What follows belongs to an exercise in optimizing a design on an open flow for small area; a production flow would make more cautious choices.
RTL that was checked went through simulation tests only; none was proved equivalent to the original.
Some runs may be left out. An edit can pass the tests and still lose a function that they never use.
Function not checked in runs 3 and 4: the RTL went through the layout flow alone.
Power is estimated from default activity; no workload was simulated.

<file path="design/flow/run.sh">
#!/bin/bash
# synth_recipe.tcl (not shown) runs the flow's synth.tcl, then flattens the netlist and writes it again
# the make line also repeats each setting of config.mk as NAME=value (left out here)
make -C /OpenROAD-flow-scripts/flow DESIGN_CONFIG=/design/flow/config.mk WORK_HOME=/design/flow/orfs CLKGATE_MAP_FILE= SYNTH_SCRIPT=/design/flow/synth_recipe.tcl finish
</file>
<file path="design/flow/config.mk">
export PLATFORM = sky130hd
export DESIGN_NAME = mojo_top
export DESIGN_NICKNAME = mojo_top
export VERILOG_FILES = /design/flow/design.v
export SDC_FILE = /design/flow/constraint.sdc
export NUM_CORES = 4
export LEC_CHECK = 0
export CAP_MARGIN = 20
export CORE_MARGIN = 2
export CORE_UTILIZATION = 40
export SLEW_MARGIN = 20
</file>
<file path="design/flow/constraint.sdc">
create_clock -name core_clock -period 10.0 [get_ports {clk}]
set_input_delay 2.0000 -clock core_clock [delete_from_list [all_inputs] [get_ports {clk}]]
set_output_delay 2.0000 -clock core_clock [all_outputs]
set_load 0.01 [all_outputs]
</file>
<file path="design/flow/design.v">
`timescale 1ns / 1ps
module serial_tx #(
        parameter CLK_PER_BIT = 5208 
    )(
        input clk,
        input rst,
        output tx,
        input [7:0] data,
        input send
    );
    parameter CTR_SIZE = $clog2(CLK_PER_BIT);
    localparam STATE_SIZE = 2;
    localparam IDLE 	  = 2'd0,
			   START_BIT  = 2'd1,
			   DATA 	  = 2'd2,
			   STOP_BIT   = 2'd3;
    reg [CTR_SIZE-1:0] ctr_d, ctr_q;
    reg [2:0] bit_ctr_d, bit_ctr_q;
    reg [7:0] data_d, data_q;
    reg [STATE_SIZE-1:0] state_d, state_q;
    reg tx_d, tx_q;
    assign tx = tx_q;
    always @(*) begin
        tx_d = 1'b1;
        ctr_d = ctr_q;
        bit_ctr_d = bit_ctr_q;
        data_d = data_q;
        state_d = state_q;
        case (state_q)
            IDLE: begin
                    tx_d = 1'b1;
                    bit_ctr_d = 3'b0;
                    ctr_d = 1'b0;
                    if (send) begin
                        data_d = data;
                        state_d = START_BIT;
                    end
            end
            START_BIT: begin
                ctr_d = ctr_q + 1'b1;
                tx_d = 1'b0;
                if (ctr_q == CLK_PER_BIT - 1) begin
                    ctr_d = 1'b0;
                    state_d = DATA;
                end
            end
            DATA: begin
                tx_d = data_q[bit_ctr_q];
                ctr_d = ctr_q + 1'b1;
                if (ctr_q == CLK_PER_BIT - 1) begin
                    ctr_d = 1'b0;
                    bit_ctr_d = bit_ctr_q + 1'b1;
                    if (bit_ctr_q == 7) begin
                        state_d = STOP_BIT;
                    end
                end
            end
            STOP_BIT: begin
                tx_d = 1'b1;
                ctr_d = ctr_q + 1'b1;
                if (ctr_q == CLK_PER_BIT - 1) begin
                    state_d = IDLE;
                end
            end
            default: begin
                state_d = IDLE;
            end
        endcase
    end
    always @(posedge clk) begin
        if (rst) begin
            state_q <= IDLE;
            tx_q <= 1'b1;
        end else begin
            state_q <= state_d;
            tx_q <= tx_d;
        end
        data_q <= data_d;
        bit_ctr_q <= bit_ctr_d;
        ctr_q <= ctr_d;
    end
endmodule
`timescale 1ns / 1ps
module serial_rx #(
    parameter CLK_PER_BIT = 5208
  )(
    input clk,
    input rst,
    input rx,
    output [7:0] data,
    output new_data
  );
  parameter CTR_SIZE = $clog2(CLK_PER_BIT);
  localparam STATE_SIZE = 2;
  localparam IDLE 		= 2'd0,
			 WAIT_HALF  = 2'd1,
			 WAIT_FULL  = 2'd2,
			 WAIT_HIGH  = 2'd3;
  reg [CTR_SIZE-1:0] ctr_d, ctr_q;
  reg [2:0] bit_ctr_d, bit_ctr_q;
  reg [7:0] data_d, data_q;
  reg new_data_d, new_data_q;
  reg [STATE_SIZE-1:0] state_d, state_q;
  reg rx_d, rx_q;
  assign new_data = new_data_q;
  assign data = data_q;
  always @(*) begin
    rx_d = rx;
    state_d = state_q;
    ctr_d = ctr_q;
    bit_ctr_d = bit_ctr_q;
    data_d = data_q;
    new_data_d = 1'b0;
    case (state_q)
      IDLE: begin
        bit_ctr_d = 3'b0;
        ctr_d = 1'b0;
        if (rx_q == 1'b0) begin
          state_d = WAIT_HALF;
        end
      end
      WAIT_HALF: begin
        ctr_d = ctr_q + 1'b1;
        if (ctr_q == (CLK_PER_BIT >> 1)) begin
          ctr_d = 1'b0;
          state_d = WAIT_FULL;
        end
      end
      WAIT_FULL: begin
        ctr_d = ctr_q + 1'b1;
        if (ctr_q == CLK_PER_BIT - 1) begin
          data_d = {rx_q, data_q[7:1]};
          bit_ctr_d = bit_ctr_q + 1'b1;
          ctr_d = 1'b0;
          if (bit_ctr_q == 3'd7) begin
            state_d = WAIT_HIGH;
            new_data_d = 1'b1;
          end
        end
      end
      WAIT_HIGH: begin
        if (rx_q == 1'b1) begin
          state_d = IDLE;
        end
      end
      default: begin
        state_d = IDLE;
      end
    endcase
  end
  always @(posedge clk) begin
    if (rst) begin
      ctr_q <= 1'b0;
      bit_ctr_q <= 3'b0;
      new_data_q <= 1'b0;
      state_q <= IDLE;
    end else begin
      ctr_q <= ctr_d;
      bit_ctr_q <= bit_ctr_d;
      new_data_q <= new_data_d;
      state_q <= state_d;
    end
    rx_q <= rx_d;
    data_q <= data_d;
  end
endmodule
`timescale 1ns / 1ps
module servo (
    input clk,
    input rst,
    input [7:0] position,
    output pwm_out
  );
  reg pwm_d, pwm_q;
  reg [19:0] ctr_d, ctr_q;
  assign pwm_out = pwm_q;
  always @(*) begin
    ctr_d = ctr_q + 1'b1;
    if (position + 9'd165 > ctr_q[19:8])
      pwm_d = 1'b1;
    else
      pwm_d = 1'b0;
  end
  always @(posedge clk) begin
    if (rst) begin
      ctr_q <= 1'b0;
    end else begin
      ctr_q <= ctr_d;
    end
    pwm_q <= pwm_d;
  end
endmodule
`timescale 1ns / 1ps
module position(
	input clk,
	input rst,
	input [7:0] action,
	output [7:0] location_1,
	output [7:0] location_2,
	output [7:0] location_3,
	output [7:0] location_4,	
	output [7:0] ledOut
    );
assign ledOut[7:0] = led_indicate[7:0];
reg [7:0] led_indicate;
reg [26:0] ctr_d, ctr_q;    
reg [7:0] servo_pos_1_d, servo_pos_1_q;
reg [7:0] servo_pos_2_d, servo_pos_2_q;
reg [7:0] servo_pos_3_d, servo_pos_3_q;
reg [7:0] servo_pos_4_d, servo_pos_4_q;
assign location_1 = servo_pos_1_q;
assign location_2 = servo_pos_2_q;
assign location_3 = servo_pos_3_q;
assign location_4 = servo_pos_4_q;
localparam  MOTOR1_FWD = 8'b0011_0001,
 		    MOTOR1_REV = 8'b0011_0010,
		    MOTOR2_FWD = 8'b0011_0011,
 		    MOTOR2_REV = 8'b0011_0100,		    
		    MOTOR3_FWD = 8'b0011_0101,
 		    MOTOR3_REV = 8'b0011_0110,
		    MOTOR4_FWD = 8'b0011_0111,
 		    MOTOR4_REV = 8'b0011_1000,		    
		    MOTOR_IDLE = 8'b0011_0000;		  
wire tick = ~rst & (ctr_q[18:0] == 19'h3FFFF);
always @(posedge clk) begin
	if (rst) begin
		led_indicate <= MOTOR_IDLE;
		servo_pos_1_d <= 8'd128;
		servo_pos_2_d <= 8'd128;
		servo_pos_3_d <= 8'd128;
		servo_pos_4_d <= 8'd128;
	end else if (tick)
	case(action)
		MOTOR_IDLE : begin
		led_indicate <= MOTOR_IDLE;
		servo_pos_1_d <= servo_pos_1_q;
		servo_pos_2_d <= servo_pos_2_q;
		servo_pos_3_d <= servo_pos_3_q;
		servo_pos_4_d <= servo_pos_4_q;		
		end
		MOTOR1_FWD : begin
		led_indicate <= MOTOR1_FWD;
		if (servo_pos_1_q == 8'd255) servo_pos_1_d <= 8'd255;
		else servo_pos_1_d <= servo_pos_1_q + 1;
		end
		MOTOR1_REV : begin
		led_indicate <= MOTOR1_REV;
		if (servo_pos_1_q == 8'd1) servo_pos_1_d <= 8'd1;
		else servo_pos_1_d <= servo_pos_1_q - 1;
		end
		MOTOR2_FWD : begin              
		led_indicate <= MOTOR2_FWD;
		if (servo_pos_2_q == 8'd200) servo_pos_2_d <= 8'd200;
		else servo_pos_2_d <= servo_pos_2_q + 1;
		end
		MOTOR2_REV : begin              
		led_indicate <= MOTOR2_REV;
		if (servo_pos_2_q == 8'd35) servo_pos_2_d <= 8'd35;
		else servo_pos_2_d <= servo_pos_2_q - 1;
		end		
		MOTOR3_FWD : begin              
		led_indicate <= MOTOR1_FWD;
		if (servo_pos_3_q == 8'd180) servo_pos_3_d <= 8'd180;
		else servo_pos_3_d <= servo_pos_3_q + 1;
		end
		MOTOR3_REV : begin              
		led_indicate <= MOTOR1_REV;
		if (servo_pos_3_q == 8'd70) servo_pos_3_d <= 8'd70;
		else servo_pos_3_d <= servo_pos_3_q - 1;
		end
		MOTOR4_FWD : begin            
		led_indicate <= MOTOR2_FWD;
		if (servo_pos_4_q == 8'd190) servo_pos_4_d <= 8'd190;
		else servo_pos_4_d <= servo_pos_4_q + 1;
		end
		MOTOR4_REV : begin            
		led_indicate <= MOTOR2_REV;
		if (servo_pos_4_q == 8'd120) servo_pos_4_d <= 8'd120;
		else servo_pos_4_d <= servo_pos_4_q - 1;
		end
		default : begin
		led_indicate <= MOTOR_IDLE;	
		servo_pos_1_d <= 8'd128;
		servo_pos_2_d <= 8'd128;
		servo_pos_3_d <= 8'd128;
		servo_pos_4_d <= 8'd128;		
		end
	endcase
end
always @(ctr_q) begin
	ctr_d = ctr_q + 1;
end
always @(posedge clk) begin
	if (rst) ctr_q <= 27'b0;
	else ctr_q <= ctr_d;
	if (rst) begin
     servo_pos_1_q <= 8'd128;
     servo_pos_2_q <= 8'd128;
     servo_pos_3_q <= 8'd128;
     servo_pos_4_q <= 8'd128;
	end else begin
     servo_pos_1_q <= servo_pos_1_d;
     servo_pos_2_q <= servo_pos_2_d;
     servo_pos_3_q <= servo_pos_3_d;	
     servo_pos_4_q <= servo_pos_4_d;		
	end
end
endmodule
module mojo_top(
    input clk,              	 
    input rst_n,			 
    input cclk,			 
    output[7:0]led,			 
    input button,
    input uart_rx,
    output uart_tx,
    output pwmSignal_1,
    output pwmSignal_2,    
    output pwmSignal_3,
    output pwmSignal_4    
    );
wire [7:0] uart_data;
wire rst = ~rst_n;  
reg [7:0] motor;
reg new_data;
wire uart_new;
wire [7:0] value_1, value_2, value_3, value_4;
position my_position (
	.clk(clk),
	.rst(rst),
	.action(motor),         
	.location_1(value_1),   
	.location_2(value_2),
	.location_3(value_3),
	.location_4(value_4),	
	.ledOut(led)            
);
servo my_servo_1 (
    .clk(clk),
    .rst(rst),
    .position(value_1),      
    .pwm_out(pwmSignal_1)    
);
servo my_servo_2 (
    .clk(clk),
    .rst(rst),
    .position(value_2),       
    .pwm_out(pwmSignal_2)  
);
servo my_servo_3 (
    .clk(clk),
    .rst(rst),
    .position(value_3),      
    .pwm_out(pwmSignal_3)  
);
servo my_servo_4 (
    .clk(clk),
    .rst(rst),
    .position(value_4),      
    .pwm_out(pwmSignal_4)  
);
serial_rx my_serial_rx (
	.clk(clk),
	.rst(rst),
	.rx(uart_rx),
	.data(uart_data),
	.new_data(uart_new)
);
always @(posedge clk) begin
	if (rst) motor <= 8'd0;
	else if (uart_new) motor <= uart_data;
end
serial_tx my_serial_tx (
	.clk(clk),
	.rst(rst),
	.tx(uart_tx),
	.data(8'b0010_1110),     
	.send(~button)          
);
endmodule
</file>
Fig. 1: run 1, clock tree branches
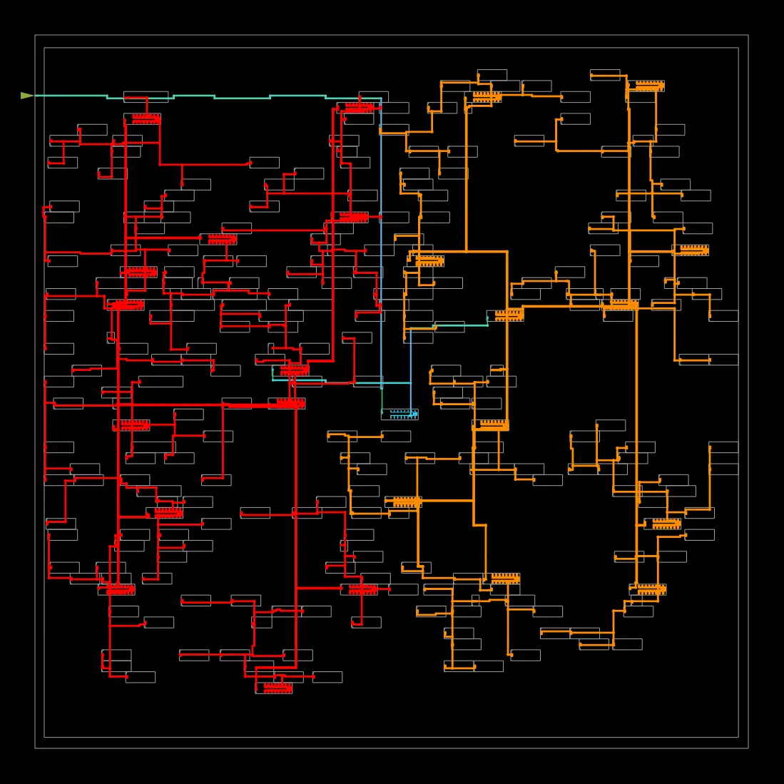
H-tree depth reported by CTS: 1
number of clock sinks: 225
clock root cell: clkbuf_16
sequential cell count of the final layout: 225
number of CTS-inserted buffers: 25

Fig. 2: run 1, routed metal, one color a layer
Only two layers are drawn.
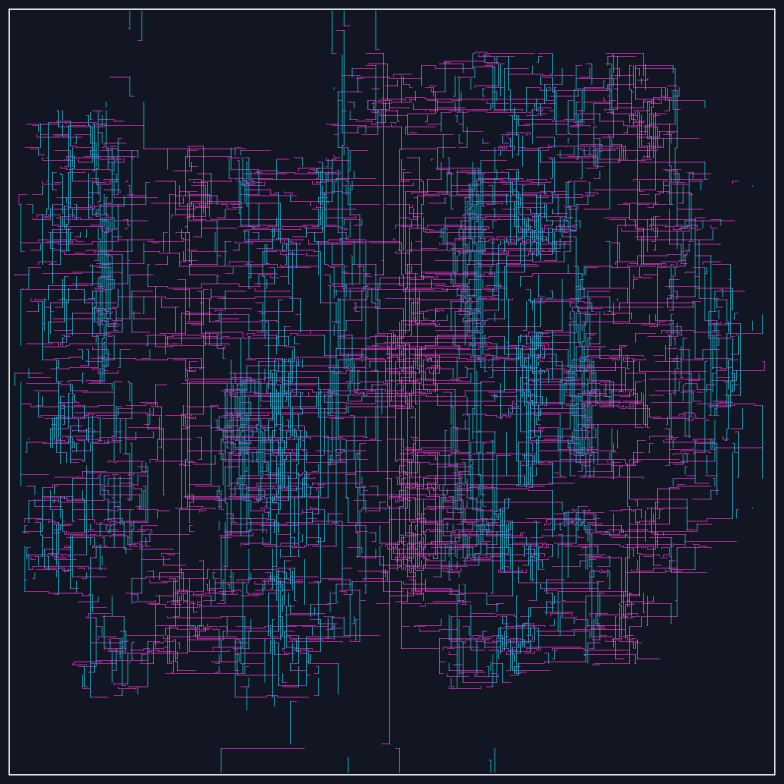
| color | layer | wire length |
|---|---|---|
| magenta | met1 | 11700 um |
| cyan | met2 | 10400 um |

Fig. 3: run 1, zoomed window
Window x 64 to 114, y 28 to 78 um. Cells in gray, sequential cells in the stronger gray; small squares are vias.
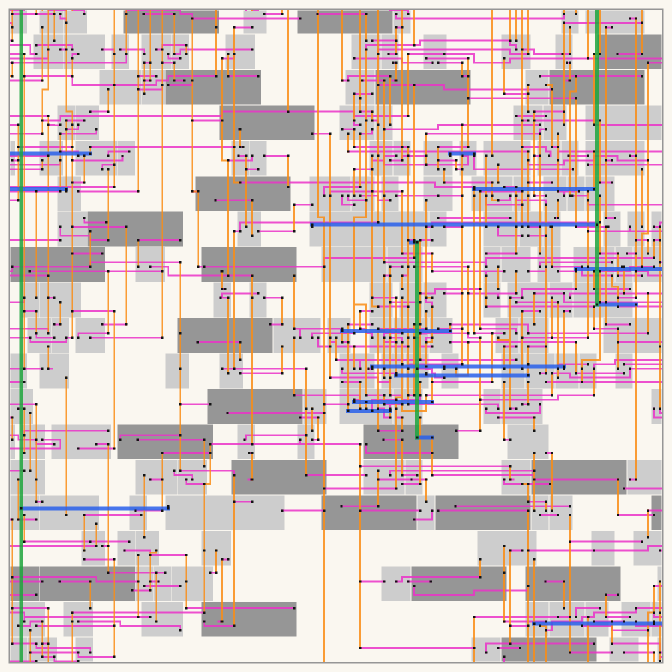
| color | layer |
|---|---|
| magenta | met1 |
| blue | met3 |
| orange | met2 |
| green | met4 |
sequential cells in the window: 24
most frequent: dfxtp_1 (24), nand2_1 (16), inv_1 (15)
cells with their middle in the window: 173
netlist names of flops here include: my_position.servo_pos_3_q (8), my_position.servo_pos_3_d (6), my_servo_3.ctr_q (3)

==> notes.md, run 1 <==
- The flow ran to the end and the layout has no timing, DRC or antenna violations.
- The initial antenna violation count came to 0.
- The number of global-route vias before repair is 8660.
- The total setup buffers inserted after CTS is 0.
- The required arrival time at the worst endpoint is 10.37 ns.
- The endpoint class of the critical path is a flop.
- In this run the standard cell core region covers 29600 sq um.
- The reg-to-reg startpoint is my_position.servo_pos_1_q[0].
- For this design the static power due to leakage is 4.68 nW.
- The synthesized design contains 225 register bits.
- The count of input and output buffers is 11.
- The most critical setup path has its startpoint at rst_n.
- The die span in x is 177 um.
- Compared with the post-synthesis result, the final layout area differs by 10.3%.
- Among all flip-flop cells after synthesis, the most frequent one is dfxtp_1.
- The critical path in this run is classified as in -> reg.
- The number of nets in the final layout is 1453.
- The Yosys step of the flow raised 5 warnings.
- In this run the power density over the cells is 153 nW/um^2.
- The maximum number of pins on one net before global-route repair is 84.
- The portion of the post-synthesis area used by sequential elements is 38.4%.
- Max-cap violations in this run came to 0.
- The floorplan step defined a die boundary enclosing 31400 sq um.
- At the pin with the least slew margin, the transition time is 0.913 ns.
- The average instance in the mapped netlist occupies 8.59 sq um.
- The first global-routing pass estimated 40400 um of wire.
- In the post-synthesis netlist, the cell with the most instances is dfxtp_1.
- The number of enable flip-flop cells after synthesis is 11.
- After synthesis the cells add up to 12000 sq um.
- The clock latency reported for the late side of the worst-skew pair is 0.54 ns.
- The minimum setup slack in the final design is 5.80 ns.
- By area the synthesized netlist is led by dfxtp_1, ha_1, xnor2_1.
- No sink is reached through more buffers than the 3 on the longest clock path.
- Buffers inserted to repair hold after CTS numbered 0.
- The total wire length is 23500 um.
- Leaving out filler cells and counting taps, the final layout contains 1788.
- The total area of sequential cells is 4610 sq um.
- The startpoint identified for the worst hold timing path is my_position.servo_pos_1_d[7].
- The summed area of non-filler cells in the final layout is 13200 sq um.
- Routability-driven placement finished with a final weighted congestion of 0.821.
- The post-detailed-route via-to-cell ratio is 5.21.
- The HPWL after detailed placement is 16000 um.
- Overall power consumption after layout is estimated at 2.03 mW.
- The placed instances occupy a cell area of 12400 sq um.
- The number of violations reported at the end of detailed-routing iteration 0 is 574.
- The time the worst path needs with I/O delays and setup is 4.20 ns.
- Once the clock tree was built, the resizer swapped 0 gates to a different size.
- The number of instances in the synthesized netlist is 1397.
- The count of distinct cell types in the synthesized netlist is 76.
- The portion of the clock cycle consumed by the worst path in the final layout is 42.0%.
- The floorplan has 63 rows.
- On the final layout, the worst clock skew is 0.0158 ns.
- The tightest min-delay check is of the reg -> reg type.
- The vertical die dimension is 177 um.
- The area of the multi-input gates is 6840 sq um.
- The layout filler cell count is 2925.
- The number of top-level pins is 18.
- For this run, design rule violations remaining after detail routing come to 0.
- The detailed router placed 9323 vias in this run.
- By count the netlist is led by dfxtp_1, xnor2_1, nand2_1.
- In this run the biggest area consumer among cell types represents 35.7% of the synthesized area.
- The count of final max-slew check failures was 0.
- The starting density of the core is 40.6%.
- The iteration count of the initial detailed-routing pass is 5.
- Including well taps, the total number of placed cells is 1742.
- The total track usage is 15.0%.
- The data arrival time of the critical path is 4.57 ns.
- The maximum fanout along the worst path is 76.
- Headroom to the max-slew limit came out at 38.7%.
- Setup repair after global routing left no endpoint under its margin.
- The detail route stage leaves a number of antenna-violating nets equal to 0.
- Counting flops with an async set or reset pin after synthesis yields a share of 0%.
- Of all cell types, the one taking the most synthesized area is dfxtp_1.
- Prior to clock tree synthesis, the placed netlist has a worst setup slack of 5.21 ns.
- Setup violations remaining at the end of the flow were counted as 0.
- For the final routed database, the setup TNS stands at 0 ns.
- Derived from the worst setup path, the maximum achievable clock frequency is 238 MHz.
- After clock tree synthesis, the clock-pin slew on the worst setup and hold paths is 0.06 ns.
- Across the VDD grid, the largest voltage drop is 0.128 mV.
- The repair_antennas step left the layout with diodes totalling 0.
- The CTS tree is done.
- After detailed routing, the average wire length per cell comes to 13.2 um.
- The final-report hold violation count is 0.
- The total grt overflow is 0.
[run 1: layout by cell type, fill, tap and decap left out, drive strengths merged, types with 50 or more instances in the layout]
master / synthesis / final
dfxtp: 214 / 214
xnor2: 96 / 96
nand2: 93 / 93
and2: 88 / 88
nor2: 87 / 87
inv: 84 / 85
ha: 69 / 69
nand3: 65 / 65
o21ai: 62 / 62
a21oi: 50 / 50
[run 1: final cells by class]
| class | count | area share (%) |
|---|---|---|
| Sequential cell | 225 | 34.8 |
| Multi-Input combinational cell | 1027 | 51.6 |
| Tap cell | 390 | 3.68 |
| Timing Repair Buffer | 15 | 1.04 |
| Clock buffer | 36 | 5.56 |
| Inverter | 85 | 2.41 |
| Clock inverter | 10 | 0.822 |
[run 1: power by group]
| group | internal [mW] | switching [mW] |
|---|---|---|
| combinational | 0.0617 | 0.0864 |
| sequential | 0.929 | 0.0186 |
| clock | 0.563 | 0.372 |
| total | 1.55 | 0.477 |
[run 1: critical path, stage by stage]
cell and delay [ns]:
buf_4 0.51, or3b_1 0.46, or4_4 0.59, a21oi_1 0.64, and3b_1 0.26, o21ai_0 0.09
[run 1: path summary, 6_finish.rpt]
path / to / slack, ns / depth (start not counted)
min: my_position.servo_pos_1_q[7] / 0.42 / 2
max reg2reg: my_servo_1.pwm_q / 7.16 / 10
max: my_position.servo_pos_3_d[7] / 5.80 / 6
min reg2reg: my_position.servo_pos_1_q[7] / 0.42 / 2
[run 1: cells by family (layout without fill, tap and decap cells)]
family,Yosys count,count (layout),synth area share [%]
compound gates,237,237,12.9
simple gates,569,569,25.8
fa+ha+maj,69,69,7.19
mux,15,15,1.26
buf+inv,148,146,4.79
other cells,2,5,0.0625
xor+xnor,132,132,9.63
flops,225,225,38.4
[run 1: through the flow]
stage	util, %	hold slack (ns)
global placement	41.9	0.400
finish	44.8	0.417
floorplan	-	0.392
CTS	44.8	0.428
detailed placement	41.9	0.403
global route	44.8	0.448
[run 1: layer usage]
metal	wire [um]	vias up	GRT usage (%)
met2	10400	150	24.5
met4	610	0	4.30
met1	11700	4305	20.7
met3	779	40	1.95
met5	0	-	0
li1	-	4828	-
[run 1: registers in the layout, indices dropped and copies added (netlist names), 13 cells and up]
name                count
my_servo_1.ctr_q       20
my_position.ctr_q      19
my_serial_rx.ctr_q     13
my_serial_tx.ctr_q     13
my_servo_2.ctr_q       20
my_servo_4.ctr_q       20
my_servo_3.ctr_q       20
--- run 2 (diff from run 1) ---
==> design/flow/design.v (replaced) <==
module mojo_top(
    input clk,
    input rst_n,
    input cclk,
    output [7:0] led,
    input button,
    input uart_rx,
    output uart_tx,
    output pwmSignal_1,
    output pwmSignal_2,
    output pwmSignal_3,
    output pwmSignal_4
    );
wire rst = ~rst_n;
reg [19:0] ctr;
always @(posedge clk)
    if (rst) ctr <= 20'd0;
    else ctr <= ctr + 1'b1;
wire tick = ~rst & ~ctr[18] & (&ctr[17:0]);    
reg rx_q;
reg [3:0] rn;
reg [12:0] rctr;
reg [3:0] nib;      
reg [3:0] motor;    
wire r_idle = rn[3] & rn[1];
wire r_high = rn[3] & ~rn[1] & rn[0];
wire r_run  = ~rn[3] | ~rn[0];
wire r_term = rctr[12] & rctr[10] & rctr[6] & rctr[4] & rctr[2] & rctr[1] & rctr[0];  
wire r_smp  = r_run & r_term;
wire r_low  = ~rn[3] & (~rn[2] | (rn[1:0] == 2'b00));        
wire r_exp  = ~rn[3] & ~(rn[1] & rn[0]);                     
always @(posedge clk) begin
    rx_q <= uart_rx;
    if (rst | (r_high & rx_q)) rn <= 4'd15;
    else if (r_smp | (r_idle & ~rx_q)) rn <= rn + 1'b1;
    if (r_idle) rctr <= 13'd2603;
    else if (r_term) rctr <= 13'd0;
    else rctr <= rctr + 1'b1;
    if (r_smp) begin
        if (r_low) nib <= {rx_q, nib[3:1]};
        else if (rx_q != r_exp) begin
            nib[3] <= 1'b1;
            nib[0] <= 1'b1;
        end
    end
    if (rst) motor <= 4'd15;
    else if (r_high) motor <= nib;
end
reg [7:0] p1, p2, p3, p4;
reg [2:0] ledc;
assign led = {5'b00110, ledc};
always @(posedge clk) begin
    if (rst) begin
        ledc <= 3'd0;
        p1 <= 8'd128; p2 <= 8'd128; p3 <= 8'd128; p4 <= 8'd128;
    end else if (tick) begin
        case (motor)
        4'd0: ledc <= 3'd0;
        4'd1: begin ledc <= 3'd1; if (p1 != 8'd255) p1 <= p1 + 1'b1; end
        4'd2: begin ledc <= 3'd2; if (p1 != 8'd1)   p1 <= p1 - 1'b1; end
        4'd3: begin ledc <= 3'd3; if (p2 != 8'd200) p2 <= p2 + 1'b1; end
        4'd4: begin ledc <= 3'd4; if (p2 != 8'd35)  p2 <= p2 - 1'b1; end
        4'd5: begin ledc <= 3'd1; if (p3 != 8'd180) p3 <= p3 + 1'b1; end
        4'd6: begin ledc <= 3'd2; if (p3 != 8'd70)  p3 <= p3 - 1'b1; end
        4'd7: begin ledc <= 3'd3; if (p4 != 8'd190) p4 <= p4 + 1'b1; end
        4'd8: begin ledc <= 3'd4; if (p4 != 8'd120) p4 <= p4 - 1'b1; end
        default: begin
            ledc <= 3'd0;
            p1 <= 8'd128; p2 <= 8'd128; p3 <= 8'd128; p4 <= 8'd128;
        end
        endcase
    end
end
reg pw1, pw2, pw3, pw4;
always @(posedge clk) begin
    pw1 <= (p1 + 9'd165 > ctr[19:8]);
    pw2 <= (p2 + 9'd165 > ctr[19:8]);
    pw3 <= (p3 + 9'd165 > ctr[19:8]);
    pw4 <= (p4 + 9'd165 > ctr[19:8]);
end
assign pwmSignal_1 = pw1;
assign pwmSignal_2 = pw2;
assign pwmSignal_3 = pw3;
assign pwmSignal_4 = pw4;
reg [3:0] tn;
reg [12:0] tctr;
reg tx_q;
wire t_idle = tn[3] & tn[1];
wire t_stop = tn[3] & ~tn[1] & tn[0];
wire t_term = tctr[12] & tctr[10] & tctr[6] & tctr[4] & tctr[2] & tctr[1] & tctr[0];
reg t_bit;
always @(*)
    case (tn)
    4'd0, 4'd1, 4'd5, 4'd7, 4'd8: t_bit = 1'b0;
    default: t_bit = 1'b1;
    endcase
always @(posedge clk) begin
    if (rst | (t_stop & t_term)) tn <= 4'd15;
    else if (t_idle ? ~button : t_term) tn <= tn + 1'b1;
    if (t_idle | t_term) tctr <= 13'd0;
    else tctr <= tctr + 1'b1;
    if (rst) tx_q <= 1'b1;
    else tx_q <= t_bit;
end
assign uart_tx = tx_q;
endmodule
Fig. 4: run 2, zoomed window
Window x 43 to 93, y 16 to 66 um. Cells in gray, sequential cells in the stronger gray; small squares are vias.
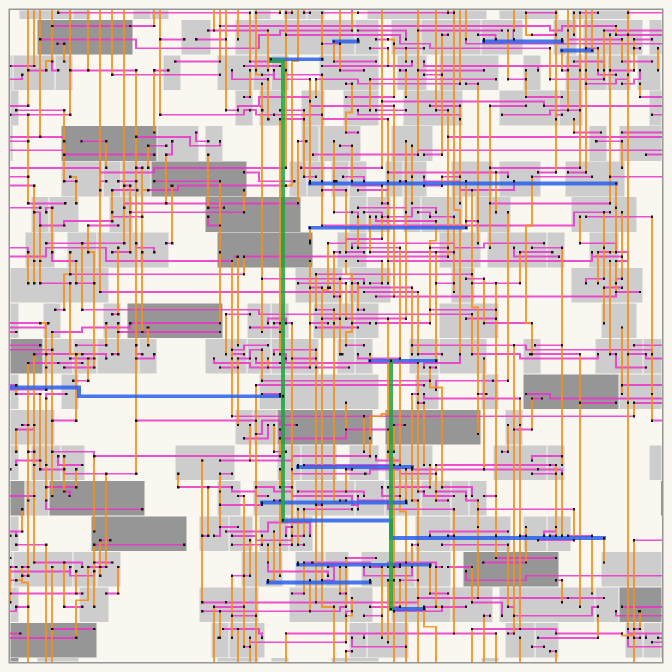
| color | layer |
|---|---|
| green | met4 |
| magenta | met1 |
| blue | met3 |
| orange | met2 |
sequential cells in the window: 13
cells with their middle in the window: 170
most frequent: nor2_1 (19), a21oi_1 (16), ha_1 (16)
netlist names of flops here include: ctr (8), p2 (5)

==> notes.md, run 2 <==
- The flow ran to the end and the layout has no timing, DRC or antenna violations.
- The number of nets with antenna violations after detailed routing is 0.
- More flip-flops sit in one register than any other, and that register is ctr.
- On the critical path the largest part of the delay comes from simple AND/OR/NAND/NOR gates.
- The clock skew is 0.00744 ns.
- The HPWL after detailed placement is 10600 um.
- The total number of H-tree levels is 3.
- The post-synthesis to final-layout area growth is 8.57%.
- Summed over all nets, the switching power comes to 0.354 mW.
- Static timing analysis puts the maximum clock frequency at 226 MHz.
- The max-capacitance violation count is 0.
- The part of the total power dissipated in sequential elements is 47.4%.
- The later pin in the worst-skew pair is clocked with a latency of 0.35 ns.
- After detailed routing, the number of remaining DRC violations is 0.
- Synthesis instantiated 76 different standard cells from the library.
- Together, buffers and inverters on the worst path number 3.
- In the final routing, the length of wire on met1 measures 7650 um.
- The number of violations reported at the end of detailed-routing iteration 0 is 313.
- Summed over all failing endpoints, the final setup total negative slack is 0 ns.
- Of the total power, the share spent switching nets is 33.1%.
- Clock-pin slew was measured on the worst setup and hold paths at 0.07 ns.
- Across the VDD grid, the largest voltage drop is 0.136 mV.
- The share of total power in the clock network is 33.7%.
- In the finished design, the share of the clock period the worst path needs comes to 44.3%.
- The worst-path cell with the longest stage delay is or4b_1.
- The required arrival time at the worst endpoint is 10.29 ns.
- The number of nets in the final layout is 920.
- The count of input and output buffers is 11.
- Ranked by instance count, the synthesized netlist is headed by nor2_1, dfxtp_1, ha_1.
- The critical path crosses 8 cells after its start point.
- The wire length of the first global-routing pass is 26000 um.
- The die is 136 um wide.
- Across every metal layer, demand over resource in global routing totals 17.3%.
- In this design, the stage delay of the slowest critical-path cell is 0.82 ns.
- The worst setup path is captured at a flop.
- Summed over all nets, wire length on met3 after detailed routing comes to 328 um.
- Data on the critical path arrives at its endpoint at 4.72 ns.
- The critical path goes through clkdlybuf4s50_1 -> buf_4 -> clkinv_1 -> nor2_1 -> nand4_4 -> or4b_1 -> or3_4 -> a21oi_2.
- The floorplan die area is 18500 sq um.
- Ranked by total cell area, the synthesized netlist is headed by dfxtp_1, ha_1, xnor2_1.
- For this run, the number of Yosys warnings is 1.
- Buffers inserted to repair hold after CTS numbered 0.
- The routability congestion estimate from global placement is 0.845.
- Synthesis handed over a netlist of 837 instances.
- The total wire length is 14800 um.
- For this configuration, the core starts out at a cell density of 40.6%.
- The tightest min-delay check is of the reg -> reg type.
- The core region is 17100 sq um.
- TritonCTS built the clock tree.
- The path type of the worst setup path is in -> reg.
- Entering global routing, the biggest net connects 50 pins.
Fig. 5: run 2, clock tree branches
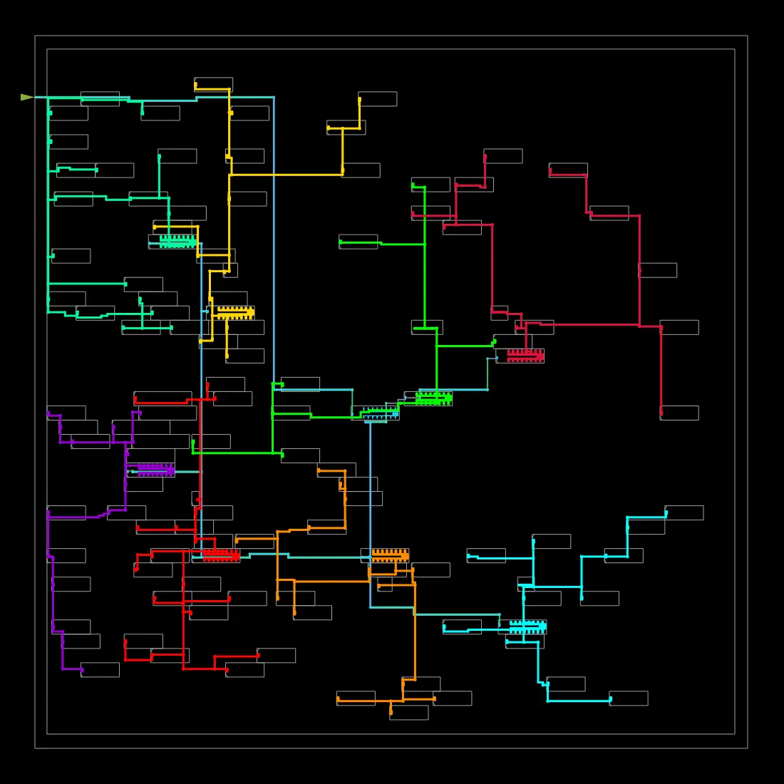
number of clock sinks: 103
sequential cell count of the final layout: 103

## run 2: cell count changes after synthesis, sizes merged, moves of 14 or more
cell and delta:
nor3 -18, o21ai -24, inv -45, xnor2 -44, or3 -21, and2 -83, nand2 -34, nor2b -28
nand4 -14, a21boi -19, dfxtp -115, clkbuf -44, nand3 -30, nor2 +31
## run 2: cell families after synthesis
group / after synthesis / share of synthesized area [%]
compound gates: 152 / 13.6
xor+xnor: 80 / 10.1
fa+ha+maj: 76 / 14.0
buf+inv: 67 / 4.23
flops: 103 / 30.2
mux: 21 / 3.11
other cells: 2 / 0.108
simple gates: 336 / 24.6
## run 2: final cells by class
cell class | instances | area, sq um
Clock buffer | 11 | 254
Clock inverter | 5 | 48.8
Fill cell | 1724 | 9570
Inverter | 39 | 146
Multi-Input combinational cell | 670 | 4570
Sequential cell | 103 | 2100
Tap cell | 225 | 282
Timing Repair Buffer | 16 | 148
## run 2: worst register-to-register path, stage by stage, from the launching register on
cell	delay, ns
dfxtp_1	0.70
nand2b_1	0.18
nor2_1	0.56
ha_1	0.36
a21oi_1	0.23
o211ai_1	0.16
o41ai_1	0.38
xnor2_1	0.19
mux2_2	0.35
o21ai_0	0.13
## run 2: worst paths after layout
path         slack [ns]      from      end
max                5.57     rst_n    p1[5]
min                0.42   rctr[0]  rctr[0]
max reg2reg        6.69  motor[1]    p3[7]
min reg2reg        0.42   rctr[0]  rctr[0]
## run 2: through the flow
step | hold slack [ns] | utilization (%) | power, mW | worst slack [ns]
4_1_cts | 0.422 | 44.1 | 1.08 | 5.58
3_3_place_gp | 0.402 | 42.3 | 0.717 | 5.25
5_1_grt | 0.430 | 44.1 | 1.13 | 5.38
3_5_place_dp | 0.405 | 42.3 | 0.720 | 5.21
2_1_floorplan | 0.388 | - | 0.667 | 6.24
6_report | 0.420 | 44.1 | 1.07 | 5.57
## run 2: routing by layer
metal / vias to the layer above / GRT usage [%]
met3: 11 / 2.46
met2: 61 / 28.2
met4: 0 / 4.17
met1: 2627 / 24.1
met5: - / 0
li1: 2953 / -
## run 2: power groups by stage
stage          clock [mW]  combinational, mW  sequential [mW]
6_report            0.360              0.202            0.507
5_1_grt             0.383              0.233            0.514
4_1_cts             0.373              0.206            0.506
3_5_place_dp            0              0.205            0.515
3_3_place_gp            0              0.202            0.515
2_1_floorplan           0              0.180            0.487
## Run 3: files that changed since run 2, shown whole
==> design/flow/design.v <==
module mojo_top(
    input clk,
    input rst_n,
    input cclk,
    output [7:0] led,
    input button,
    input uart_rx,
    output uart_tx,
    output pwmSignal_1,
    output pwmSignal_2,
    output pwmSignal_3,
    output pwmSignal_4
    );
wire rst = ~rst_n;
reg [19:0] ctr;
always @(posedge clk)
    if (rst) ctr <= 20'hF5B08;                  
    else ctr <= ctr + 1'b1;
wire tick = ~rst & (ctr[18:0] == 19'h35B07);    
wire [2:0] ph = ctr[2:0];
wire ph0 = (ph == 3'd0);
wire ph7 = (ph == 3'd7);
wire g8 = (ctr[7:0] == 8'd8);                   
wire mbit = ctr[4'd8 + ph];
wire pw_set = g8 & (ctr[19:8] == 12'hF5B);      
wire pw_clr = g8 & (ctr[19:16] == 4'd0);
reg rx_q;
reg [3:0] rn;
reg [12:0] rctr;
reg [3:0] nib;      
reg [3:0] motor;    
wire r_idle = rn[3] & rn[1];
wire r_high = rn[3] & ~rn[1] & rn[0];
wire r_run  = ~rn[3] | ~rn[0];
wire r_term = rctr[12] & rctr[10] & rctr[6] & rctr[4] & rctr[2] & rctr[1] & rctr[0];  
wire r_smp  = r_run & r_term;
wire r_low  = ~rn[3] & (~rn[2] | (rn[1:0] == 2'b00));        
wire r_exp  = ~rn[3] & ~(rn[1] & rn[0]);                     
always @(posedge clk) begin
    rx_q <= uart_rx;
    if (rst | (r_high & rx_q)) rn <= 4'd15;
    else if (r_smp | (r_idle & ~rx_q)) rn <= rn + 1'b1;
    if (r_idle) rctr <= 13'd2603;
    else if (r_term) rctr <= 13'd0;
    else rctr <= rctr + 1'b1;
    if (r_smp) begin
        if (r_low) nib <= {rx_q, nib[3:1]};
        else if (rx_q != r_exp) begin
            nib[3] <= 1'b1;
            nib[0] <= 1'b1;
        end
    end
    if (rst) motor <= 4'd15;
    else if (r_high) motor <= nib;
end
reg [2:0] ledc;
reg hi;
assign led = {5'b00110, ledc};
always @(posedge clk)
    if (rst) begin
        ledc <= 3'd0; hi <= 1'b1;
    end else if (tick) begin
        case (motor)
        4'd0: begin ledc <= 3'd0; hi <= 1'b0; end
        4'd1: begin ledc <= 3'd1; hi <= 1'b0; end
        4'd2: begin ledc <= 3'd2; hi <= 1'b0; end
        4'd3: begin ledc <= 3'd3; hi <= 1'b0; end
        4'd4: begin ledc <= 3'd4; hi <= 1'b0; end
        4'd5: begin ledc <= 3'd1; hi <= 1'b1; end
        4'd6: begin ledc <= 3'd2; hi <= 1'b1; end
        4'd7: begin ledc <= 3'd3; hi <= 1'b1; end
        4'd8: begin ledc <= 3'd4; hi <= 1'b1; end
        default: begin ledc <= 3'd0; hi <= 1'b1; end
        endcase
    end
wire active = |ledc;
wire dflt = hi & ~active;
wire up = ledc[0];
wire [1:0] sel = {hi, ledc[2] | (ledc[1] & ledc[0])};
reg upd;                   
always @(posedge clk)
    upd <= rst | tick | (upd & ~(wpass & ph7));
wire win   = upd & (ctr[7:4] == 4'd1);
wire cpass = win & ~ctr[3];                    
wire wpass = win & ctr[3];                     
reg [7:0] r1, r2, r3, r4;                      
reg limbit;
always @(*) begin
    case ({sel, up})
    3'b001: limbit = 1'b1;                     
    3'b000: limbit = (ph == 3'd0);             
    3'b011: limbit = (ph == 3'd3) | (ph == 3'd6) | (ph == 3'd7);   
    3'b010: limbit = (ph == 3'd0) | (ph == 3'd1) | (ph == 3'd5);   
    3'b101: limbit = (ph == 3'd2) | (ph == 3'd4) | (ph == 3'd5) | (ph == 3'd7);  
    3'b100: limbit = (ph == 3'd1) | (ph == 3'd2) | (ph == 3'd6);   
    3'b111: limbit = (ph == 3'd1) | (ph == 3'd2) | (ph == 3'd3) | (ph == 3'd4) | (ph == 3'd5) | (ph == 3'd7);  
    default: limbit = (ph == 3'd3) | (ph == 3'd4) | (ph == 3'd5) | (ph == 3'd6);  
    endcase
end
reg rsel;
always @(*)
    case (sel)
    2'd0: rsel = r1[0];
    2'd1: rsel = r2[0];
    2'd2: rsel = r3[0];
    default: rsel = r4[0];
    endcase
reg sat, cy;
always @(posedge clk) begin
    if (~wpass) sat <= (ph0 | sat) & (rsel == limbit);
    cy <= (ph0 | cy) & (rsel == up);
end
wire nbit = rsel ^ ((ph0 | cy) & ~sat);
wire wr   = wpass & active;
wire dw   = wpass & dflt;
always @(posedge clk) begin
    r1 <= {dw ? ph7 : (wr & sel == 2'd0) ? nbit : r1[0], r1[7:1]};
    r2 <= {dw ? ph7 : (wr & sel == 2'd1) ? nbit : r2[0], r2[7:1]};
    r3 <= {dw ? ph7 : (wr & sel == 2'd2) ? nbit : r3[0], r3[7:1]};
    r4 <= {dw ? ph7 : (wr & sel == 2'd3) ? nbit : r4[0], r4[7:1]};
end
reg e1, e2, e3, e4;        
reg pw1, pw2, pw3, pw4;
always @(posedge clk) begin
    e1 <= (ph0 | e1) & (r1[0] == mbit);
    e2 <= (ph0 | e2) & (r2[0] == mbit);
    e3 <= (ph0 | e3) & (r3[0] == mbit);
    e4 <= (ph0 | e4) & (r4[0] == mbit);
    pw1 <= pw_set | (pw1 & ~(pw_clr & e1));
    pw2 <= pw_set | (pw2 & ~(pw_clr & e2));
    pw3 <= pw_set | (pw3 & ~(pw_clr & e3));
    pw4 <= pw_set | (pw4 & ~(pw_clr & e4));
end
assign pwmSignal_1 = pw1;
assign pwmSignal_2 = pw2;
assign pwmSignal_3 = pw3;
assign pwmSignal_4 = pw4;
reg [3:0] tn;
reg [12:0] tctr;
reg tx_q;
wire t_idle = tn[3] & tn[1];
wire t_stop = tn[3] & ~tn[1] & tn[0];
wire t_term = tctr[12] & tctr[10] & tctr[6] & tctr[4] & tctr[2] & tctr[1] & tctr[0];
reg t_bit;
always @(*)
    case (tn)
    4'd0, 4'd1, 4'd5, 4'd7, 4'd8: t_bit = 1'b0;
    default: t_bit = 1'b1;
    endcase
always @(posedge clk) begin
    if (rst | (t_stop & t_term)) tn <= 4'd15;
    else if (t_idle ? ~button : t_term) tn <= tn + 1'b1;
    if (t_idle | t_term) tctr <= 13'd0;
    else tctr <= tctr + 1'b1;
    if (rst) tx_q <= 1'b1;
    else tx_q <= t_bit;
end
assign uart_tx = tx_q;
endmodule
Fig. 6: run 3, routed metal, one color a layer
Only two layers are drawn.
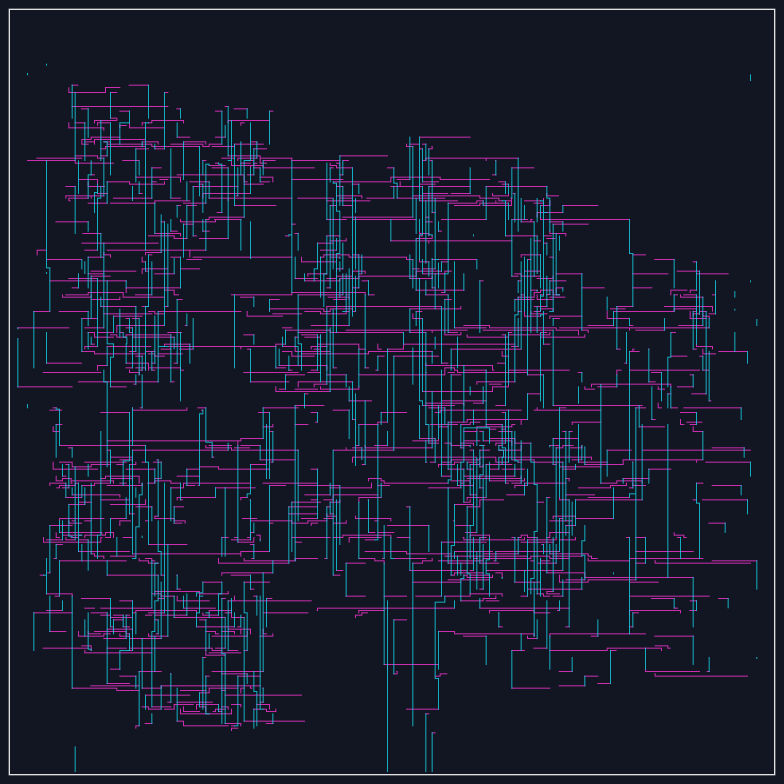
| color | layer | wire length |
|---|---|---|
| cyan | met2 | 3340 um |
| magenta | met1 | 3730 um |
number of vias in the routed layout: 3118
total routing usage reported by global routing: 13.5%
post-detailed-routing wire length: 7440 um

==> notes.md, run 3 <==
- The flow ran to the end and the layout has no timing, DRC or antenna violations.
- Once detailed placement completed, the half-perimeter wirelength came to 5070 um.
- The share of async-settable or async-resettable flops after synthesis is 0%.
- The iteration count of the initial detailed-routing pass is 4.
- The buffer levels on the longest clock path is 2.
- The layout filler cell count is 1060.
- The number of global-route vias before repair is 2974.
- TritonCTS built the clock tree.
- At the pin with the least slew margin, the transition time is 0.733 ns.
- The final layout contains 497 nets.
- The final number of setup-violating endpoints is 0.
- The cell area that synthesis handed to floorplanning was 4520 sq um.
- The endpoint with the worst hold slack is r1[2].
- After synthesis, the cell types taking the most area are dfxtp_1, xnor2_1, nand2_1.
- Once placement completed, the tool counted placed cells totaling 608.
- The max-capacitance violation count is 0.
- The min-delay analysis places its worst path in the category reg -> reg.
- The core box area is 10900 sq um.
- The number of top-level pins is 18.
- Data on the critical path arrives at its endpoint at 1.44 ns.
- The largest individual stage delay along the critical path comes from the cell clkdlybuf4s50_1.
- The wire length of the first global-routing pass is 13000 um.
- After synthesis, the largest area contributor takes up 46.9% of total cell area.
- Counting cells, the worst reg-to-reg path comes to 7.
- For this run the aggregate overflow at the end of global routing stands at 0.
- The number of hold buffers added after CTS is 0.
- The count of buffers added on input and output ports is 11.
- Ranked by flip-flop count, first place goes to ctr.
- The number of diodes added for antenna fixing is 0.
- The count of cells resized by post-cts repair is 0.
- Adding up every negative setup slack in the final design gives 0 ns.
- Among all flip-flop cells after synthesis, the most frequent one is dfxtp_1.
- The average footprint of a synthesized cell is 9.56 sq um.
- The analysis attributes to net switching a power of 0.280 mW.
- The combinational cell fraction of total power is 14.5%.
- The headroom to the max-slew limit is 51.0%.
- The initial utilization of the core area, before any placement, comes to 41.4%.
- The total cell area at the placement stage is 4720 sq um.
- After synthesis, the netlist uses 52 different library cells.
- Counting both buffers and inverters, the worst setup path holds a total of 1.
- Entering global routing, the biggest net connects 33 pins.
- Yosys mapped a number of flops with a built-in enable equal to 5.
- The die covers 12200 sq um.
- The number of warnings printed during yosys synthesis is 1.
- Per report_power, the clock group accounts for 34.7% of the total.
- The summed area of non-filler cells in the final layout is 5020 sq um.
- The number of nets with antenna violations after detailed routing is 0.
- The first routing iteration left 114 violations.
- The setup slack on the worst flop-to-flop path is 7.79 ns.
- The final-report hold violation count is 0.
- The worst setup path is of the reg -> out kind.
- The total setup buffers inserted after CTS is 0.
- Before CTS, the worst setup slack after placement is 6.04 ns.
- In the routed design, unresolved DRC markers number 0.
- Setup repair after global routing left no endpoint under its margin.
- The minimum setup slack in the final design is 6.56 ns.
- The most common cell after layout, fill and taps aside is dfxtp_1.
- The commonest cells after synthesis are dfxtp_1, nand2_1, nor2_1.
Fig. 7: run 3, where the registers sit
Other sequential cells in the stronger gray, the rest of the logic in the fainter gray.
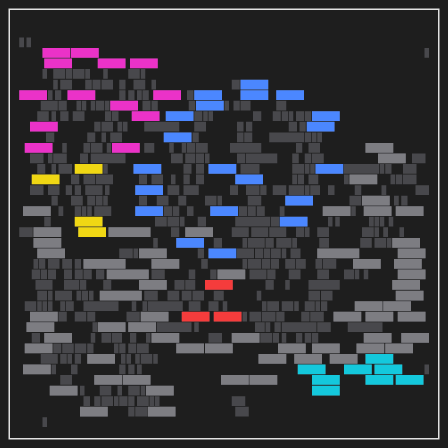
| color | name in the netlist | placed flops |
|---|---|---|
| blue | ctr | 20 |
| cyan | r1 | 8 |
| yellow | tn | 4 |
| magenta | tctr | 13 |
| red | ledc | 3 |
post-layout utilization of the core: 45.9%
Storage cell area: 2270 sq um
sequential-cell power consumption: 0.515 mW
proportion of cell area occupied by registers: 45.3%

run 3: cell count changes after synthesis, moves of 10 or more:
cell / delta
a21oi_1: -46
and3_1: -10
ha_1: -60
inv_1: -18
nand2_1: -14
nand3_1: -13
nor2_1: -75
xnor2_1: -25
xor2_1: -12
run 3: area by class of cell:
| cell class | instances | area [sq um] | share of cell area [%] |
|---|---|---|---|
| clock inverter | 6 | 50.0 | 0.997 |
| multi-input combinational | 325 | 2090 | 41.6 |
| inverter | 21 | 78.8 | 1.57 |
| clock buffer | 10 | 250 | 4.99 |
| sequential | 111 | 2270 | 45.3 |
| tap | 140 | 175 | 3.49 |
| timing repair buffer | 11 | 105 | 2.09 |
run 3: routing by layer:
metal  vias up  track usage [%]  routed length, um
met5         -                0                  0
met4         0             3.75                 87
met3         9             4.76                292
met2        35             22.3               3340
met1      1450             16.6               3730
li1       1624                -                  -
run 3: logic make-up after synthesis:
kind of cell	after synthesis	share of synthesized area (%)
multiplexers	15	4.18
flip-flops	111	50.2
AND/OR/NAND/NOR	186	21.1
other	2	0.166
XOR/XNOR	43	8.33
AO/OA/AOI/OAI	63	8.58
buffers and inverters	40	3.85
adder cells (fa/ha/maj)	13	3.60
run 3: worst max path at each step:
stage	to	start
after detailed placement	rn[1]	rst_n
final	led[0]	ledc[0]
after global routing	led[0]	ledc[0]
after CTS	rn[1]	rst_n
after global placement	rn[1]	rst_n
after floorplan	tn[2]	button
run 3: power groups by stage:
stage	clock, mW	combinational, mW	sequential (mW)
2_1_floorplan	0	0.125	0.516
6_report	0.352	0.147	0.515
3_3_place_gp	0	0.144	0.524
5_1_grt	0.380	0.171	0.521
4_1_cts	0.364	0.149	0.515
3_5_place_dp	0	0.147	0.525
--- run 4 (diff from run 3) ---
--- a/design/flow/config.mk
+++ b/design/flow/config.mk
@@ -7,2 +7,3 @@
 export LEC_CHECK = 0
+export ABC_AREA = 1
 export CAP_MARGIN = 20
Fig. 8: run 4, where the registers sit
Other sequential cells in the stronger gray, the rest of the logic in the fainter gray.
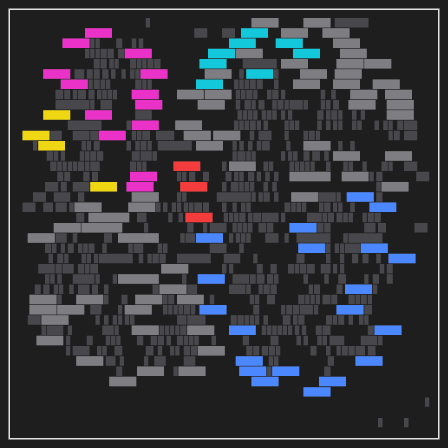
| color | name in the netlist | placed flops |
|---|---|---|
| blue | ctr | 20 |
| red | ledc | 3 |
| cyan | r1 | 8 |
| magenta | tctr | 13 |
| yellow | tn | 4 |
not colored: 63

==> notes.md, run 4 <==
- The flow ran to the end and the layout has no timing, DRC or antenna violations.
- The area of the mapped netlist is 4800 sq um.
- The min-delay analysis places its worst path in the category reg -> reg.
- The setup path with the least slack is of type reg -> out.
- The standard-cell row count is 40.
- The tool flagged a number of max-cap violations equal to 0.
- The origin of the worst min-delay path is r1[1].
- For this configuration, the core starts out at a cell density of 40.5%.
- After the last flow step, the layout net total stands at 674.
- Total power for the finished layout comes to 1.04 mW.
- The switching portion of total power is 28.0%.
- Clock tree synthesis found a total of 111 sinks.
- For the finished layout, the period the worst path requires is 3.39 ns.
- The register bit total from synthesis is 111.
- The cell depth of the worst flop-to-flop path is 5.
- The HPWL after detailed placement is 6580 um.
- The maximum number of pins on one net before global-route repair is 24.
- Counting instances, the worst hold path has a depth of 0.
- After floorplanning, the core was sized to cover 11900 sq um.
- The most frequently used flop master after synthesis is dfxtp_1.
- The count of cells resized by post-cts repair is 0.
- The signal on the critical path passes through clkdlybuf4s50_1.
- The number of flip-flops under the largest register name is 20.
- The largest registers in the layout are ctr (20), rctr (13), tctr (13).
- The first global-routing pass estimated 15800 um of wire.
- The clock skew is 0.00770 ns.
- The tree is rooted in a clkbuf_16.
- The maximum cell stage delay along the critical path is 0.59 ns.
- The portion of the clock cycle consumed by the worst path in the final layout is 33.9%.
- Post-CTS timing repair inserted 0 buffers for setup.
- Measured against its own limit, the worst slew margin works out to 35.3%.
- The number of diodes added for antenna fixing is 0.
- TritonCTS built the clock tree.
- The combinational cell fraction of total power is 16.0%.
- The average instance in the mapped netlist occupies 7.49 sq um.
- In this run, the clock network consumes 33.6% of the power.
- The final-report hold violation count came to 0.
- Static timing analysis puts the maximum clock frequency at 295 MHz.
- The die span in x is 114 um.
- Before antenna repair, the detailed router went through 4 iterations.
- The top cell family by delay on the critical path is buffers and inverters.
- On the critical path, the stage with the largest delay is an instance of clkdlybuf4s50_1.
- Setup repair after global routing left no endpoint under its margin.
- After detailed routing, the number of vias per cell comes to 4.79.
Fig. 9: run 4, wire density map
Scale bar: 20 um. The die is cut into 23 by 23 equal tiles; black is low, pale yellow is high, scaled to the fullest tile. Values are wire area over tile area, all layers added.
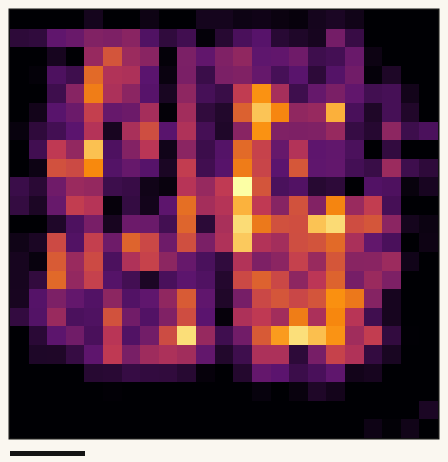
emptiest ninth of the die: bottom left
densest ninth of the die: middle
mean over tiles: 0.11
fullest tile: 0.45
total routing usage reported by global routing: 15.1%
number of vias in the routed layout: 3866

run 4: cell types whose count changed after synthesis, sizes merged, moves of 19 or more:
cell / before / now
a21oi: 11 / 30
inv: 21 / 93
nor2: 40 / 70
nand3: 23 / 50
nand2: 44 / 164
xnor2: 27 / 3
run 4: final cells by class:
| type | instances | area, sq um | area share (%) |
|---|---|---|---|
| Inverter | 93 | 349 | 6.53 |
| Timing Repair Buffer | 12 | 118 | 2.20 |
| Clock buffer | 12 | 278 | 5.20 |
| Multi-Input combinational cell | 429 | 2120 | 39.7 |
| Sequential cell | 111 | 2270 | 42.5 |
| Tap cell | 147 | 184 | 3.44 |
| Clock inverter | 3 | 23.8 | 0.445 |
run 4: how the worst max path moves through the flow:
stage	from	to	cells after the start
2_1_floorplan	rst_n	hi	4
3_3_place_gp	rst_n	ledc[1]	6
3_5_place_dp	rst_n	ctr[8]	5
4_1_cts	ledc[2]	led[2]	1
5_1_grt	ledc[2]	led[2]	1
6_report	ledc[2]	led[2]	1
run 4: through the flow:
stage	worst slack, ns	cells	utilization (%)
after floorplan	7.45	644	-
after global placement	6.57	792	42.5
after detailed placement	6.54	792	42.5
after CTS	6.58	807	45.1
after global routing	6.54	807	45.1
final	6.61	807	45.1
run 4: routing by layer:
layer | up-vias | routed length (um) | track usage [%]
met2 | 63 | 4240 | 25.8
met4 | 0 | 127 | 4.31
met5 | - | 0 | 0
met3 | 11 | 356 | 4.94
met1 | 1741 | 4260 | 18.4
li1 | 2051 | - | -
run 4: power groups by stage:
stage | logic [mW] | clock network, mW | registers (mW)
after global placement | 0.162 | 0 | 0.534
after CTS | 0.168 | 0.366 | 0.526
after detailed placement | 0.167 | 0 | 0.536
final | 0.167 | 0.351 | 0.525
after global routing | 0.199 | 0.382 | 0.532
after floorplan | 0.138 | 0 | 0.527
run 4: kinds of logic (layout without fill, tap and decap cells):
group | count (synthesis) | count (layout) | share of synthesized area (%)
other | 2 | 5 | 0.157
AND/OR/NAND/NOR | 329 | 329 | 30.7
AO/OA/AOI/OAI | 73 | 73 | 8.01
XOR/XNOR | 9 | 9 | 1.64
adder cells (fa/ha/maj) | 13 | 13 | 3.39
buffers and inverters | 104 | 120 | 8.71
flip-flops | 111 | 111 | 47.4
run 4: worst register-to-register path: cells and delay by family (launching register included):
| family | cells | cell delay [ns] |
|---|---|---|
| flip-flops | 1 | 0.41 |
| AND/OR/NAND/NOR | 3 | 0.46 |
| AO/OA/AOI/OAI | 1 | 0.78 |
| XOR/XNOR | 1 | 0.20 |
--- run 5 (diff from run 4) ---
--- a/design/flow/design.v
+++ b/design/flow/design.v
@@ -18,3 +18,4 @@
     else ctr <= ctr + 1'b1;
-wire tick = ~rst & (ctr[18:0] == 19'h35B07);    
+wire blk  = (ctr[17:8] == 10'h35B);
+wire tick = ~rst & ~ctr[18] & blk & (ctr[7:0] == 8'h07);   
 wire [2:0] ph = ctr[2:0];
@@ -24,4 +25,6 @@
 wire mbit = ctr[4'd8 + ph];
-wire pw_set = g8 & (ctr[19:8] == 12'hF5B);      
+wire pw_set = g8 & blk & ctr[19] & ctr[18];     
 wire pw_clr = g8 & (ctr[19:16] == 4'd0);
+localparam [12:0] CB = 13'd7782, CA = 13'd7718, CT = 13'd4245;
+localparam [12:0] CM = 13'b1111100111011;
 reg rx_q;
@@ -34,3 +37,3 @@
 wire r_run  = ~rn[3] | ~rn[0];
-wire r_term = rctr[12] & rctr[10] & rctr[6] & rctr[4] & rctr[2] & rctr[1] & rctr[0];  
+wire r_term = ((rctr ^ CT) & CM) == 13'd0;
 wire r_smp  = r_run & r_term;
@@ -42,5 +45,5 @@
     else if (r_smp | (r_idle & ~rx_q)) rn <= rn + 1'b1;
-    if (r_idle) rctr <= 13'd2603;
-    else if (r_term) rctr <= 13'd0;
-    else rctr <= rctr + 1'b1;
+    if (r_idle) rctr <= CA;
+    else if (r_term) rctr <= CB;
+    else rctr <= {rctr[0] ^ rctr[3], rctr[12:1]};
     if (r_smp) begin
@@ -79,8 +82,5 @@
 wire [1:0] sel = {hi, ledc[2] | (ledc[1] & ledc[0])};
-reg upd;                   
-always @(posedge clk)
-    upd <= rst | tick | (upd & ~(wpass & ph7));
-wire win   = upd & (ctr[7:4] == 4'd1);
-wire cpass = win & ~ctr[3];                    
-wire wpass = win & ctr[3];                     
+wire wblk  = blk & (~ctr[18] | ctr[19]);       
+wire cpass = wblk & (ctr[7:3] == 5'd3);        
+wire wpass = wblk & (ctr[7:3] == 5'd4);        
 reg [7:0] r1, r2, r3, r4;                      
@@ -107,9 +107,9 @@
     endcase
-reg sat, cy;
-always @(posedge clk) begin
-    if (~wpass) sat <= (ph0 | sat) & (rsel == limbit);
-    cy <= (ph0 | cy) & (rsel == up);
-end
-wire nbit = rsel ^ ((ph0 | cy) & ~sat);
-wire wr   = wpass & active;
+reg k;
+wire cin = ph0 ? ~k : k;
+always @(posedge clk)
+    if (cpass) k <= (ph0 | k) & (rsel == limbit);
+    else k <= cin & (rsel == up);
+wire nbit = rsel ^ cin;
+wire wr   = wpass & active & (~ctr[18] | ~ctr[19]);
 wire dw   = wpass & dflt;
@@ -142,3 +142,3 @@
 wire t_stop = tn[3] & ~tn[1] & tn[0];
-wire t_term = tctr[12] & tctr[10] & tctr[6] & tctr[4] & tctr[2] & tctr[1] & tctr[0];
+wire t_term = ((tctr ^ CT) & CM) == 13'd0;
 reg t_bit;
@@ -152,4 +152,4 @@
     else if (t_idle ? ~button : t_term) tn <= tn + 1'b1;
-    if (t_idle | t_term) tctr <= 13'd0;
-    else tctr <= tctr + 1'b1;
+    if (t_idle | t_term) tctr <= CB;
+    else tctr <= {tctr[0] ^ tctr[3], tctr[12:1]};
     if (rst) tx_q <= 1'b1;
--- a/design/flow/config.mk
+++ b/design/flow/config.mk
@@ -7,6 +7,5 @@
 export LEC_CHECK = 0
-export ABC_AREA = 1
 export CAP_MARGIN = 20
 export CORE_MARGIN = 2
-export CORE_UTILIZATION = 40
+export CORE_UTILIZATION = 65
 export SLEW_MARGIN = 20
Fig. 10: run 5, clock tree branches
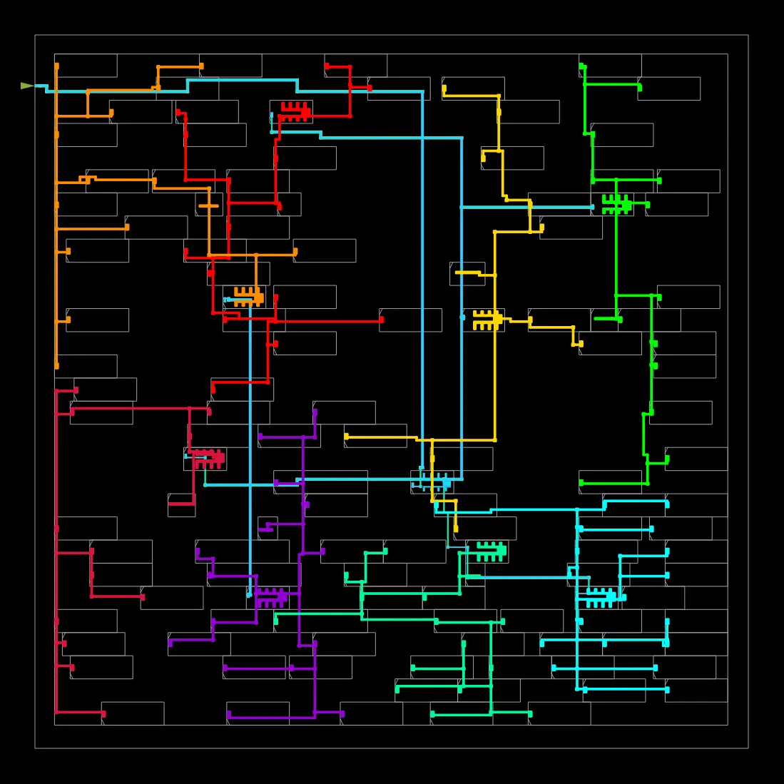
clock root cell: clkbuf_8
number of clock sinks: 109

==> notes.md, run 5 <==
- The endpoint class of the critical path is a flop.
- The initial antenna violation count is 0.
- The average footprint of a synthesized cell is 10.2 sq um.
- The die is 83.8 um wide.
- The standard-cell row count is 29.
- The data arrival time of the critical path is 4.05 ns.
- Once detail routing completed, the nets flagged for antenna violations numbered 0.
- The clock period could shrink to 3.74 ns.
- The library cell used most frequently in the layout, excluding fill and tap cells, is dfxtp_1.
- The layout filler cell count is 488.
- The multi-input combinational cells in the finished layout cover a total of 1770 sq um.
- The core region is 6240 sq um.
- Broken down by cell family, the worst path's largest delay share belongs to simple AND/OR/NAND/NOR gates.
- Clock-pin slew was measured on the worst setup and hold paths at 0.10 ns.
- The total number of H-tree levels is 3.
- The path class of the tightest hold or removal check is reg -> reg.
- For this run the aggregate overflow at the end of global routing stands at 0.
- Summing every instance area after synthesis gives 4140 sq um.
- The synthesized design devotes to its leading area cell type 50.7% of total area.
- The portion of the clock cycle consumed by the worst path in the final layout is 37.4%.
- Buffers placed on the I/O ports in this run total 11.
- Summing over every cut layer, the via total after detailed routing is 2679.
- The area growth from synthesis to layout is 7.58%.
- The final-layout worst hold slack is 0.333 ns.
- For this design, the slowest cell found on the critical path is or4_1.
- The fmax is 267 MHz.
- For this configuration, the core starts out at a cell density of 66.4%.
- The worst pin sits at a relative slew slack of 56.7%.
- For this block, the routed nets add up to 6690 um of wire.
- The start point of the critical path is rst_n.
- The longest clock path from root to sink contains 2 buffers.
- The die covers 7030 sq um.
- The routability congestion estimate from global placement is 0.845.
- In the final layout, the registers with the most flip-flops are ctr (20), rctr (13), tctr (13).
- For this run, the number of Yosys warnings is 1.
- The first global-routing pass estimated 11900 um of wire.
- The number of design rule violations left after detail routing is 0.
- The most frequently used flop master after synthesis is dfxtp_1.
- The number of flip-flops under the largest register name is 20.
- Across the run, the number of max-cap violations was 0.
- The accumulated negative setup slack is 0 ns.
- The CTS tree is done.
- The reg-to-reg startpoint is ctr[0].
- The critical path goes through clkdlybuf4s50_1 -> buf_4 -> nor4b_1 -> nand4_2 -> or4_1 -> a21boi_1.
- The number of global-route vias before repair is 2574.
- In this run the power density over the cells is 217 nW/um^2.
- The commonest cells after synthesis are dfxtp_1, nand2_1, xnor2_1.
- The path type of the worst setup path is in -> reg.
- In the layout the commonest cells are dfxtp_1, nand2_1, xnor2_1, inv_1, nand2b_1.
- The vertical die dimension is 83.8 um.
- The clock skew is 0.00625 ns.
- The final number of setup-violating endpoints is 0.
- The average wire per standard cell is 13.4 um.
- The synthesized design spends more area on one cell type than any other, namely dfxtp_1.
- Data on the critical path is required at its endpoint by 10.31 ns.
- After synthesis, the share of flip-flops with an asynchronous set or reset is 0%.
- More flip-flops sit in one register than any other, and that register is ctr.
- The largest single stage delay on the critical path is 0.52 ns.
- The worst voltage drop across the vdd grid is 0.170 mV.
- The HPWL after detailed placement is 4600 um.
- The reported leakage power is 1.73 nW.
- The number of diodes added for antenna fixing is 0.
- The total track usage is 21.3%.
- In the post-synthesis netlist, the cell with the most instances is dfxtp_1.
- The origin of the worst min-delay path is r1[2].
- In this run, post-CTS repair resized a total of 0 instances.
- The number of nets in the final layout is 433.
- The flow ran to the end and the layout has no timing, DRC or antenna violations.
- For the pin with the worst max-slew slack, the measured transition is 0.632 ns.
- Hold repair after CTS inserted 0 buffers.
- The first routing iteration left 107 violations.
- The cell count after synthesis came out at 408.
- The post-detailed-route via-to-cell ratio is 5.38.
- In the post-synthesis netlist, the biggest area contributors are dfxtp_1, nand2_1, xnor2_1.
- The final-report hold violation count is 0.
- The combined buffer and inverter count along the critical path is 2.
- Entering global routing, the biggest net connects 33 pins.
- The iteration count of the initial detailed-routing pass is 4.
- Sequential elements use 53.6% of the synthesized area.
- The count of final max-slew check failures came to 0.
Fig. 11: run 5, where the registers sit
Other sequential cells in the stronger gray, the rest of the logic in the fainter gray.
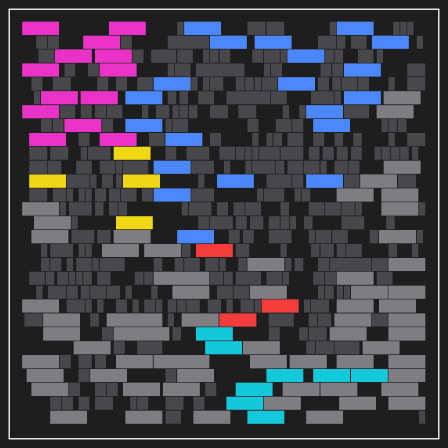
| color | name in the netlist | placed flops |
|---|---|---|
| cyan | r1 | 8 |
| yellow | tn | 4 |
| magenta | tctr | 13 |
| blue | ctr | 20 |
| red | ledc | 3 |
proportion of cell area occupied by registers: 49.9%
post-layout utilization of the core: 71.4%
sequential-cell power consumption: 0.540 mW
Storage cell area: 2220 sq um

run 5: cell types whose count changed after synthesis, sizes merged, moves of 8 or more:
cell and delta:
nand3 -34, nand2b +18, xnor2 +16, o21ai -18, inv -75, nand2 -119
nor3 -11, and2 +18, a21oi -18, nor2 -59, nor4 +8
run 5: logic make-up (layout without fill, tap and decap cells):
logic type / count (synthesis) / after routing / synth area share (%)
other: 2 / 5 / 0.181
DFF: 109 / 109 / 53.6
xor gates and xnor gates: 30 / 30 / 6.34
muxes: 10 / 10 / 3.44
adders and majority gates: 12 / 12 / 3.62
buffers and inverters: 36 / 46 / 3.87
and+or+nand+nor: 156 / 156 / 21.1
AOI/OAI and AO/OA: 53 / 53 / 7.76
run 5: final timing paths:
path	end	slack (ns)	cells past startpoint
setup reg to reg	ctr[16]	7.82	7
setup / recovery	ledc[2]	6.26	6
hold / removal	r1[1]	0.33	0
hold reg to reg	r1[1]	0.33	0
run 5: final cells by class:
type | instances | area share [%]
Tap cell | 77 | 2.16
Multi-Input combinational cell | 266 | 39.8
Clock inverter | 7 | 1.29
Clock buffer | 9 | 2.78
Inverter | 18 | 1.52
Sequential cell | 109 | 49.9
Timing Repair Buffer | 12 | 2.64
run 5: stage by stage:
step | instance area, sq um | std cells | power (mW) | setup WS (ns)
finish | 4460 | 498 | 0.969 | 6.26
global route | 4460 | 498 | 1.03 | 6.12
CTS | 4460 | 498 | 0.979 | 6.28
detailed placement | 4280 | 482 | 0.732 | 5.90
global placement | 4280 | 482 | 0.724 | 5.96
floorplan | 4150 | 411 | 0.691 | 6.86
run 5: worst reg2reg max path: cells and delay by family, from the launching register on:
kind | cells | cell delay [ns]
xor+xnor | 1 | 0.16
fa+ha+maj | 1 | 0.37
flops | 1 | 0.49
simple gates | 5 | 1.04
run 5: power by group:
part           internal, mW  switching, mW  leakage, nW
clock network        0.0944          0.152       0.0926
registers             0.497         0.0435        0.894
logic                0.0854         0.0970        0.740
run 5: layer usage:
layer | vias to the layer above | global-route usage (%) | part of all wire (%) | wire length, um
met3 | 11 | 5.44 | 2.7 | 182
met2 | 28 | 34.2 | 47 | 3120
met5 | - | 0 | 0 | 0
met4 | 0 | 9.38 | 1.9 | 129
li1 | 1390 | - | - | -
met1 | 1250 | 27.1 | 49 | 3250
--- run 6 (diff from run 5) ---
--- a/design/flow/config.mk
+++ b/design/flow/config.mk
@@ -9,3 +9,3 @@
 export CORE_MARGIN = 2
-export CORE_UTILIZATION = 65
+export CORE_UTILIZATION = 40
 export SLEW_MARGIN = 20
Fig. 12: run 6, where the registers sit
Other sequential cells in the stronger gray, the rest of the logic in the fainter gray.
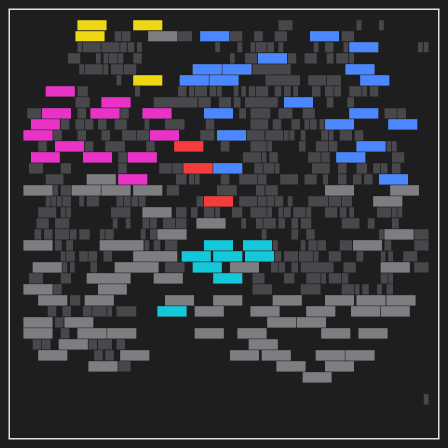
post-layout utilization of the core: 44.7%
proportion of cell area occupied by registers: 48.8%

==> notes.md, run 6 <==
- The tightest min-delay check is of the reg -> reg type.
- The accumulated negative setup slack is 0 ns.
- The initial antenna violation count came to 0.
- The CTS tree is done.
- The count of final max-slew check failures is 0.
- Setup violations remaining at the end of the flow were counted as 0.
- Clock tree synthesis selected as its root buffer the cell clkbuf_8.
- The flow ran to the end and the layout has no timing, DRC or antenna violations.
- The headroom to the max-slew limit is 59.1%.
- On the final layout, the worst hold slack is 0.325 ns.
- Fill cells in the final layout number 1012.
- The most frequently used flop master after synthesis is dfxtp_1.
- The design draws 0.994 mW.
- The max-capacitance violation count is 0.
- The maximum fanout along the worst path is 32.
- The total grt overflow is 0.
- Combinational logic burns 18.3% of the power.
- In the synthesized netlist, the cells that appear most often are dfxtp_1, nand2_1, xnor2_1.
- The number of global-route vias before repair came to 2575.
- The number of instances in the synthesized netlist is 408.
- The number of violations reported at the end of detailed-routing iteration 0 is 107.
- The total number of vias is 2745.
- The worst slack after detailed placement is 5.89 ns.
- In the final layout, the registers with the most flip-flops are ctr (20), rctr (13), tctr (13).
- The clock net in this run drives a total of 109 sinks.
- The total setup buffers inserted after CTS is 0.
- The number of nets in the final layout is 433.
- The die span in x is 106 um.
- Summing all flip-flop and latch instances after layout gives 2220 sq um.
- After clock tree synthesis, the clock-pin slew on the worst setup and hold paths is 0.10 ns.
- For this run, the number of Yosys warnings is 1.
- The count of input and output buffers is 11.
- The number of antenna diodes in the final layout is 0.
- The first TritonRoute pass finished after 4 iterations.
- In this run, distinct cell masters in the synthesized netlist total 53.
- Using the TritonRoute via totals, the vias-per-cell ratio works out to 4.94.
- After synthesis, the cell types taking the most area are dfxtp_1, nand2_1, xnor2_1.
- Entering global routing, the biggest net connects 33 pins.
- In the routed design, unresolved DRC markers number 0.
- Sequential cells burn 54.3% of the power.
- The slew at the pin closest to its max-slew limit is 0.597 ns.
- The time the worst path needs with I/O delays and setup is 3.75 ns.
Fig. 13: run 6, zoomed window
Window x 28 to 78, y 7 to 57 um. Cells in gray, sequential cells in the stronger gray; small squares are vias.
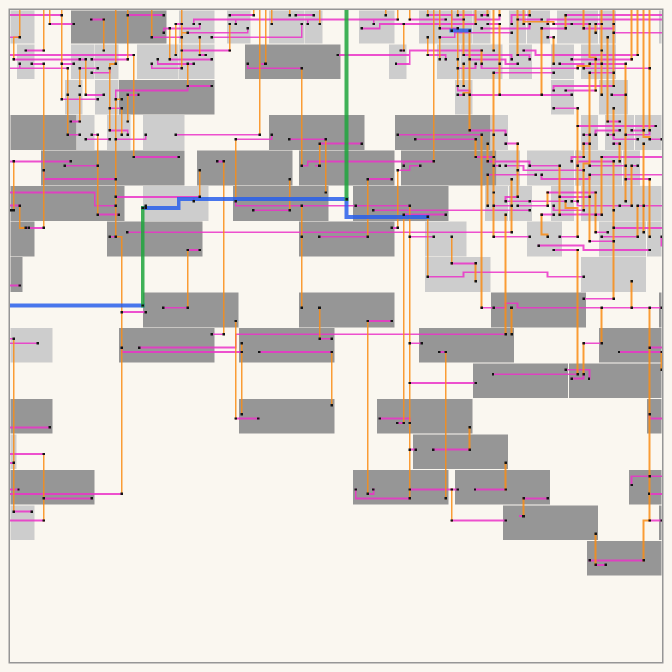
| color | layer |
|---|---|
| green | met4 |
| magenta | met1 |
| blue | met3 |
| orange | met2 |
most frequent: dfxtp_1 (29), nand2_1 (7), o21ai_0 (6)
cells with their middle in the window: 82
netlist names of flops here include: r1 (8), r3 (8), r4 (6)
sequential cells in the window: 31

-- run 6: cell counts after synthesis --
Identical to the previous run, type by type.
-- run 6: cells by family (layout without fill, tap and decap cells) --
logic type	Yosys count	after routing	share of synthesized area, %
compound gates	53	53	7.76
xor+xnor	30	30	6.34
fa+ha+maj	12	12	3.62
buf+inv	36	45	3.87
flops	109	109	53.6
mux	10	10	3.44
other cells	2	5	0.181
simple gates	156	156	21.1
-- run 6: layout make-up --
class / instances / share of cell area (%)
inverter: 18 / 1.48
tap: 136 / 3.74
clock inverter: 5 / 1.48
sequential: 109 / 48.8
timing repair buffer: 12 / 2.58
clock buffer: 10 / 3.02
multi-input combinational: 266 / 38.9
-- run 6: power by group through the flow --
stage / registers, mW / clock network [mW] / logic, mW
after floorplan: 0.533 / 0 / 0.159
after global routing: 0.549 / 0.302 / 0.212
after detailed placement: 0.549 / 0 / 0.184
final: 0.540 / 0.272 / 0.182
after CTS: 0.540 / 0.287 / 0.184
after global placement: 0.549 / 0 / 0.177
-- run 6: layer usage --
metal / share of wire (%) / vias up / global-route usage, %
met2: 45 / 29 / 21.0
met5: 0 / - / 0
met1: 50 / 1305 / 17.5
li1: - / 1403 / -
met3: 2.9 / 8 / 4.14
met4: 1.2 / 0 / 3.95
-- run 6: worst max-delay path: stages --
cell	delay, ns
clkdlybuf4s50_1	0.45
buf_4	0.29
nor4b_1	0.35
nand4_2	0.26
or4_1	0.54
a21boi_1	0.14
-- run 6: path summary, 6_finish.rpt --
path                   to  cells after the start
hold reg to reg     r3[0]                      0
setup / recovery  ledc[2]                      6
hold / removal      r3[0]                      0
setup reg to reg  ctr[16]                      7
--- run 7 (diff from run 6) ---
==> design/flow/flow/run.sh (new file) <==
#!/bin/bash
# Layout flow: the standard synthesis, then the combinational logic is
# re-mapped by Yosys/ABC for area (the flip-flops, their names and cell types
# stay exactly as the standard synthesis made them), then the standard ORFS
# steps from floorplan to finish, with clock-tree and port-buffer options.
# Each tool writes its full output to a log file of its own in this folder.
set -euo pipefail
W=$(pwd)
R=$W/orfs/results/$FLOW_PLATFORM/mojo_top/base
LIB=$FLOW_HOME/platforms/$FLOW_PLATFORM/lib/sky130_fd_sc_hd__tt_025C_1v80.lib
YOSYS=$FLOW_HOME/../tools/install/yosys/bin/yosys
[[ -x $YOSYS ]] || YOSYS=yosys

# 1. standard synthesis
bash standard.sh synth > synth.log 2>&1

# 2. re-map the combinational logic
cp "$R/1_2_yosys.v" std_synth.v
python3 flow/genmodels.py "$LIB" comb_models.v > genmodels.log 2>&1
DU=$(sed 's/^/-dont_use /' flow/dont_use.txt | tr '\n' ' ')
best=""
for s in 1 2; do
  case $s in
    1) ABC="" ;;
    2) ABC="-script +strash;&get,-n;&fraig,-x;&put;dc2;strash;&get,-n;&dch,-f;&nf,-R,1000;&put" ;;
  esac
  cat > remap_$s.ys <<EOT
read_liberty -lib $LIB
read_verilog std_synth.v
hierarchy -top $FLOW_TOP
techmap -map comb_models.v
opt_expr
opt_clean -purge
techmap
opt_expr
opt_clean -purge
abc -liberty $LIB $DU $ABC
opt_clean -purge
setundef -zero
splitnets
opt_clean -purge
hilomap -singleton -hicell sky130_fd_sc_hd__conb_1 HI -locell sky130_fd_sc_hd__conb_1 LO
insbuf -buf sky130_fd_sc_hd__buf_4 A X
check -assert -mapped
tee -o remap_$s.stat stat -liberty $LIB
write_verilog -noattr -nohex -nodec remap_$s.v
EOT
  if "$YOSYS" -s remap_$s.ys > remap_$s.log 2>&1; then
    a=$(sed -n "s/.*Chip area for module .*: \([0-9.]*\).*/\1/p" remap_$s.stat)
    echo "script $s: area $a" >> remap.txt
    if [[ -z "$best" ]] || awk "BEGIN{exit !($a < $best_a)}"; then best=$s; best_a=$a; fi
  fi
done
# keep the re-mapped netlist only if it has exactly the standard synthesis's flip-flops
ffs() { grep -oE '^\s*sky130_fd_sc_hd__(dfxtp|edfxtp|dfrtp|dfstp|dfbbp|dfrbp|dfsbp|dfxbp|sdf[a-z]*|edf[a-z]*|df[a-z]*)_[0-9]+\s+\S+' "$1" | sed -E 's/\s+/ /g; s/^ //' | sort; }
if [[ -n "$best" ]] && [[ "$(ffs std_synth.v)" == "$(ffs remap_$best.v)" ]] && [[ $(ffs std_synth.v | wc -l) -gt 0 ]]; then
  echo "using script $best" >> remap.txt
  sleep 1
  cp remap_$best.v "$R/1_2_yosys.v"
else
  echo "keeping the standard netlist" >> remap.txt
fi

# 3. floorplan to finish
bash standard.sh \
  "CTS_ARGS=-sink_clustering_enable -repair_clock_nets -dont_use_dummy_load" \
  "BUFFER_PORTS_ARGS=-buffer_cell sky130_fd_sc_hd__buf_1" \
  finish > layout.log 2>&1
==> design/flow/flow/dont_use.txt (new file) <==
sky130_fd_sc_hd__probe_p_8
sky130_fd_sc_hd__probec_p_8
sky130_fd_sc_hd__lpflow_bleeder_1
sky130_fd_sc_hd__lpflow_clkbufkapwr_1
sky130_fd_sc_hd__lpflow_clkbufkapwr_16
sky130_fd_sc_hd__lpflow_clkbufkapwr_2
sky130_fd_sc_hd__lpflow_clkbufkapwr_4
sky130_fd_sc_hd__lpflow_clkbufkapwr_8
sky130_fd_sc_hd__lpflow_clkinvkapwr_1
sky130_fd_sc_hd__lpflow_clkinvkapwr_16
sky130_fd_sc_hd__lpflow_clkinvkapwr_2
sky130_fd_sc_hd__lpflow_clkinvkapwr_4
sky130_fd_sc_hd__lpflow_clkinvkapwr_8
sky130_fd_sc_hd__lpflow_decapkapwr_12
sky130_fd_sc_hd__lpflow_decapkapwr_3
sky130_fd_sc_hd__lpflow_decapkapwr_4
sky130_fd_sc_hd__lpflow_decapkapwr_6
sky130_fd_sc_hd__lpflow_decapkapwr_8
sky130_fd_sc_hd__lpflow_inputiso0n_1
sky130_fd_sc_hd__lpflow_inputiso0p_1
sky130_fd_sc_hd__lpflow_inputiso1n_1
sky130_fd_sc_hd__lpflow_inputiso1p_1
sky130_fd_sc_hd__lpflow_inputisolatch_1
sky130_fd_sc_hd__lpflow_isobufsrc_1
sky130_fd_sc_hd__lpflow_isobufsrc_16
sky130_fd_sc_hd__lpflow_isobufsrc_2
sky130_fd_sc_hd__lpflow_isobufsrc_4
sky130_fd_sc_hd__lpflow_isobufsrc_8
sky130_fd_sc_hd__lpflow_isobufsrckapwr_16
sky130_fd_sc_hd__lpflow_lsbuf_lh_hl_isowell_tap_1
sky130_fd_sc_hd__lpflow_lsbuf_lh_hl_isowell_tap_2
sky130_fd_sc_hd__lpflow_lsbuf_lh_hl_isowell_tap_4
sky130_fd_sc_hd__lpflow_lsbuf_lh_isowell_4
sky130_fd_sc_hd__lpflow_lsbuf_lh_isowell_tap_1
sky130_fd_sc_hd__lpflow_lsbuf_lh_isowell_tap_2
sky130_fd_sc_hd__lpflow_lsbuf_lh_isowell_tap_4
==> design/flow/flow/genmodels.py (new file) <==
# Writes a Verilog model (an assign per output) of every combinational cell
# of a liberty file, for Yosys to turn mapped cells back into logic.
# usage: python3 genmodels.py LIB OUT.v
import re,sys
lib=open(sys.argv[1]).read()
# split into cells
out=[]
for m in re.finditer(r'\n\s*cell\s*\(\s*"?(sky130_fd_sc_hd__\w+)"?\s*\)\s*\{', lib):
    name=m.group(1)
    start=m.end()
    # find matching brace
    depth=1; i=start
    while depth:
        c=lib[i]
        if c=='{': depth+=1
        elif c=='}': depth-=1
        i+=1
    body=lib[start:i]
    if re.search(r'\b(ff|latch|statetable)\s*\(', body): continue
    pins=[]
    for pm in re.finditer(r'\bpin\s*\(\s*"?(\w+)"?\s*\)\s*\{', body):
        pstart=pm.end(); d=1; j=pstart
        while d:
            c=body[j]
            if c=='{': d+=1
            elif c=='}': d-=1
            j+=1
        pb=body[pstart:j]
        dirm=re.search(r'direction\s*:\s*"?(\w+)"?', pb)
        fm=re.search(r'\bfunction\s*:\s*"([^"]*)"', pb)
        pins.append((pm.group(1), dirm.group(1) if dirm else None, fm.group(1) if fm else None))
    outs=[p for p in pins if p[1]=='output']
    ins=[p for p in pins if p[1]=='input']
    if not outs or any(o[2] is None for o in outs): continue
    def conv(f):
        f=f.replace('!','~')
        # juxtaposition AND: "A B" -> "A & B"
        f=re.sub(r'(\w|\))\s+(?=[\w(~])', r'\1 & ', f)
        return f
    ports=[p[0] for p in ins]+[o[0] for o in outs]
    s=f"module {name}({', '.join(ports)});\n"
    for p in ins: s+=f"  input {p[0]};\n"
    for o in outs: s+=f"  output {o[0]};\n  assign {o[0]} = {conv(o[2])};\n"
    s+="endmodule\n"
    out.append(s)
open(sys.argv[2],'w').write("\n".join(out))
print(len(out))
==> design/flow/standard.sh (new file) <==
#!/bin/bash
# synth_recipe.tcl (not shown) runs the flow's synth.tcl, then flattens the netlist and writes it again
# the make line also repeats each setting of config.mk as NAME=value (left out here)
make -C /OpenROAD-flow-scripts/flow DESIGN_CONFIG=/design/flow/config.mk WORK_HOME=/design/flow/orfs CLKGATE_MAP_FILE= SYNTH_SCRIPT=/design/flow/synth_recipe.tcl "${@:-finish}"
--- a/design/flow/config.mk
+++ b/design/flow/config.mk
@@ -9,3 +9,3 @@
 export CORE_MARGIN = 2
-export CORE_UTILIZATION = 40
+export CORE_UTILIZATION = 65
 export SLEW_MARGIN = 20
removed: design/flow/run.sh
Fig. 14: run 7, where the registers sit
Other sequential cells in the stronger gray, the rest of the logic in the fainter gray.
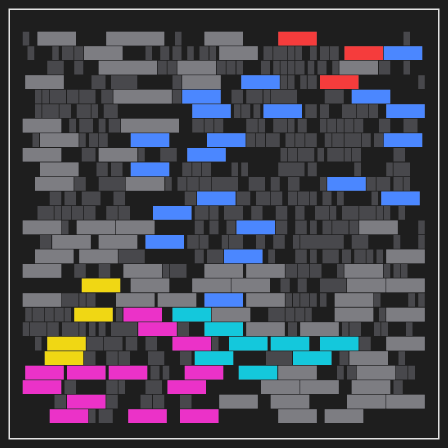
| color | name in the netlist | placed flops |
|---|---|---|
| yellow | tn | 4 |
| cyan | r1 | 8 |
| magenta | tctr | 13 |
| red | ledc | 3 |
| blue | ctr | 20 |
not colored: 61
sequential-cell power consumption: 0.537 mW
proportion of cell area occupied by registers: 55.6%
post-layout utilization of the core: 72.2%

==> notes.md, run 7 <==
- The flow ran to the end and the layout has no timing, DRC or antenna violations.
- CTS built an H-tree with a depth of 3.
- The number of global-route vias before repair is 2436.
- The endpoint identified for the worst register-to-register timing path is ctr[19].
- The number of hold buffers added after CTS is 0.
- In this run the critical register-to-register path is launched from ctr[0].
- Wires add up to 6350 um.
- The routed layout has 2682 vias.
- The area of the mapped netlist is 3770 sq um.
- The cell depth of the worst flop-to-flop path is 9.
- TritonCTS created 9 clock buffers.
- The clock sink total is 109.
- The number of diodes added for antenna fixing is 0.
- The worst voltage drop across the vdd grid is 0.183 mV.
- The final-report hold violation count was 0.
- In the final layout, the registers with the most flip-flops are ctr (20), rctr (13), tctr (13).
- The count of input and output buffers is 11.
- For this design the static power due to leakage is 1.54 nW.
- The average footprint of a synthesized cell is 9.76 sq um.
- The tool flagged a number of max-cap violations equal to 0.
- Setup slack on the worst reg-to-reg path comes out at 7.26 ns.
- Clock-pin slew was measured on the worst setup and hold paths at 0.11 ns.
- In the post-route analysis, the smallest setup slack over all paths is 6.94 ns.
- The vertical die dimension is 80.1 um.
- Data on the critical path arrives at its endpoint at 1.06 ns.
- The number of warnings printed during yosys synthesis is 1.
- The final number of setup-violating endpoints is 0.
- The path length in cells of the critical path is 1.
- The buffer levels on the longest clock path is 2.
- Once the floorplan was initialized, standard cells occupied 68.0% of the core.
- Together, buffers and inverters on the worst path number 1.
- The number of nets with antenna violations after detailed routing is 0.
- The number of design rule violations left after detail routing is 0.
- The HPWL after detailed placement is 4470 um.
- The clock skew is 0.0386 ns.
- The number of nets in the final layout is 411.
- In this run the worst path has a maximum fanout of 9.
- The headroom to the max-slew limit is 37.0%.
- The slowest stage of the critical path is the dfxtp_1 cell.
- The internal portion of the total power is 0.637 mW.
- For the pin with the worst max-slew slack, the measured transition is 0.937 ns.
- The die covers 6420 sq um.
- The net switching power is 0.243 mW.
- The endpoint class of the critical path is an output pin.
- The iteration count of the initial detailed-routing pass is 4.
- The path type of the worst setup path is reg -> out.
- In this run, placement finished with an instance count of 467.
- The clock network burns 23.0% of the power.
- The count of final max-slew check failures was 0.
- The largest register by flop count is ctr.
- Counting instances, the worst hold path has a depth of 0.
- The initial antenna violation count is 0.
- In this run the cell area measured after placement is 3870 sq um.
- For the worst-skew pair, the clock arrives at the later sink with an insertion delay of 0.36 ns.
- The summed area of non-filler cells in the final layout is 4000 sq um.
- The count of cells resized by post-cts repair is 0.
- The class of the worst hold path is reg -> reg.
- For this design the top-level I/O count stands at 18.
- The critical path goes through buf_1.
- The portion of the clock cycle consumed by the worst path in the final layout is 30.6%.
- The smallest clock period supported by the final layout is computed as 3.06 ns.
- The worst slack after detailed placement is 6.82 ns.
- The routability congestion estimate from global placement is 0.860.
- The root buffer cell chosen for the clock tree is clkbuf_8.
- The total grt overflow is 0.
- The start point of the critical path is ledc[0].
- The standard-cell row count is 27.
- The number of instances in the synthesized netlist is 386.
- The post-detailed-route via-to-cell ratio is 5.63.
- The final standard cell count with taps included and fillers excluded is 476.
- The die is 80.1 um wide.
- The core box area is 5540 sq um.
- The maximum cell stage delay along the critical path is 0.53 ns.
- The first routing iteration left 174 violations.
- The critical path ends at led[0].
- Among cell families on the critical path, the largest total delay comes from flip-flops.
- After detailed routing, the average wire length per cell comes to 13.3 um.
- The switching portion of total power is 27.6%.
- For the worst setup path, the data required time is 8.00 ns.
- The accumulated negative setup slack is 0 ns.
- The total setup buffers inserted after CTS is 0.
- Entering global routing, the biggest net connects 33 pins.
- Setup repair after global routing left no endpoint under its margin.
- The register with the most flip-flops in the layout has 20 of them.
- The wire length of the first global-routing pass is 11000 um.
- In the layout the commonest cells are dfxtp_1, nand2_1, o21ai_0, a21oi_1, nor2_1.
- The part of the total power dissipated in sequential elements is 60.9%.
- The total track usage is 22.0%.
- The post-synthesis to final-layout area growth is 6.08%.
- The fmax is 327 MHz.
- In this run, the combinational gates consume 16.1% of the power.
- Leaving out fill and tap cells, the most frequent cell in the layout is dfxtp_1.
Fig. 15: run 7, routed metal, one color a layer
Only two layers are drawn.
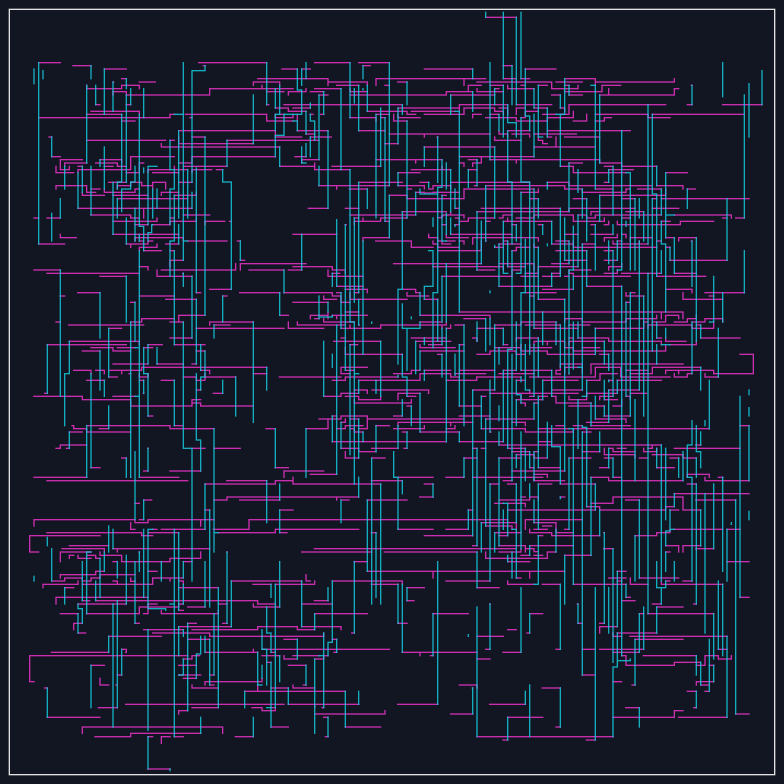
| color | layer | wire length |
|---|---|---|
| cyan | met2 | 2910 um |
| magenta | met1 | 3130 um |

## run 7: changes by cell type in the layout (fill, tap and decap cells not counted), sizes merged, moves of 7 or more
cell           change
ha                -12
buf               +11
clkinv             +8
o21ai             +12
xnor2              -7
clkdlybuf4s50     -11
nor2              +11
a21oi             +11
and2               -7
xor2               -7
inv               -20
nand3              -7
nand2              +9
## run 7: power groups by stage
stage                     sequential [mW]  clock (mW)  combinational (mW)
after global placement              0.545           0               0.136
after floorplan                     0.536           0               0.116
after global routing                0.545       0.228               0.161
after CTS                           0.536       0.208               0.142
final                               0.537       0.202               0.141
after detailed placement            0.546           0               0.141
## run 7: worst min path at each step
stage	slack (ns)	end	from
floorplan	0.31	r1[0]	r1[1]
global placement	0.31	r3[0]	r3[1]
detailed placement	0.31	r3[1]	r3[2]
CTS	0.30	r1[5]	r1[6]
global route	0.31	r1[5]	r1[6]
finish	0.31	r1[5]	r1[6]
## run 7: stage by stage
step	hold slack (ns)	power [mW]	util, %
3_3_place_gp	0.311	0.681	69.9
4_1_cts	0.304	0.887	72.2
2_1_floorplan	0.310	0.652	-
3_5_place_dp	0.314	0.687	69.9
6_report	0.309	0.880	72.2
5_1_grt	0.310	0.934	72.2
## run 7: routing by layer
layer / vias to the layer above / global-route usage (%) / share of wire, %
met1: 1246 / 29.9 / 49
li1: 1379 / - / -
met5: - / 0 / 0
met4: 0 / 9.83 / 1.1
met2: 50 / 33.9 / 46
met3: 7 / 4.61 / 3.7
## run 7: final cells by class
cell class	count	area, sq um
well taps	72	90.1
flip-flops and latches	109	2220
repair buffers	12	48.8
inverters	10	37.5
fillers	421	1540
clock buffers	9	124
multi-input cells	264	1480
--- run 8 (diff from run 7) ---
--- a/design/flow/design.v
+++ b/design/flow/design.v
@@ -34,12 +34,12 @@
 reg [3:0] motor;    
-wire r_idle = rn[3] & rn[1];
-wire r_high = rn[3] & ~rn[1] & rn[0];
-wire r_run  = ~rn[3] | ~rn[0];
+wire r_idle = ~rn[3] & ~rn[2] & ~rn[0];
+wire r_high = rn[3] & rn[2];
+wire r_run  = ~r_idle & ~r_high;
 wire r_term = ((rctr ^ CT) & CM) == 13'd0;
 wire r_smp  = r_run & r_term;
-wire r_low  = ~rn[3] & (~rn[2] | (rn[1:0] == 2'b00));        
-wire r_exp  = ~rn[3] & ~(rn[1] & rn[0]);                     
+wire r_low  = ~rn[3];
+wire r_exp  = ~rn[1];
 always @(posedge clk) begin
     rx_q <= uart_rx;
-    if (rst | (r_high & rx_q)) rn <= 4'd15;
+    if (rst | (r_high & rx_q)) rn <= 4'd2;
     else if (r_smp | (r_idle & ~rx_q)) rn <= rn + 1'b1;
@@ -140,13 +140,8 @@
 reg tx_q;
-wire t_idle = tn[3] & tn[1];
-wire t_stop = tn[3] & ~tn[1] & tn[0];
+wire t_idle = (~tn[3] & tn[2]);
+wire t_stop = (~tn[3] & ~tn[2] & tn[0]);
 wire t_term = ((tctr ^ CT) & CM) == 13'd0;
-reg t_bit;
-always @(*)
-    case (tn)
-    4'd0, 4'd1, 4'd5, 4'd7, 4'd8: t_bit = 1'b0;
-    default: t_bit = 1'b1;
-    endcase
+wire t_bit = (~tn[3] & tn[0]) | (~tn[2] & tn[1]) | (tn[2] & ~tn[0]);
 always @(posedge clk) begin
-    if (rst | (t_stop & t_term)) tn <= 4'd15;
+    if (rst | (t_stop & t_term)) tn <= 4'd7;
     else if (t_idle ? ~button : t_term) tn <= tn + 1'b1;
--- a/design/flow/flow/run.sh
+++ b/design/flow/flow/run.sh
@@ -21,3 +21,3 @@
 best=""
-for s in 1 2; do
+for s in 1 2 3 4 5; do
   case $s in
@@ -25,2 +25,5 @@
     2) ABC="-script +strash;&get,-n;&fraig,-x;&put;dc2;strash;&get,-n;&dch,-f;&nf,-R,1000;&put" ;;
+    3) ABC="-script +strash;&get,-n;&fraig,-x;&put;dc2;dc2;strash;&get,-n;&dch,-f;&nf,-R,1000;&put;strash;&get,-n;&dch,-f;&nf,-R,1000;&put" ;;
+    4) ABC="-script +strash;&get,-n;&fraig,-x;&put;dc2;strash;dch,-f;amap;strash;&get,-n;&dch,-f;&nf,-R,1000;&put" ;;
+    5) ABC="-script +strash;dc2;&get,-n;&dch,-f;&nf,-R,1000;&put;mfs2;strash;&get,-n;&dch,-f;&nf,-R,1000;&put" ;;
   esac
Fig. 16: run 8, clock tree branches
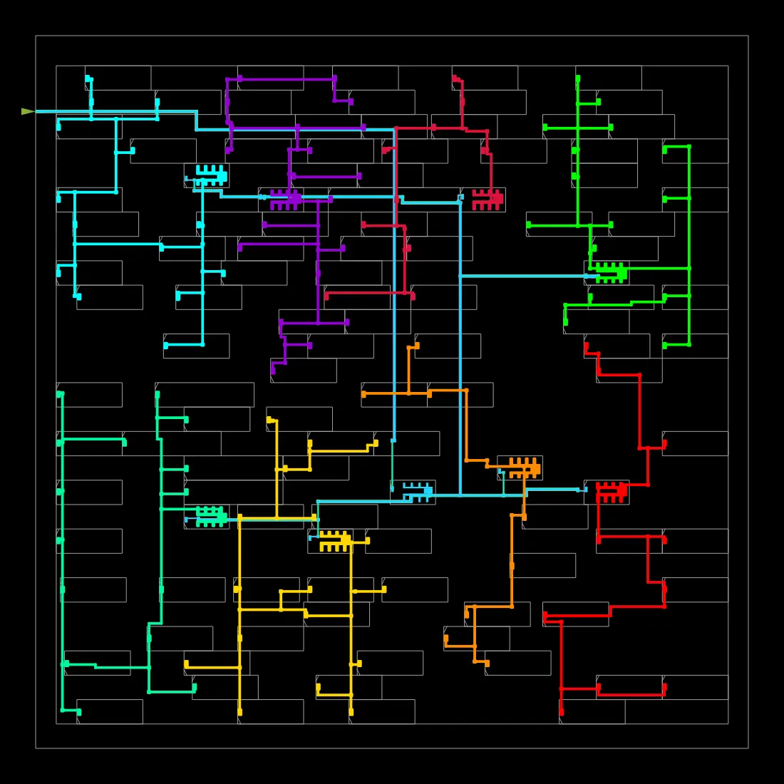
sequential cell count of the final layout: 109
H-tree depth reported by CTS: 3
number of CTS-inserted buffers: 9

==> notes.md, run 8 <==
- The run finished with no timing, DRC or antenna violations.
- The register with the most flip-flops in the final layout is ctr.
- The class of the worst hold path is reg -> reg.
- The worst-path cell with the longest stage delay is dfxtp_1.
- The analysis attributes to cell leakage a power of 1.51 nW.
- The buffer cell driving the clock tree root is clkbuf_8.
- The count of final max-slew check failures was 0.
- Dividing the final minimum period by the clock period gives 32.5%.
- The vertical die dimension is 79.5 um.
- Summing all flip-flop and latch instances after layout gives 2220 sq um.
- The clock latency reported for the late side of the worst-skew pair is 0.36 ns.
- The cell area power density is 197 nW/um^2.
- The path type of the worst setup path is reg -> reg.
- Dividing the detail-routed wire length by the instance count gives 12.9 um.
- The total wire length is 6130 um.
- In this run, placement finished with an instance count of 467.
- The number of diodes added for antenna fixing is 0.
- The final-report hold violation count came to 0.
- The top cell family by delay on the critical path is simple AND/OR/NAND/NOR gates.
- The first global-routing pass estimated 10500 um of wire.
- At the pin with the least slew margin, the transition time is 0.892 ns.
- Once detail routing completed, the nets flagged for antenna violations numbered 0.
- The floorplan die area is 6320 sq um.
- In the final layout, the registers with the most flip-flops are ctr (20), rctr (13), tctr (13).
- The total grt overflow is 0.
- The register with the most flip-flops in the layout has 20 of them.
- The cell that appears most often on the critical path is and3_1.
- The max-capacitance violation count is 0.
- The total area inside the core boundary comes to 5510 sq um.
- The most common cell after layout, fill and taps aside is dfxtp_1.
- Global routing used 21.1% of the available tracks.
- The post-detailed-route via-to-cell ratio is 5.53.
- The maximum number of pins on one net before global-route repair is 34.
- The final number of setup-violating endpoints is 0.
- The die span in x is 79.5 um.
- Fill cells in the final layout number 427.
- The number of violations reported at the end of detailed-routing iteration 0 is 105.
- The time the worst path needs with I/O delays and setup is 3.25 ns.
- A synthesized cell averages 9.60 sq um.
- The combined buffer and inverter count along the critical path is 0.
- For this run, the number of Yosys warnings is 1.
Fig. 17: run 8, where the registers sit
Other sequential cells in the stronger gray, the rest of the logic in the fainter gray.
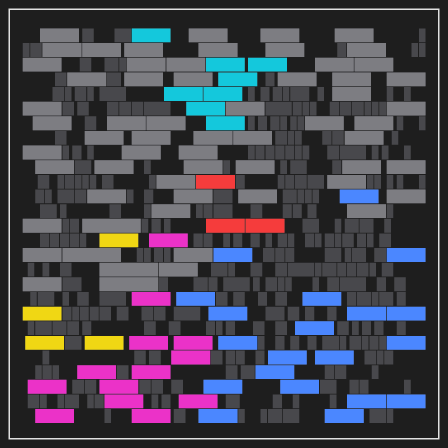
sequential-cell power consumption: 0.493 mW
proportion of cell area occupied by registers: 56.5%

## run 8: worst register-to-register path, delay by kind of cell (launching register included)
| kind | cells | cell delay [ns] |
|---|---|---|
| AND/OR/NAND/NOR | 9 | 2.37 |
| flip-flops | 1 | 0.52 |
| AO/OA/AOI/OAI | 2 | 0.29 |
## run 8: where the power goes
group	switching [mW]	internal [mW]	total (mW)
Clock	0.120	0.0811	0.201
Sequential	0.0224	0.471	0.493
Combinational	0.0457	0.0375	0.0832
Total	0.188	0.589	0.777
## run 8: final timing paths
path                from      end  slack, ns  depth (start not counted)
setup / recovery  ctr[0]  ctr[19]       6.75                         11
hold / removal     r1[4]    r1[3]       0.30                          0
setup reg to reg  ctr[0]  ctr[19]       6.75                         11
hold reg to reg    r1[4]    r1[3]       0.30                          0
## run 8: per-stage QoR
step                cell area [sq um]  power, mW  hold slack, ns  util [%]  setup WS [ns]
floorplan                        3720      0.565           0.310         -           7.30
detailed placement               3810      0.586           0.312      69.2           6.77
global placement                 3810      0.582           0.310      69.2           6.78
finish                           3940      0.777           0.301      71.5           6.75
CTS                              3940      0.783           0.305      71.5           6.77
global route                     3940      0.818           0.301      71.5           6.43
## run 8: layer usage
layer,part of all wire [%],wire length [um],global-route usage [%],vias up
met1,47,2880,24.9,1202
met4,1.4,88,6.72,0
li1,-,-,-,1375
met2,48,2920,36.8,47
met5,0,0,0,-
met3,4.0,244,6.11,7
## run 8: final cells by class
class	instances	area share, %
clock buffers	9	3.15
inverters	9	0.858
multi-input cells	264	35.8
flip-flops and latches	109	56.5
well taps	72	2.29
repair buffers	13	1.43
--- run 9 (diff from run 8) ---
==> design/flow/flow/run.sh (replaced) <==
#!/bin/bash
# Layout flow: the standard synthesis, then the combinational logic is
# re-mapped by Yosys/ABC for area (the flip-flops, their names and cell types
# stay exactly as the standard synthesis made them; several ABC scripts are
# tried and the smallest result is kept), then the standard ORFS steps from
# floorplan to finish, with clock-tree and port-buffer options.
# Each tool writes its full output to a log file of its own in this folder.
set -euo pipefail
W=$(pwd)
R=$W/orfs/results/$FLOW_PLATFORM/mojo_top/base
LIB=$FLOW_HOME/platforms/$FLOW_PLATFORM/lib/sky130_fd_sc_hd__tt_025C_1v80.lib
YOSYS=$FLOW_HOME/../tools/install/yosys/bin/yosys
[[ -x $YOSYS ]] || YOSYS=yosys

# 1. standard synthesis
bash standard.sh synth > synth.log 2>&1

# 2. re-map the combinational logic
cp "$R/1_2_yosys.v" std_synth.v
python3 flow/genmodels.py "$LIB" comb_models.v > genmodels.log 2>&1
DU=$(sed 's/^/-dont_use /' flow/dont_use.txt | tr '\n' ' ')
MAP="&dch,-f;&nf,-R,1000;&put"
abc_script() {
  case $1 in
    1) echo "" ;;
    2) echo "-script +strash;&get,-n;&fraig,-x;&put;dc2;strash;&get,-n;$MAP" ;;
    3) echo "-script +strash;&get,-n;&fraig,-x;&put;dc2;dc2;strash;&get,-n;$MAP;strash;&get,-n;$MAP" ;;
    4) echo "-script +strash;&get,-n;&fraig,-x;&put;dc2;strash;dch,-f;amap;strash;&get,-n;$MAP" ;;
    5) echo "-script +strash;dc2;&get,-n;$MAP;mfs2;strash;&get,-n;$MAP" ;;
    6) echo "-script +strash;&get,-n;&deepsyn,-T,90;$MAP" ;;
    7) echo "-script +strash;&get,-n;&deepsyn,-T,90;&put;strash;dch,-f;amap;strash;&get,-n;$MAP" ;;
    8) echo "-script +strash;&get,-n;&deepsyn,-T,90,-S,7;$MAP" ;;
  esac
}
remap() {
  local s=$1
  cat > remap_$s.ys <<EOT
read_liberty -lib $LIB
read_verilog std_synth.v
hierarchy -top $FLOW_TOP
techmap -map comb_models.v
opt_expr
opt_clean -purge
techmap
opt_expr
opt_clean -purge
abc -liberty $LIB $DU $(abc_script $s)
opt_clean -purge
setundef -zero
splitnets
opt_clean -purge
hilomap -singleton -hicell sky130_fd_sc_hd__conb_1 HI -locell sky130_fd_sc_hd__conb_1 LO
insbuf -buf sky130_fd_sc_hd__buf_4 A X
check -assert -mapped
tee -o remap_$s.stat stat -liberty $LIB
write_verilog -noattr -nohex -nodec remap_$s.v
EOT
  timeout 600 "$YOSYS" -s remap_$s.ys > remap_$s.log 2>&1 || rm -f remap_$s.stat
}
for s in 6 7 8; do remap $s & done
for s in 1 2 3 4 5; do remap $s; done
wait
# keep the smallest netlist that has exactly the standard synthesis's flip-flops
ffs() { grep -oE '^\s*sky130_fd_sc_hd__[a-z0-9]*df[a-z0-9]*_[0-9]+\s+\S+' "$1" | sed -E 's/\s+/ /g; s/^ //' | sort; }
ffs std_synth.v > std_ffs.txt
best=""; best_a=""
for s in 1 2 3 4 5 6 7 8; do
  [[ -f remap_$s.stat && -f remap_$s.v ]] || { echo "script $s: failed" >> remap.txt; continue; }
  a=$(sed -n "s/.*Chip area for module .*: \([0-9.]*\).*/\1/p" remap_$s.stat)
  if [[ -z "$a" ]] || ! ffs remap_$s.v | cmp -s - std_ffs.txt; then echo "script $s: rejected" >> remap.txt; continue; fi
  echo "script $s: area $a" >> remap.txt
  if [[ -z "$best" ]] || awk "BEGIN{exit !($a < $best_a)}"; then best=$s; best_a=$a; fi
done
if [[ -n "$best" && -s std_ffs.txt ]]; then
  echo "using script $best" >> remap.txt
  sleep 1
  cp remap_$best.v "$R/1_2_yosys.v"
else
  echo "keeping the standard netlist" >> remap.txt
fi

# 3. floorplan to finish
bash standard.sh \
  "CTS_ARGS=-sink_clustering_enable -repair_clock_nets -dont_use_dummy_load" \
  "BUFFER_PORTS_ARGS=-buffer_cell sky130_fd_sc_hd__buf_1" \
  finish > layout.log 2>&1
Fig. 18: run 9, routed metal, one color a layer
Only two layers are drawn.
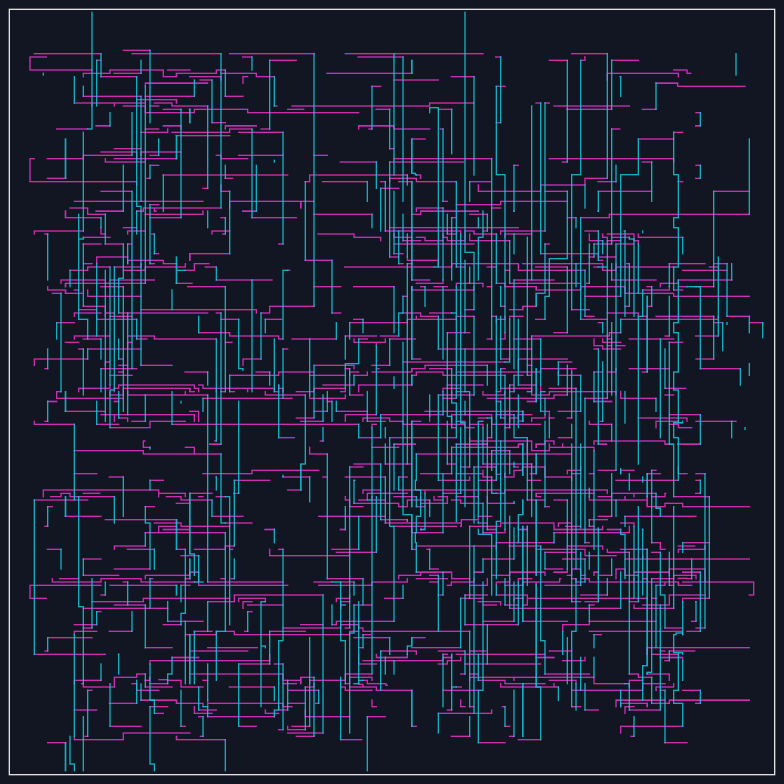
| color | layer | wire length |
|---|---|---|
| magenta | met1 | 2960 um |
| cyan | met2 | 2930 um |
post-detailed-routing wire length: 6200 um
number of vias in the routed layout: 2563

==> notes.md, run 9 <==
- For the final routed database, the setup TNS stands at 0 ns.
- The combinational cell fraction of total power is 10.8%.
- The number of instances in the synthesized netlist is 367.
- 18 I/O pins were placed.
- The number of global-route vias before repair is 2456.
- The first detailed-routing pass ran for 4 iterations.
- The clock sink total is 109.
- The clock skew is 0.0196 ns.
- The tool flagged a number of max-cap violations equal to 0.
- The design internal power is 0.587 mW.
- The mapped netlist covers 3670 sq um.
- The post-synthesis to final-layout area growth is 5.96%.
- The number of diodes added for antenna fixing is 0.
- Leaving out fill and tap cells, the most frequent cell in the layout is dfxtp_1.
- The reported leakage power is 1.47 nW.
- STA classifies the critical path endpoint as a flop.
- The overall power after layout is 0.779 mW.
- Routability-driven placement finished with a final weighted congestion of 0.818.
- The switching portion of total power is 24.7%.
- The time the worst path needs with I/O delays and setup is 3.71 ns.
- The final layout contains 390 nets.
- Measured against its own limit, the worst slew margin works out to 37.3%.
- Based on the critical path, the design can be clocked at up to 270 MHz.
- The total track usage is 22.1%.
- The largest registers in the layout are ctr (20), rctr (13), tctr (13).
- The startpoint identified for the worst register-to-register timing path is ctr[0].
- Across the VDD grid, the largest voltage drop is 0.132 mV.
- The library cells used most frequently in the layout, excluding fill and tap cells, are dfxtp_1, a21oi_1, nor2_1, nand2_1, o21ai_0.
- The standard-cell row count is 27.
- The net switching power is 0.192 mW.
- The final design utilization is 71.1%.
- The worst slack after detailed placement is 5.91 ns.
- After routing the design area is 3890 sq um.
- The layout has 442 filler cells.
- After synthesis, the mean cell area works out to 10.0 sq um.
- Using the TritonRoute via totals, the vias-per-cell ratio works out to 5.63.
- The number of violations reported at the end of detailed-routing iteration 0 is 168.
- Setup repair after global routing left no endpoint under its margin.
- More flip-flops sit in one register than any other, and that register is ctr.
- The run finished with no timing, DRC or antenna violations.
- The final-report hold violation count was 0.
- At the worst endpoint, the arrival time is 3.94 ns.
- For this run, the number of Yosys warnings is 1.
- The number of design rule violations left after detail routing is 0.
- The clock latency reported for the late side of the worst-skew pair is 0.36 ns.
- The core box area is 5470 sq um.
- From bottom edge to top edge, the die measures 79.2 um.
- The startpoint kind of the worst setup timing path is a primary input.
- TritonCTS built the clock tree.
- The HPWL after detailed placement is 4240 um.
- In this run, CTS created clock tree buffers numbering 9.
- In this run the worst setup path begins at rst_n.
- The final standard cell count with taps included and fillers excluded is 455.
- Counting along the longest clock path gives a buffer depth of 2.
- After global routing the overflow that remains totals 0.
- The first global-routing pass estimated 10900 um of wire.
- The starting density of the core is 67.1%.
- The count of final max-slew check failures is 0.
- The maximum number of pins on one net before global-route repair is 26.
- The clock-pin slew reported for the worst setup and hold paths after clock tree synthesis is 0.09 ns.
- The origin of the worst min-delay path is r1[6].
- The share of total power dissipated in sequential elements is 63.0%.
- The number of hold buffers added after CTS is 0.
- The required arrival time at the worst endpoint is 10.24 ns.
- Power spread over the standard cell area amounts to 200 nW/um^2.
- The number of nets with antenna violations after detailed routing is 0.
- The maximum fanout along the worst path is 25.
- The total number of H-tree levels is 3.
- The placed instances occupy a cell area of 3760 sq um.
- The path type of the worst setup path is in -> reg.
- The number of placed instances with taps included is 446.
- The worst hold path belongs to the class reg -> reg.
- The minimum setup slack in the final design is 6.29 ns.
- The count of cells resized by post-cts repair is 0.
- The floorplan step set the die width to 79.2 um.
- The final number of setup-violating endpoints is 0.
- The buffer cell driving the clock tree root is clkbuf_8.
- The floorplan die area is 6260 sq um.
- The number of flip-flops under the largest register name is 20.
- The average wire per standard cell is 13.6 um.
- The initial antenna violation count was 0.
- The final-layout worst hold slack is 0.309 ns.
- The share of total power in the clock network is 26.2%.
- The count of input and output buffers is 11.
- The portion of the clock cycle consumed by the worst path in the final layout is 37.1%.
- Of the cells placed in the final design, the portion with a size suffix greater than 1 is 2.87%.
- The total setup buffers inserted after CTS is 0.
- The slew at the pin closest to its max-slew limit is 0.941 ns.
Fig. 19: run 9, clock tree branches
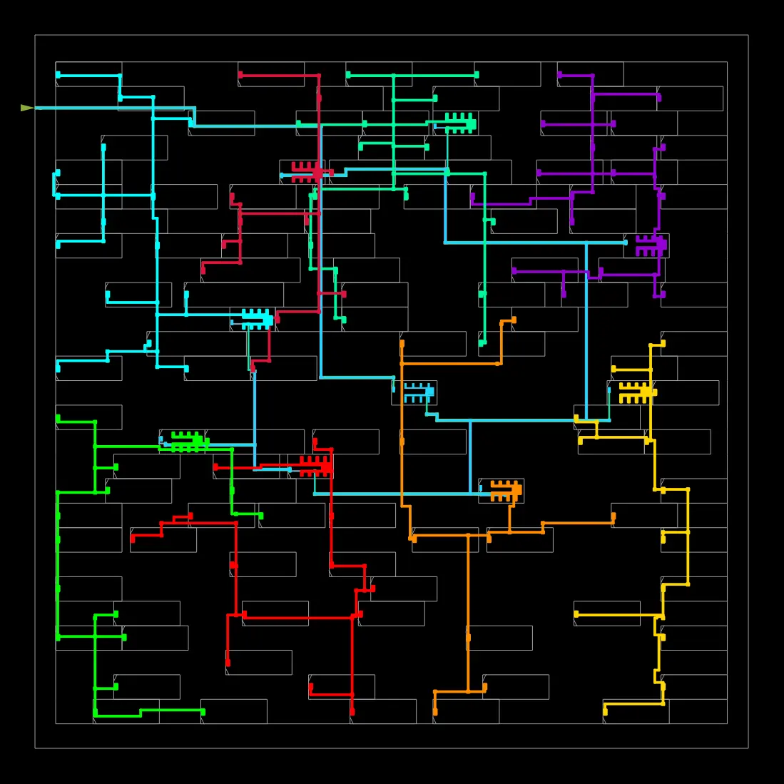

[run 9: final cells by class]
type	count	area, sq um	share of cell area (%)
tap	72	90.1	2.32
inverter	10	37.5	0.965
timing repair buffer	11	41.3	1.06
sequential	109	2220	57.1
clock buffer	9	124	3.18
multi-input combinational	244	1380	35.3
[run 9: worst max-delay path, cell delays in order]
cell and delay [ns]:
buf_1 0.68, clkinv_1 0.45, nor3_1 0.38, a21oi_1 0.17
a22o_1 0.25
[run 9: layer usage]
metal	vias to the layer above	GRT usage, %	wire [um]
li1	1321	-	-
met1	1196	27.8	2960
met2	35	36.4	2930
met3	11	6.82	232
met4	0	6.72	74
met5	-	0	0
[run 9: power by group through the flow]
| stage | sequential (mW) | clock, mW | combinational [mW] |
|---|---|---|---|
| 6_report | 0.491 | 0.204 | 0.0838 |
| 5_1_grt | 0.496 | 0.228 | 0.0975 |
| 4_1_cts | 0.491 | 0.209 | 0.0841 |
| 3_5_place_dp | 0.500 | 0 | 0.0835 |
| 3_3_place_gp | 0.499 | 0 | 0.0812 |
| 2_1_floorplan | 0.495 | 0 | 0.0691 |
[run 9: path summary, 6_finish.rpt]
| check | to | slack, ns | cells after the start |
|---|---|---|---|
| max | ledc[0] | 6.29 | 5 |
| min | r1[5] | 0.31 | 0 |
| max reg2reg | ctr[19] | 6.64 | 12 |
| min reg2reg | r1[5] | 0.31 | 0 |
--- run 10 (diff from run 9) ---
--- a/design/flow/design.v
+++ b/design/flow/design.v
@@ -56,3 +56,3 @@
     if (rst) motor <= 4'd15;
-    else if (r_high) motor <= nib;
+    else if (r_high) motor <= nib;       
 end
Fig. 20: run 10, where the registers sit
Other sequential cells in the stronger gray, the rest of the logic in the fainter gray.
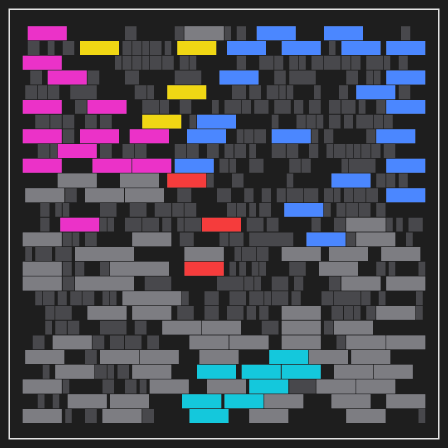
| color | name in the netlist | placed flops |
|---|---|---|
| magenta | tctr | 13 |
| yellow | tn | 4 |
| cyan | r1 | 8 |
| red | ledc | 3 |
| blue | ctr | 20 |
not colored: 61
sequential-cell power consumption: 0.523 mW
proportion of cell area occupied by registers: 57.1%
post-layout utilization of the core: 71.1%

==> notes.md, run 10 <==
- The critical path crosses 14 cells after its start point.
- The worst register-to-register path begins at ctr[0].
- The combined buffer and inverter count along the critical path is 0.
- The slew at the pin closest to its max-slew limit is 0.798 ns.
- Across the VDD grid, the largest voltage drop is 0.184 mV.
- Across all register-to-register paths, the minimum setup slack is 6.16 ns.
- The most common cell after layout, fill and taps aside is dfxtp_1.
- The flow ran to the end and the layout has no timing, DRC or antenna violations.
- Once placement completed, the tool counted placed cells totaling 439.
- The tightest min-delay check is of the reg -> reg type.
- The data arrival time of the critical path is 4.08 ns.
- Buffers inserted during clock tree synthesis total 9.
- Cells with a size suffix above 1 make up 2.93% of the layout.
- The buffer levels on the longest clock path is 2.
- After clock tree synthesis, the flow added hold-fix buffers numbering 0.
- The register with the most flip-flops in the layout has 20 of them.
- The worst setup path is captured at a flop.
- For this design, the sink count on the clock tree is 109.
- Once detail routing completed, the nets flagged for antenna violations numbered 0.
- The cell depth of the worst flop-to-flop path is 14.
- The summed area of non-filler cells in the final layout is 3890 sq um.
- The number of violations reported at the end of detailed-routing iteration 0 is 130.
- The final-report hold violation count was 0.
- The die span in x is 79.1 um.
- Along the worst path, the maximum fanout reaches 13.
- The starting density of the core is 67.0%.
- Dividing total power by cell area gives a power density of 216 nW/um^2.
- Between clock sinks in the finished design, the worst skew comes to 0.0242 ns.
- Global routing used 20.6% of the available tracks across all layers.
- For the worst-skew pair, the clock arrives at the later sink with an insertion delay of 0.36 ns.
- The CTS tree is done.
- Timing would allow up to 260 MHz.
- Entering global routing, the biggest net connects 32 pins.
- The most critical setup path has its endpoint at ledc[1].
- The average footprint of a synthesized cell is 10.2 sq um.
- The initial antenna violation count is 0.
- Port buffering added 11 buffers.
- The required arrival time at the worst endpoint is 10.24 ns.
- After global routing the overflow that remains totals 0.
- The iteration count of the initial detailed-routing pass is 4.
- Setup repair after global routing left no endpoint under its margin.
- The number of top-level pins is 18.
- After technology mapping, the gate count stands at 359.
- The post-detailed-route via-to-cell ratio is 5.59.
- The final-layout worst hold slack is 0.318 ns.
- The number of diodes added for antenna fixing is 0.
- Routability-driven placement finished with a final weighted congestion of 0.840.
Fig. 21: run 10, wire density map
Scale bar: 20 um. The die is cut into 16 by 16 equal tiles; black is low, pale yellow is high, scaled to the fullest tile. Values are wire area over tile area, all layers added.
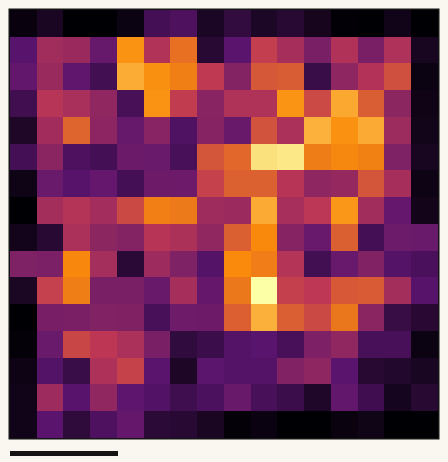
post-detailed-routing wire length: 5990 um
per-cell routed wire length: 13.4 um
number of vias in the routed layout: 2505

## run 10: report_power, final
group / leakage, nW / total (mW) / internal, mW / switching, mW
clock network: 0.0647 / 0.204 / 0.0811 / 0.123
registers: 0.891 / 0.523 / 0.489 / 0.0339
logic: 0.521 / 0.112 / 0.0503 / 0.0613
## run 10: final cells by class
class                      instances  area (sq um)
fill                             442          1580
sequential                       109          2220
inverter                           4          15.0
clock buffer                       9           124
tap                               72          90.1
timing repair buffer              12          48.8
multi-input combinational        242          1390
## run 10: worst reg2reg max path, cell delays in order (launching register included)
cell,delay (ns)
dfxtp_1,0.55
and3_1,0.34
and3_1,0.27
and3_1,0.21
and2_0,0.23
and3_1,0.27
nand2_1,0.10
nor2_1,0.25
and3_1,0.30
and3_1,0.19
and2_0,0.21
xnor2_1,0.16
nand3_1,0.16
and2_0,0.26
a22o_1,0.25
## run 10: worst min-delay path by stage
stage	start	endpoint	slack, ns
floorplan	r1[1]	r1[0]	0.31
global placement	r4[6]	r4[5]	0.31
detailed placement	r4[1]	r4[0]	0.31
CTS	r2[7]	r2[6]	0.32
global route	r3[4]	r3[3]	0.32
finish	r2[7]	r2[6]	0.32
## run 10: through the flow
step           power (mW)  setup WS [ns]
2_1_floorplan       0.616           6.70
4_1_cts             0.847           6.15
3_3_place_gp        0.639           6.30
6_report            0.839           6.16
3_5_place_dp        0.645           6.21
5_1_grt             0.881           5.69
## run 10: metal layers
layer | GRT usage [%] | share of wire [%]
met5 | 0 | 0
met4 | 10.0 | 2.0
met3 | 6.59 | 2.7
met2 | 32.8 | 47
met1 | 25.2 | 48

## re-timing with driven ports
No port has a modelled driver above. Below, the same layouts with a new extraction and two added sets of constraints.
Step 1 assumes that a clkbuf_16 drives the clock port and a buf_2 every other input.
Step 2 times the ports against the registers' clock, not the clock port: input delays grow and output delays shrink by t, the midpoint of the rising clock arrivals with the driver on.
a / b / c = ideal ports / drivers / drivers and shift; a / b = the first two.
| run | t (ns) | setup slack, ns | worst data-port slew with drivers (ns) |
|---|---|---|---|
| run 1 | 0.578 | 5.801 / 5.822 / 5.244 | 0.03 |
| run 2 | 0.394 | 5.567 / 5.590 / 5.196 | 0.03 |
| run 3 | 0.383 | 6.560 / 6.521 / 6.806 | 0.03 |
| run 4 | 0.380 | 6.608 / 6.572 / 6.579 | 0.03 |
| run 5 | 0.400 | 6.261 / 6.274 / 5.874 | 0.03 |
| run 6 | 0.386 | 6.250 / 6.258 / 5.872 | 0.03 |
| run 7 | 0.372 | 6.938 / 6.910 / 6.800 | 0.03 |
| run 8 | 0.371 | 6.754 / 6.754 / 6.751 | 0.03 |
| run 9 | 0.380 | 6.293 / 6.293 / 5.913 | 0.03 |
| run 10 | 0.380 | 6.156 / 6.156 / 6.156 | 0.03 |
After both steps setup and hold are still met in every run listed. The setup slack of run 1, which loses most, moves by +0.021 ns with the drivers and by -0.557 ns with both steps.
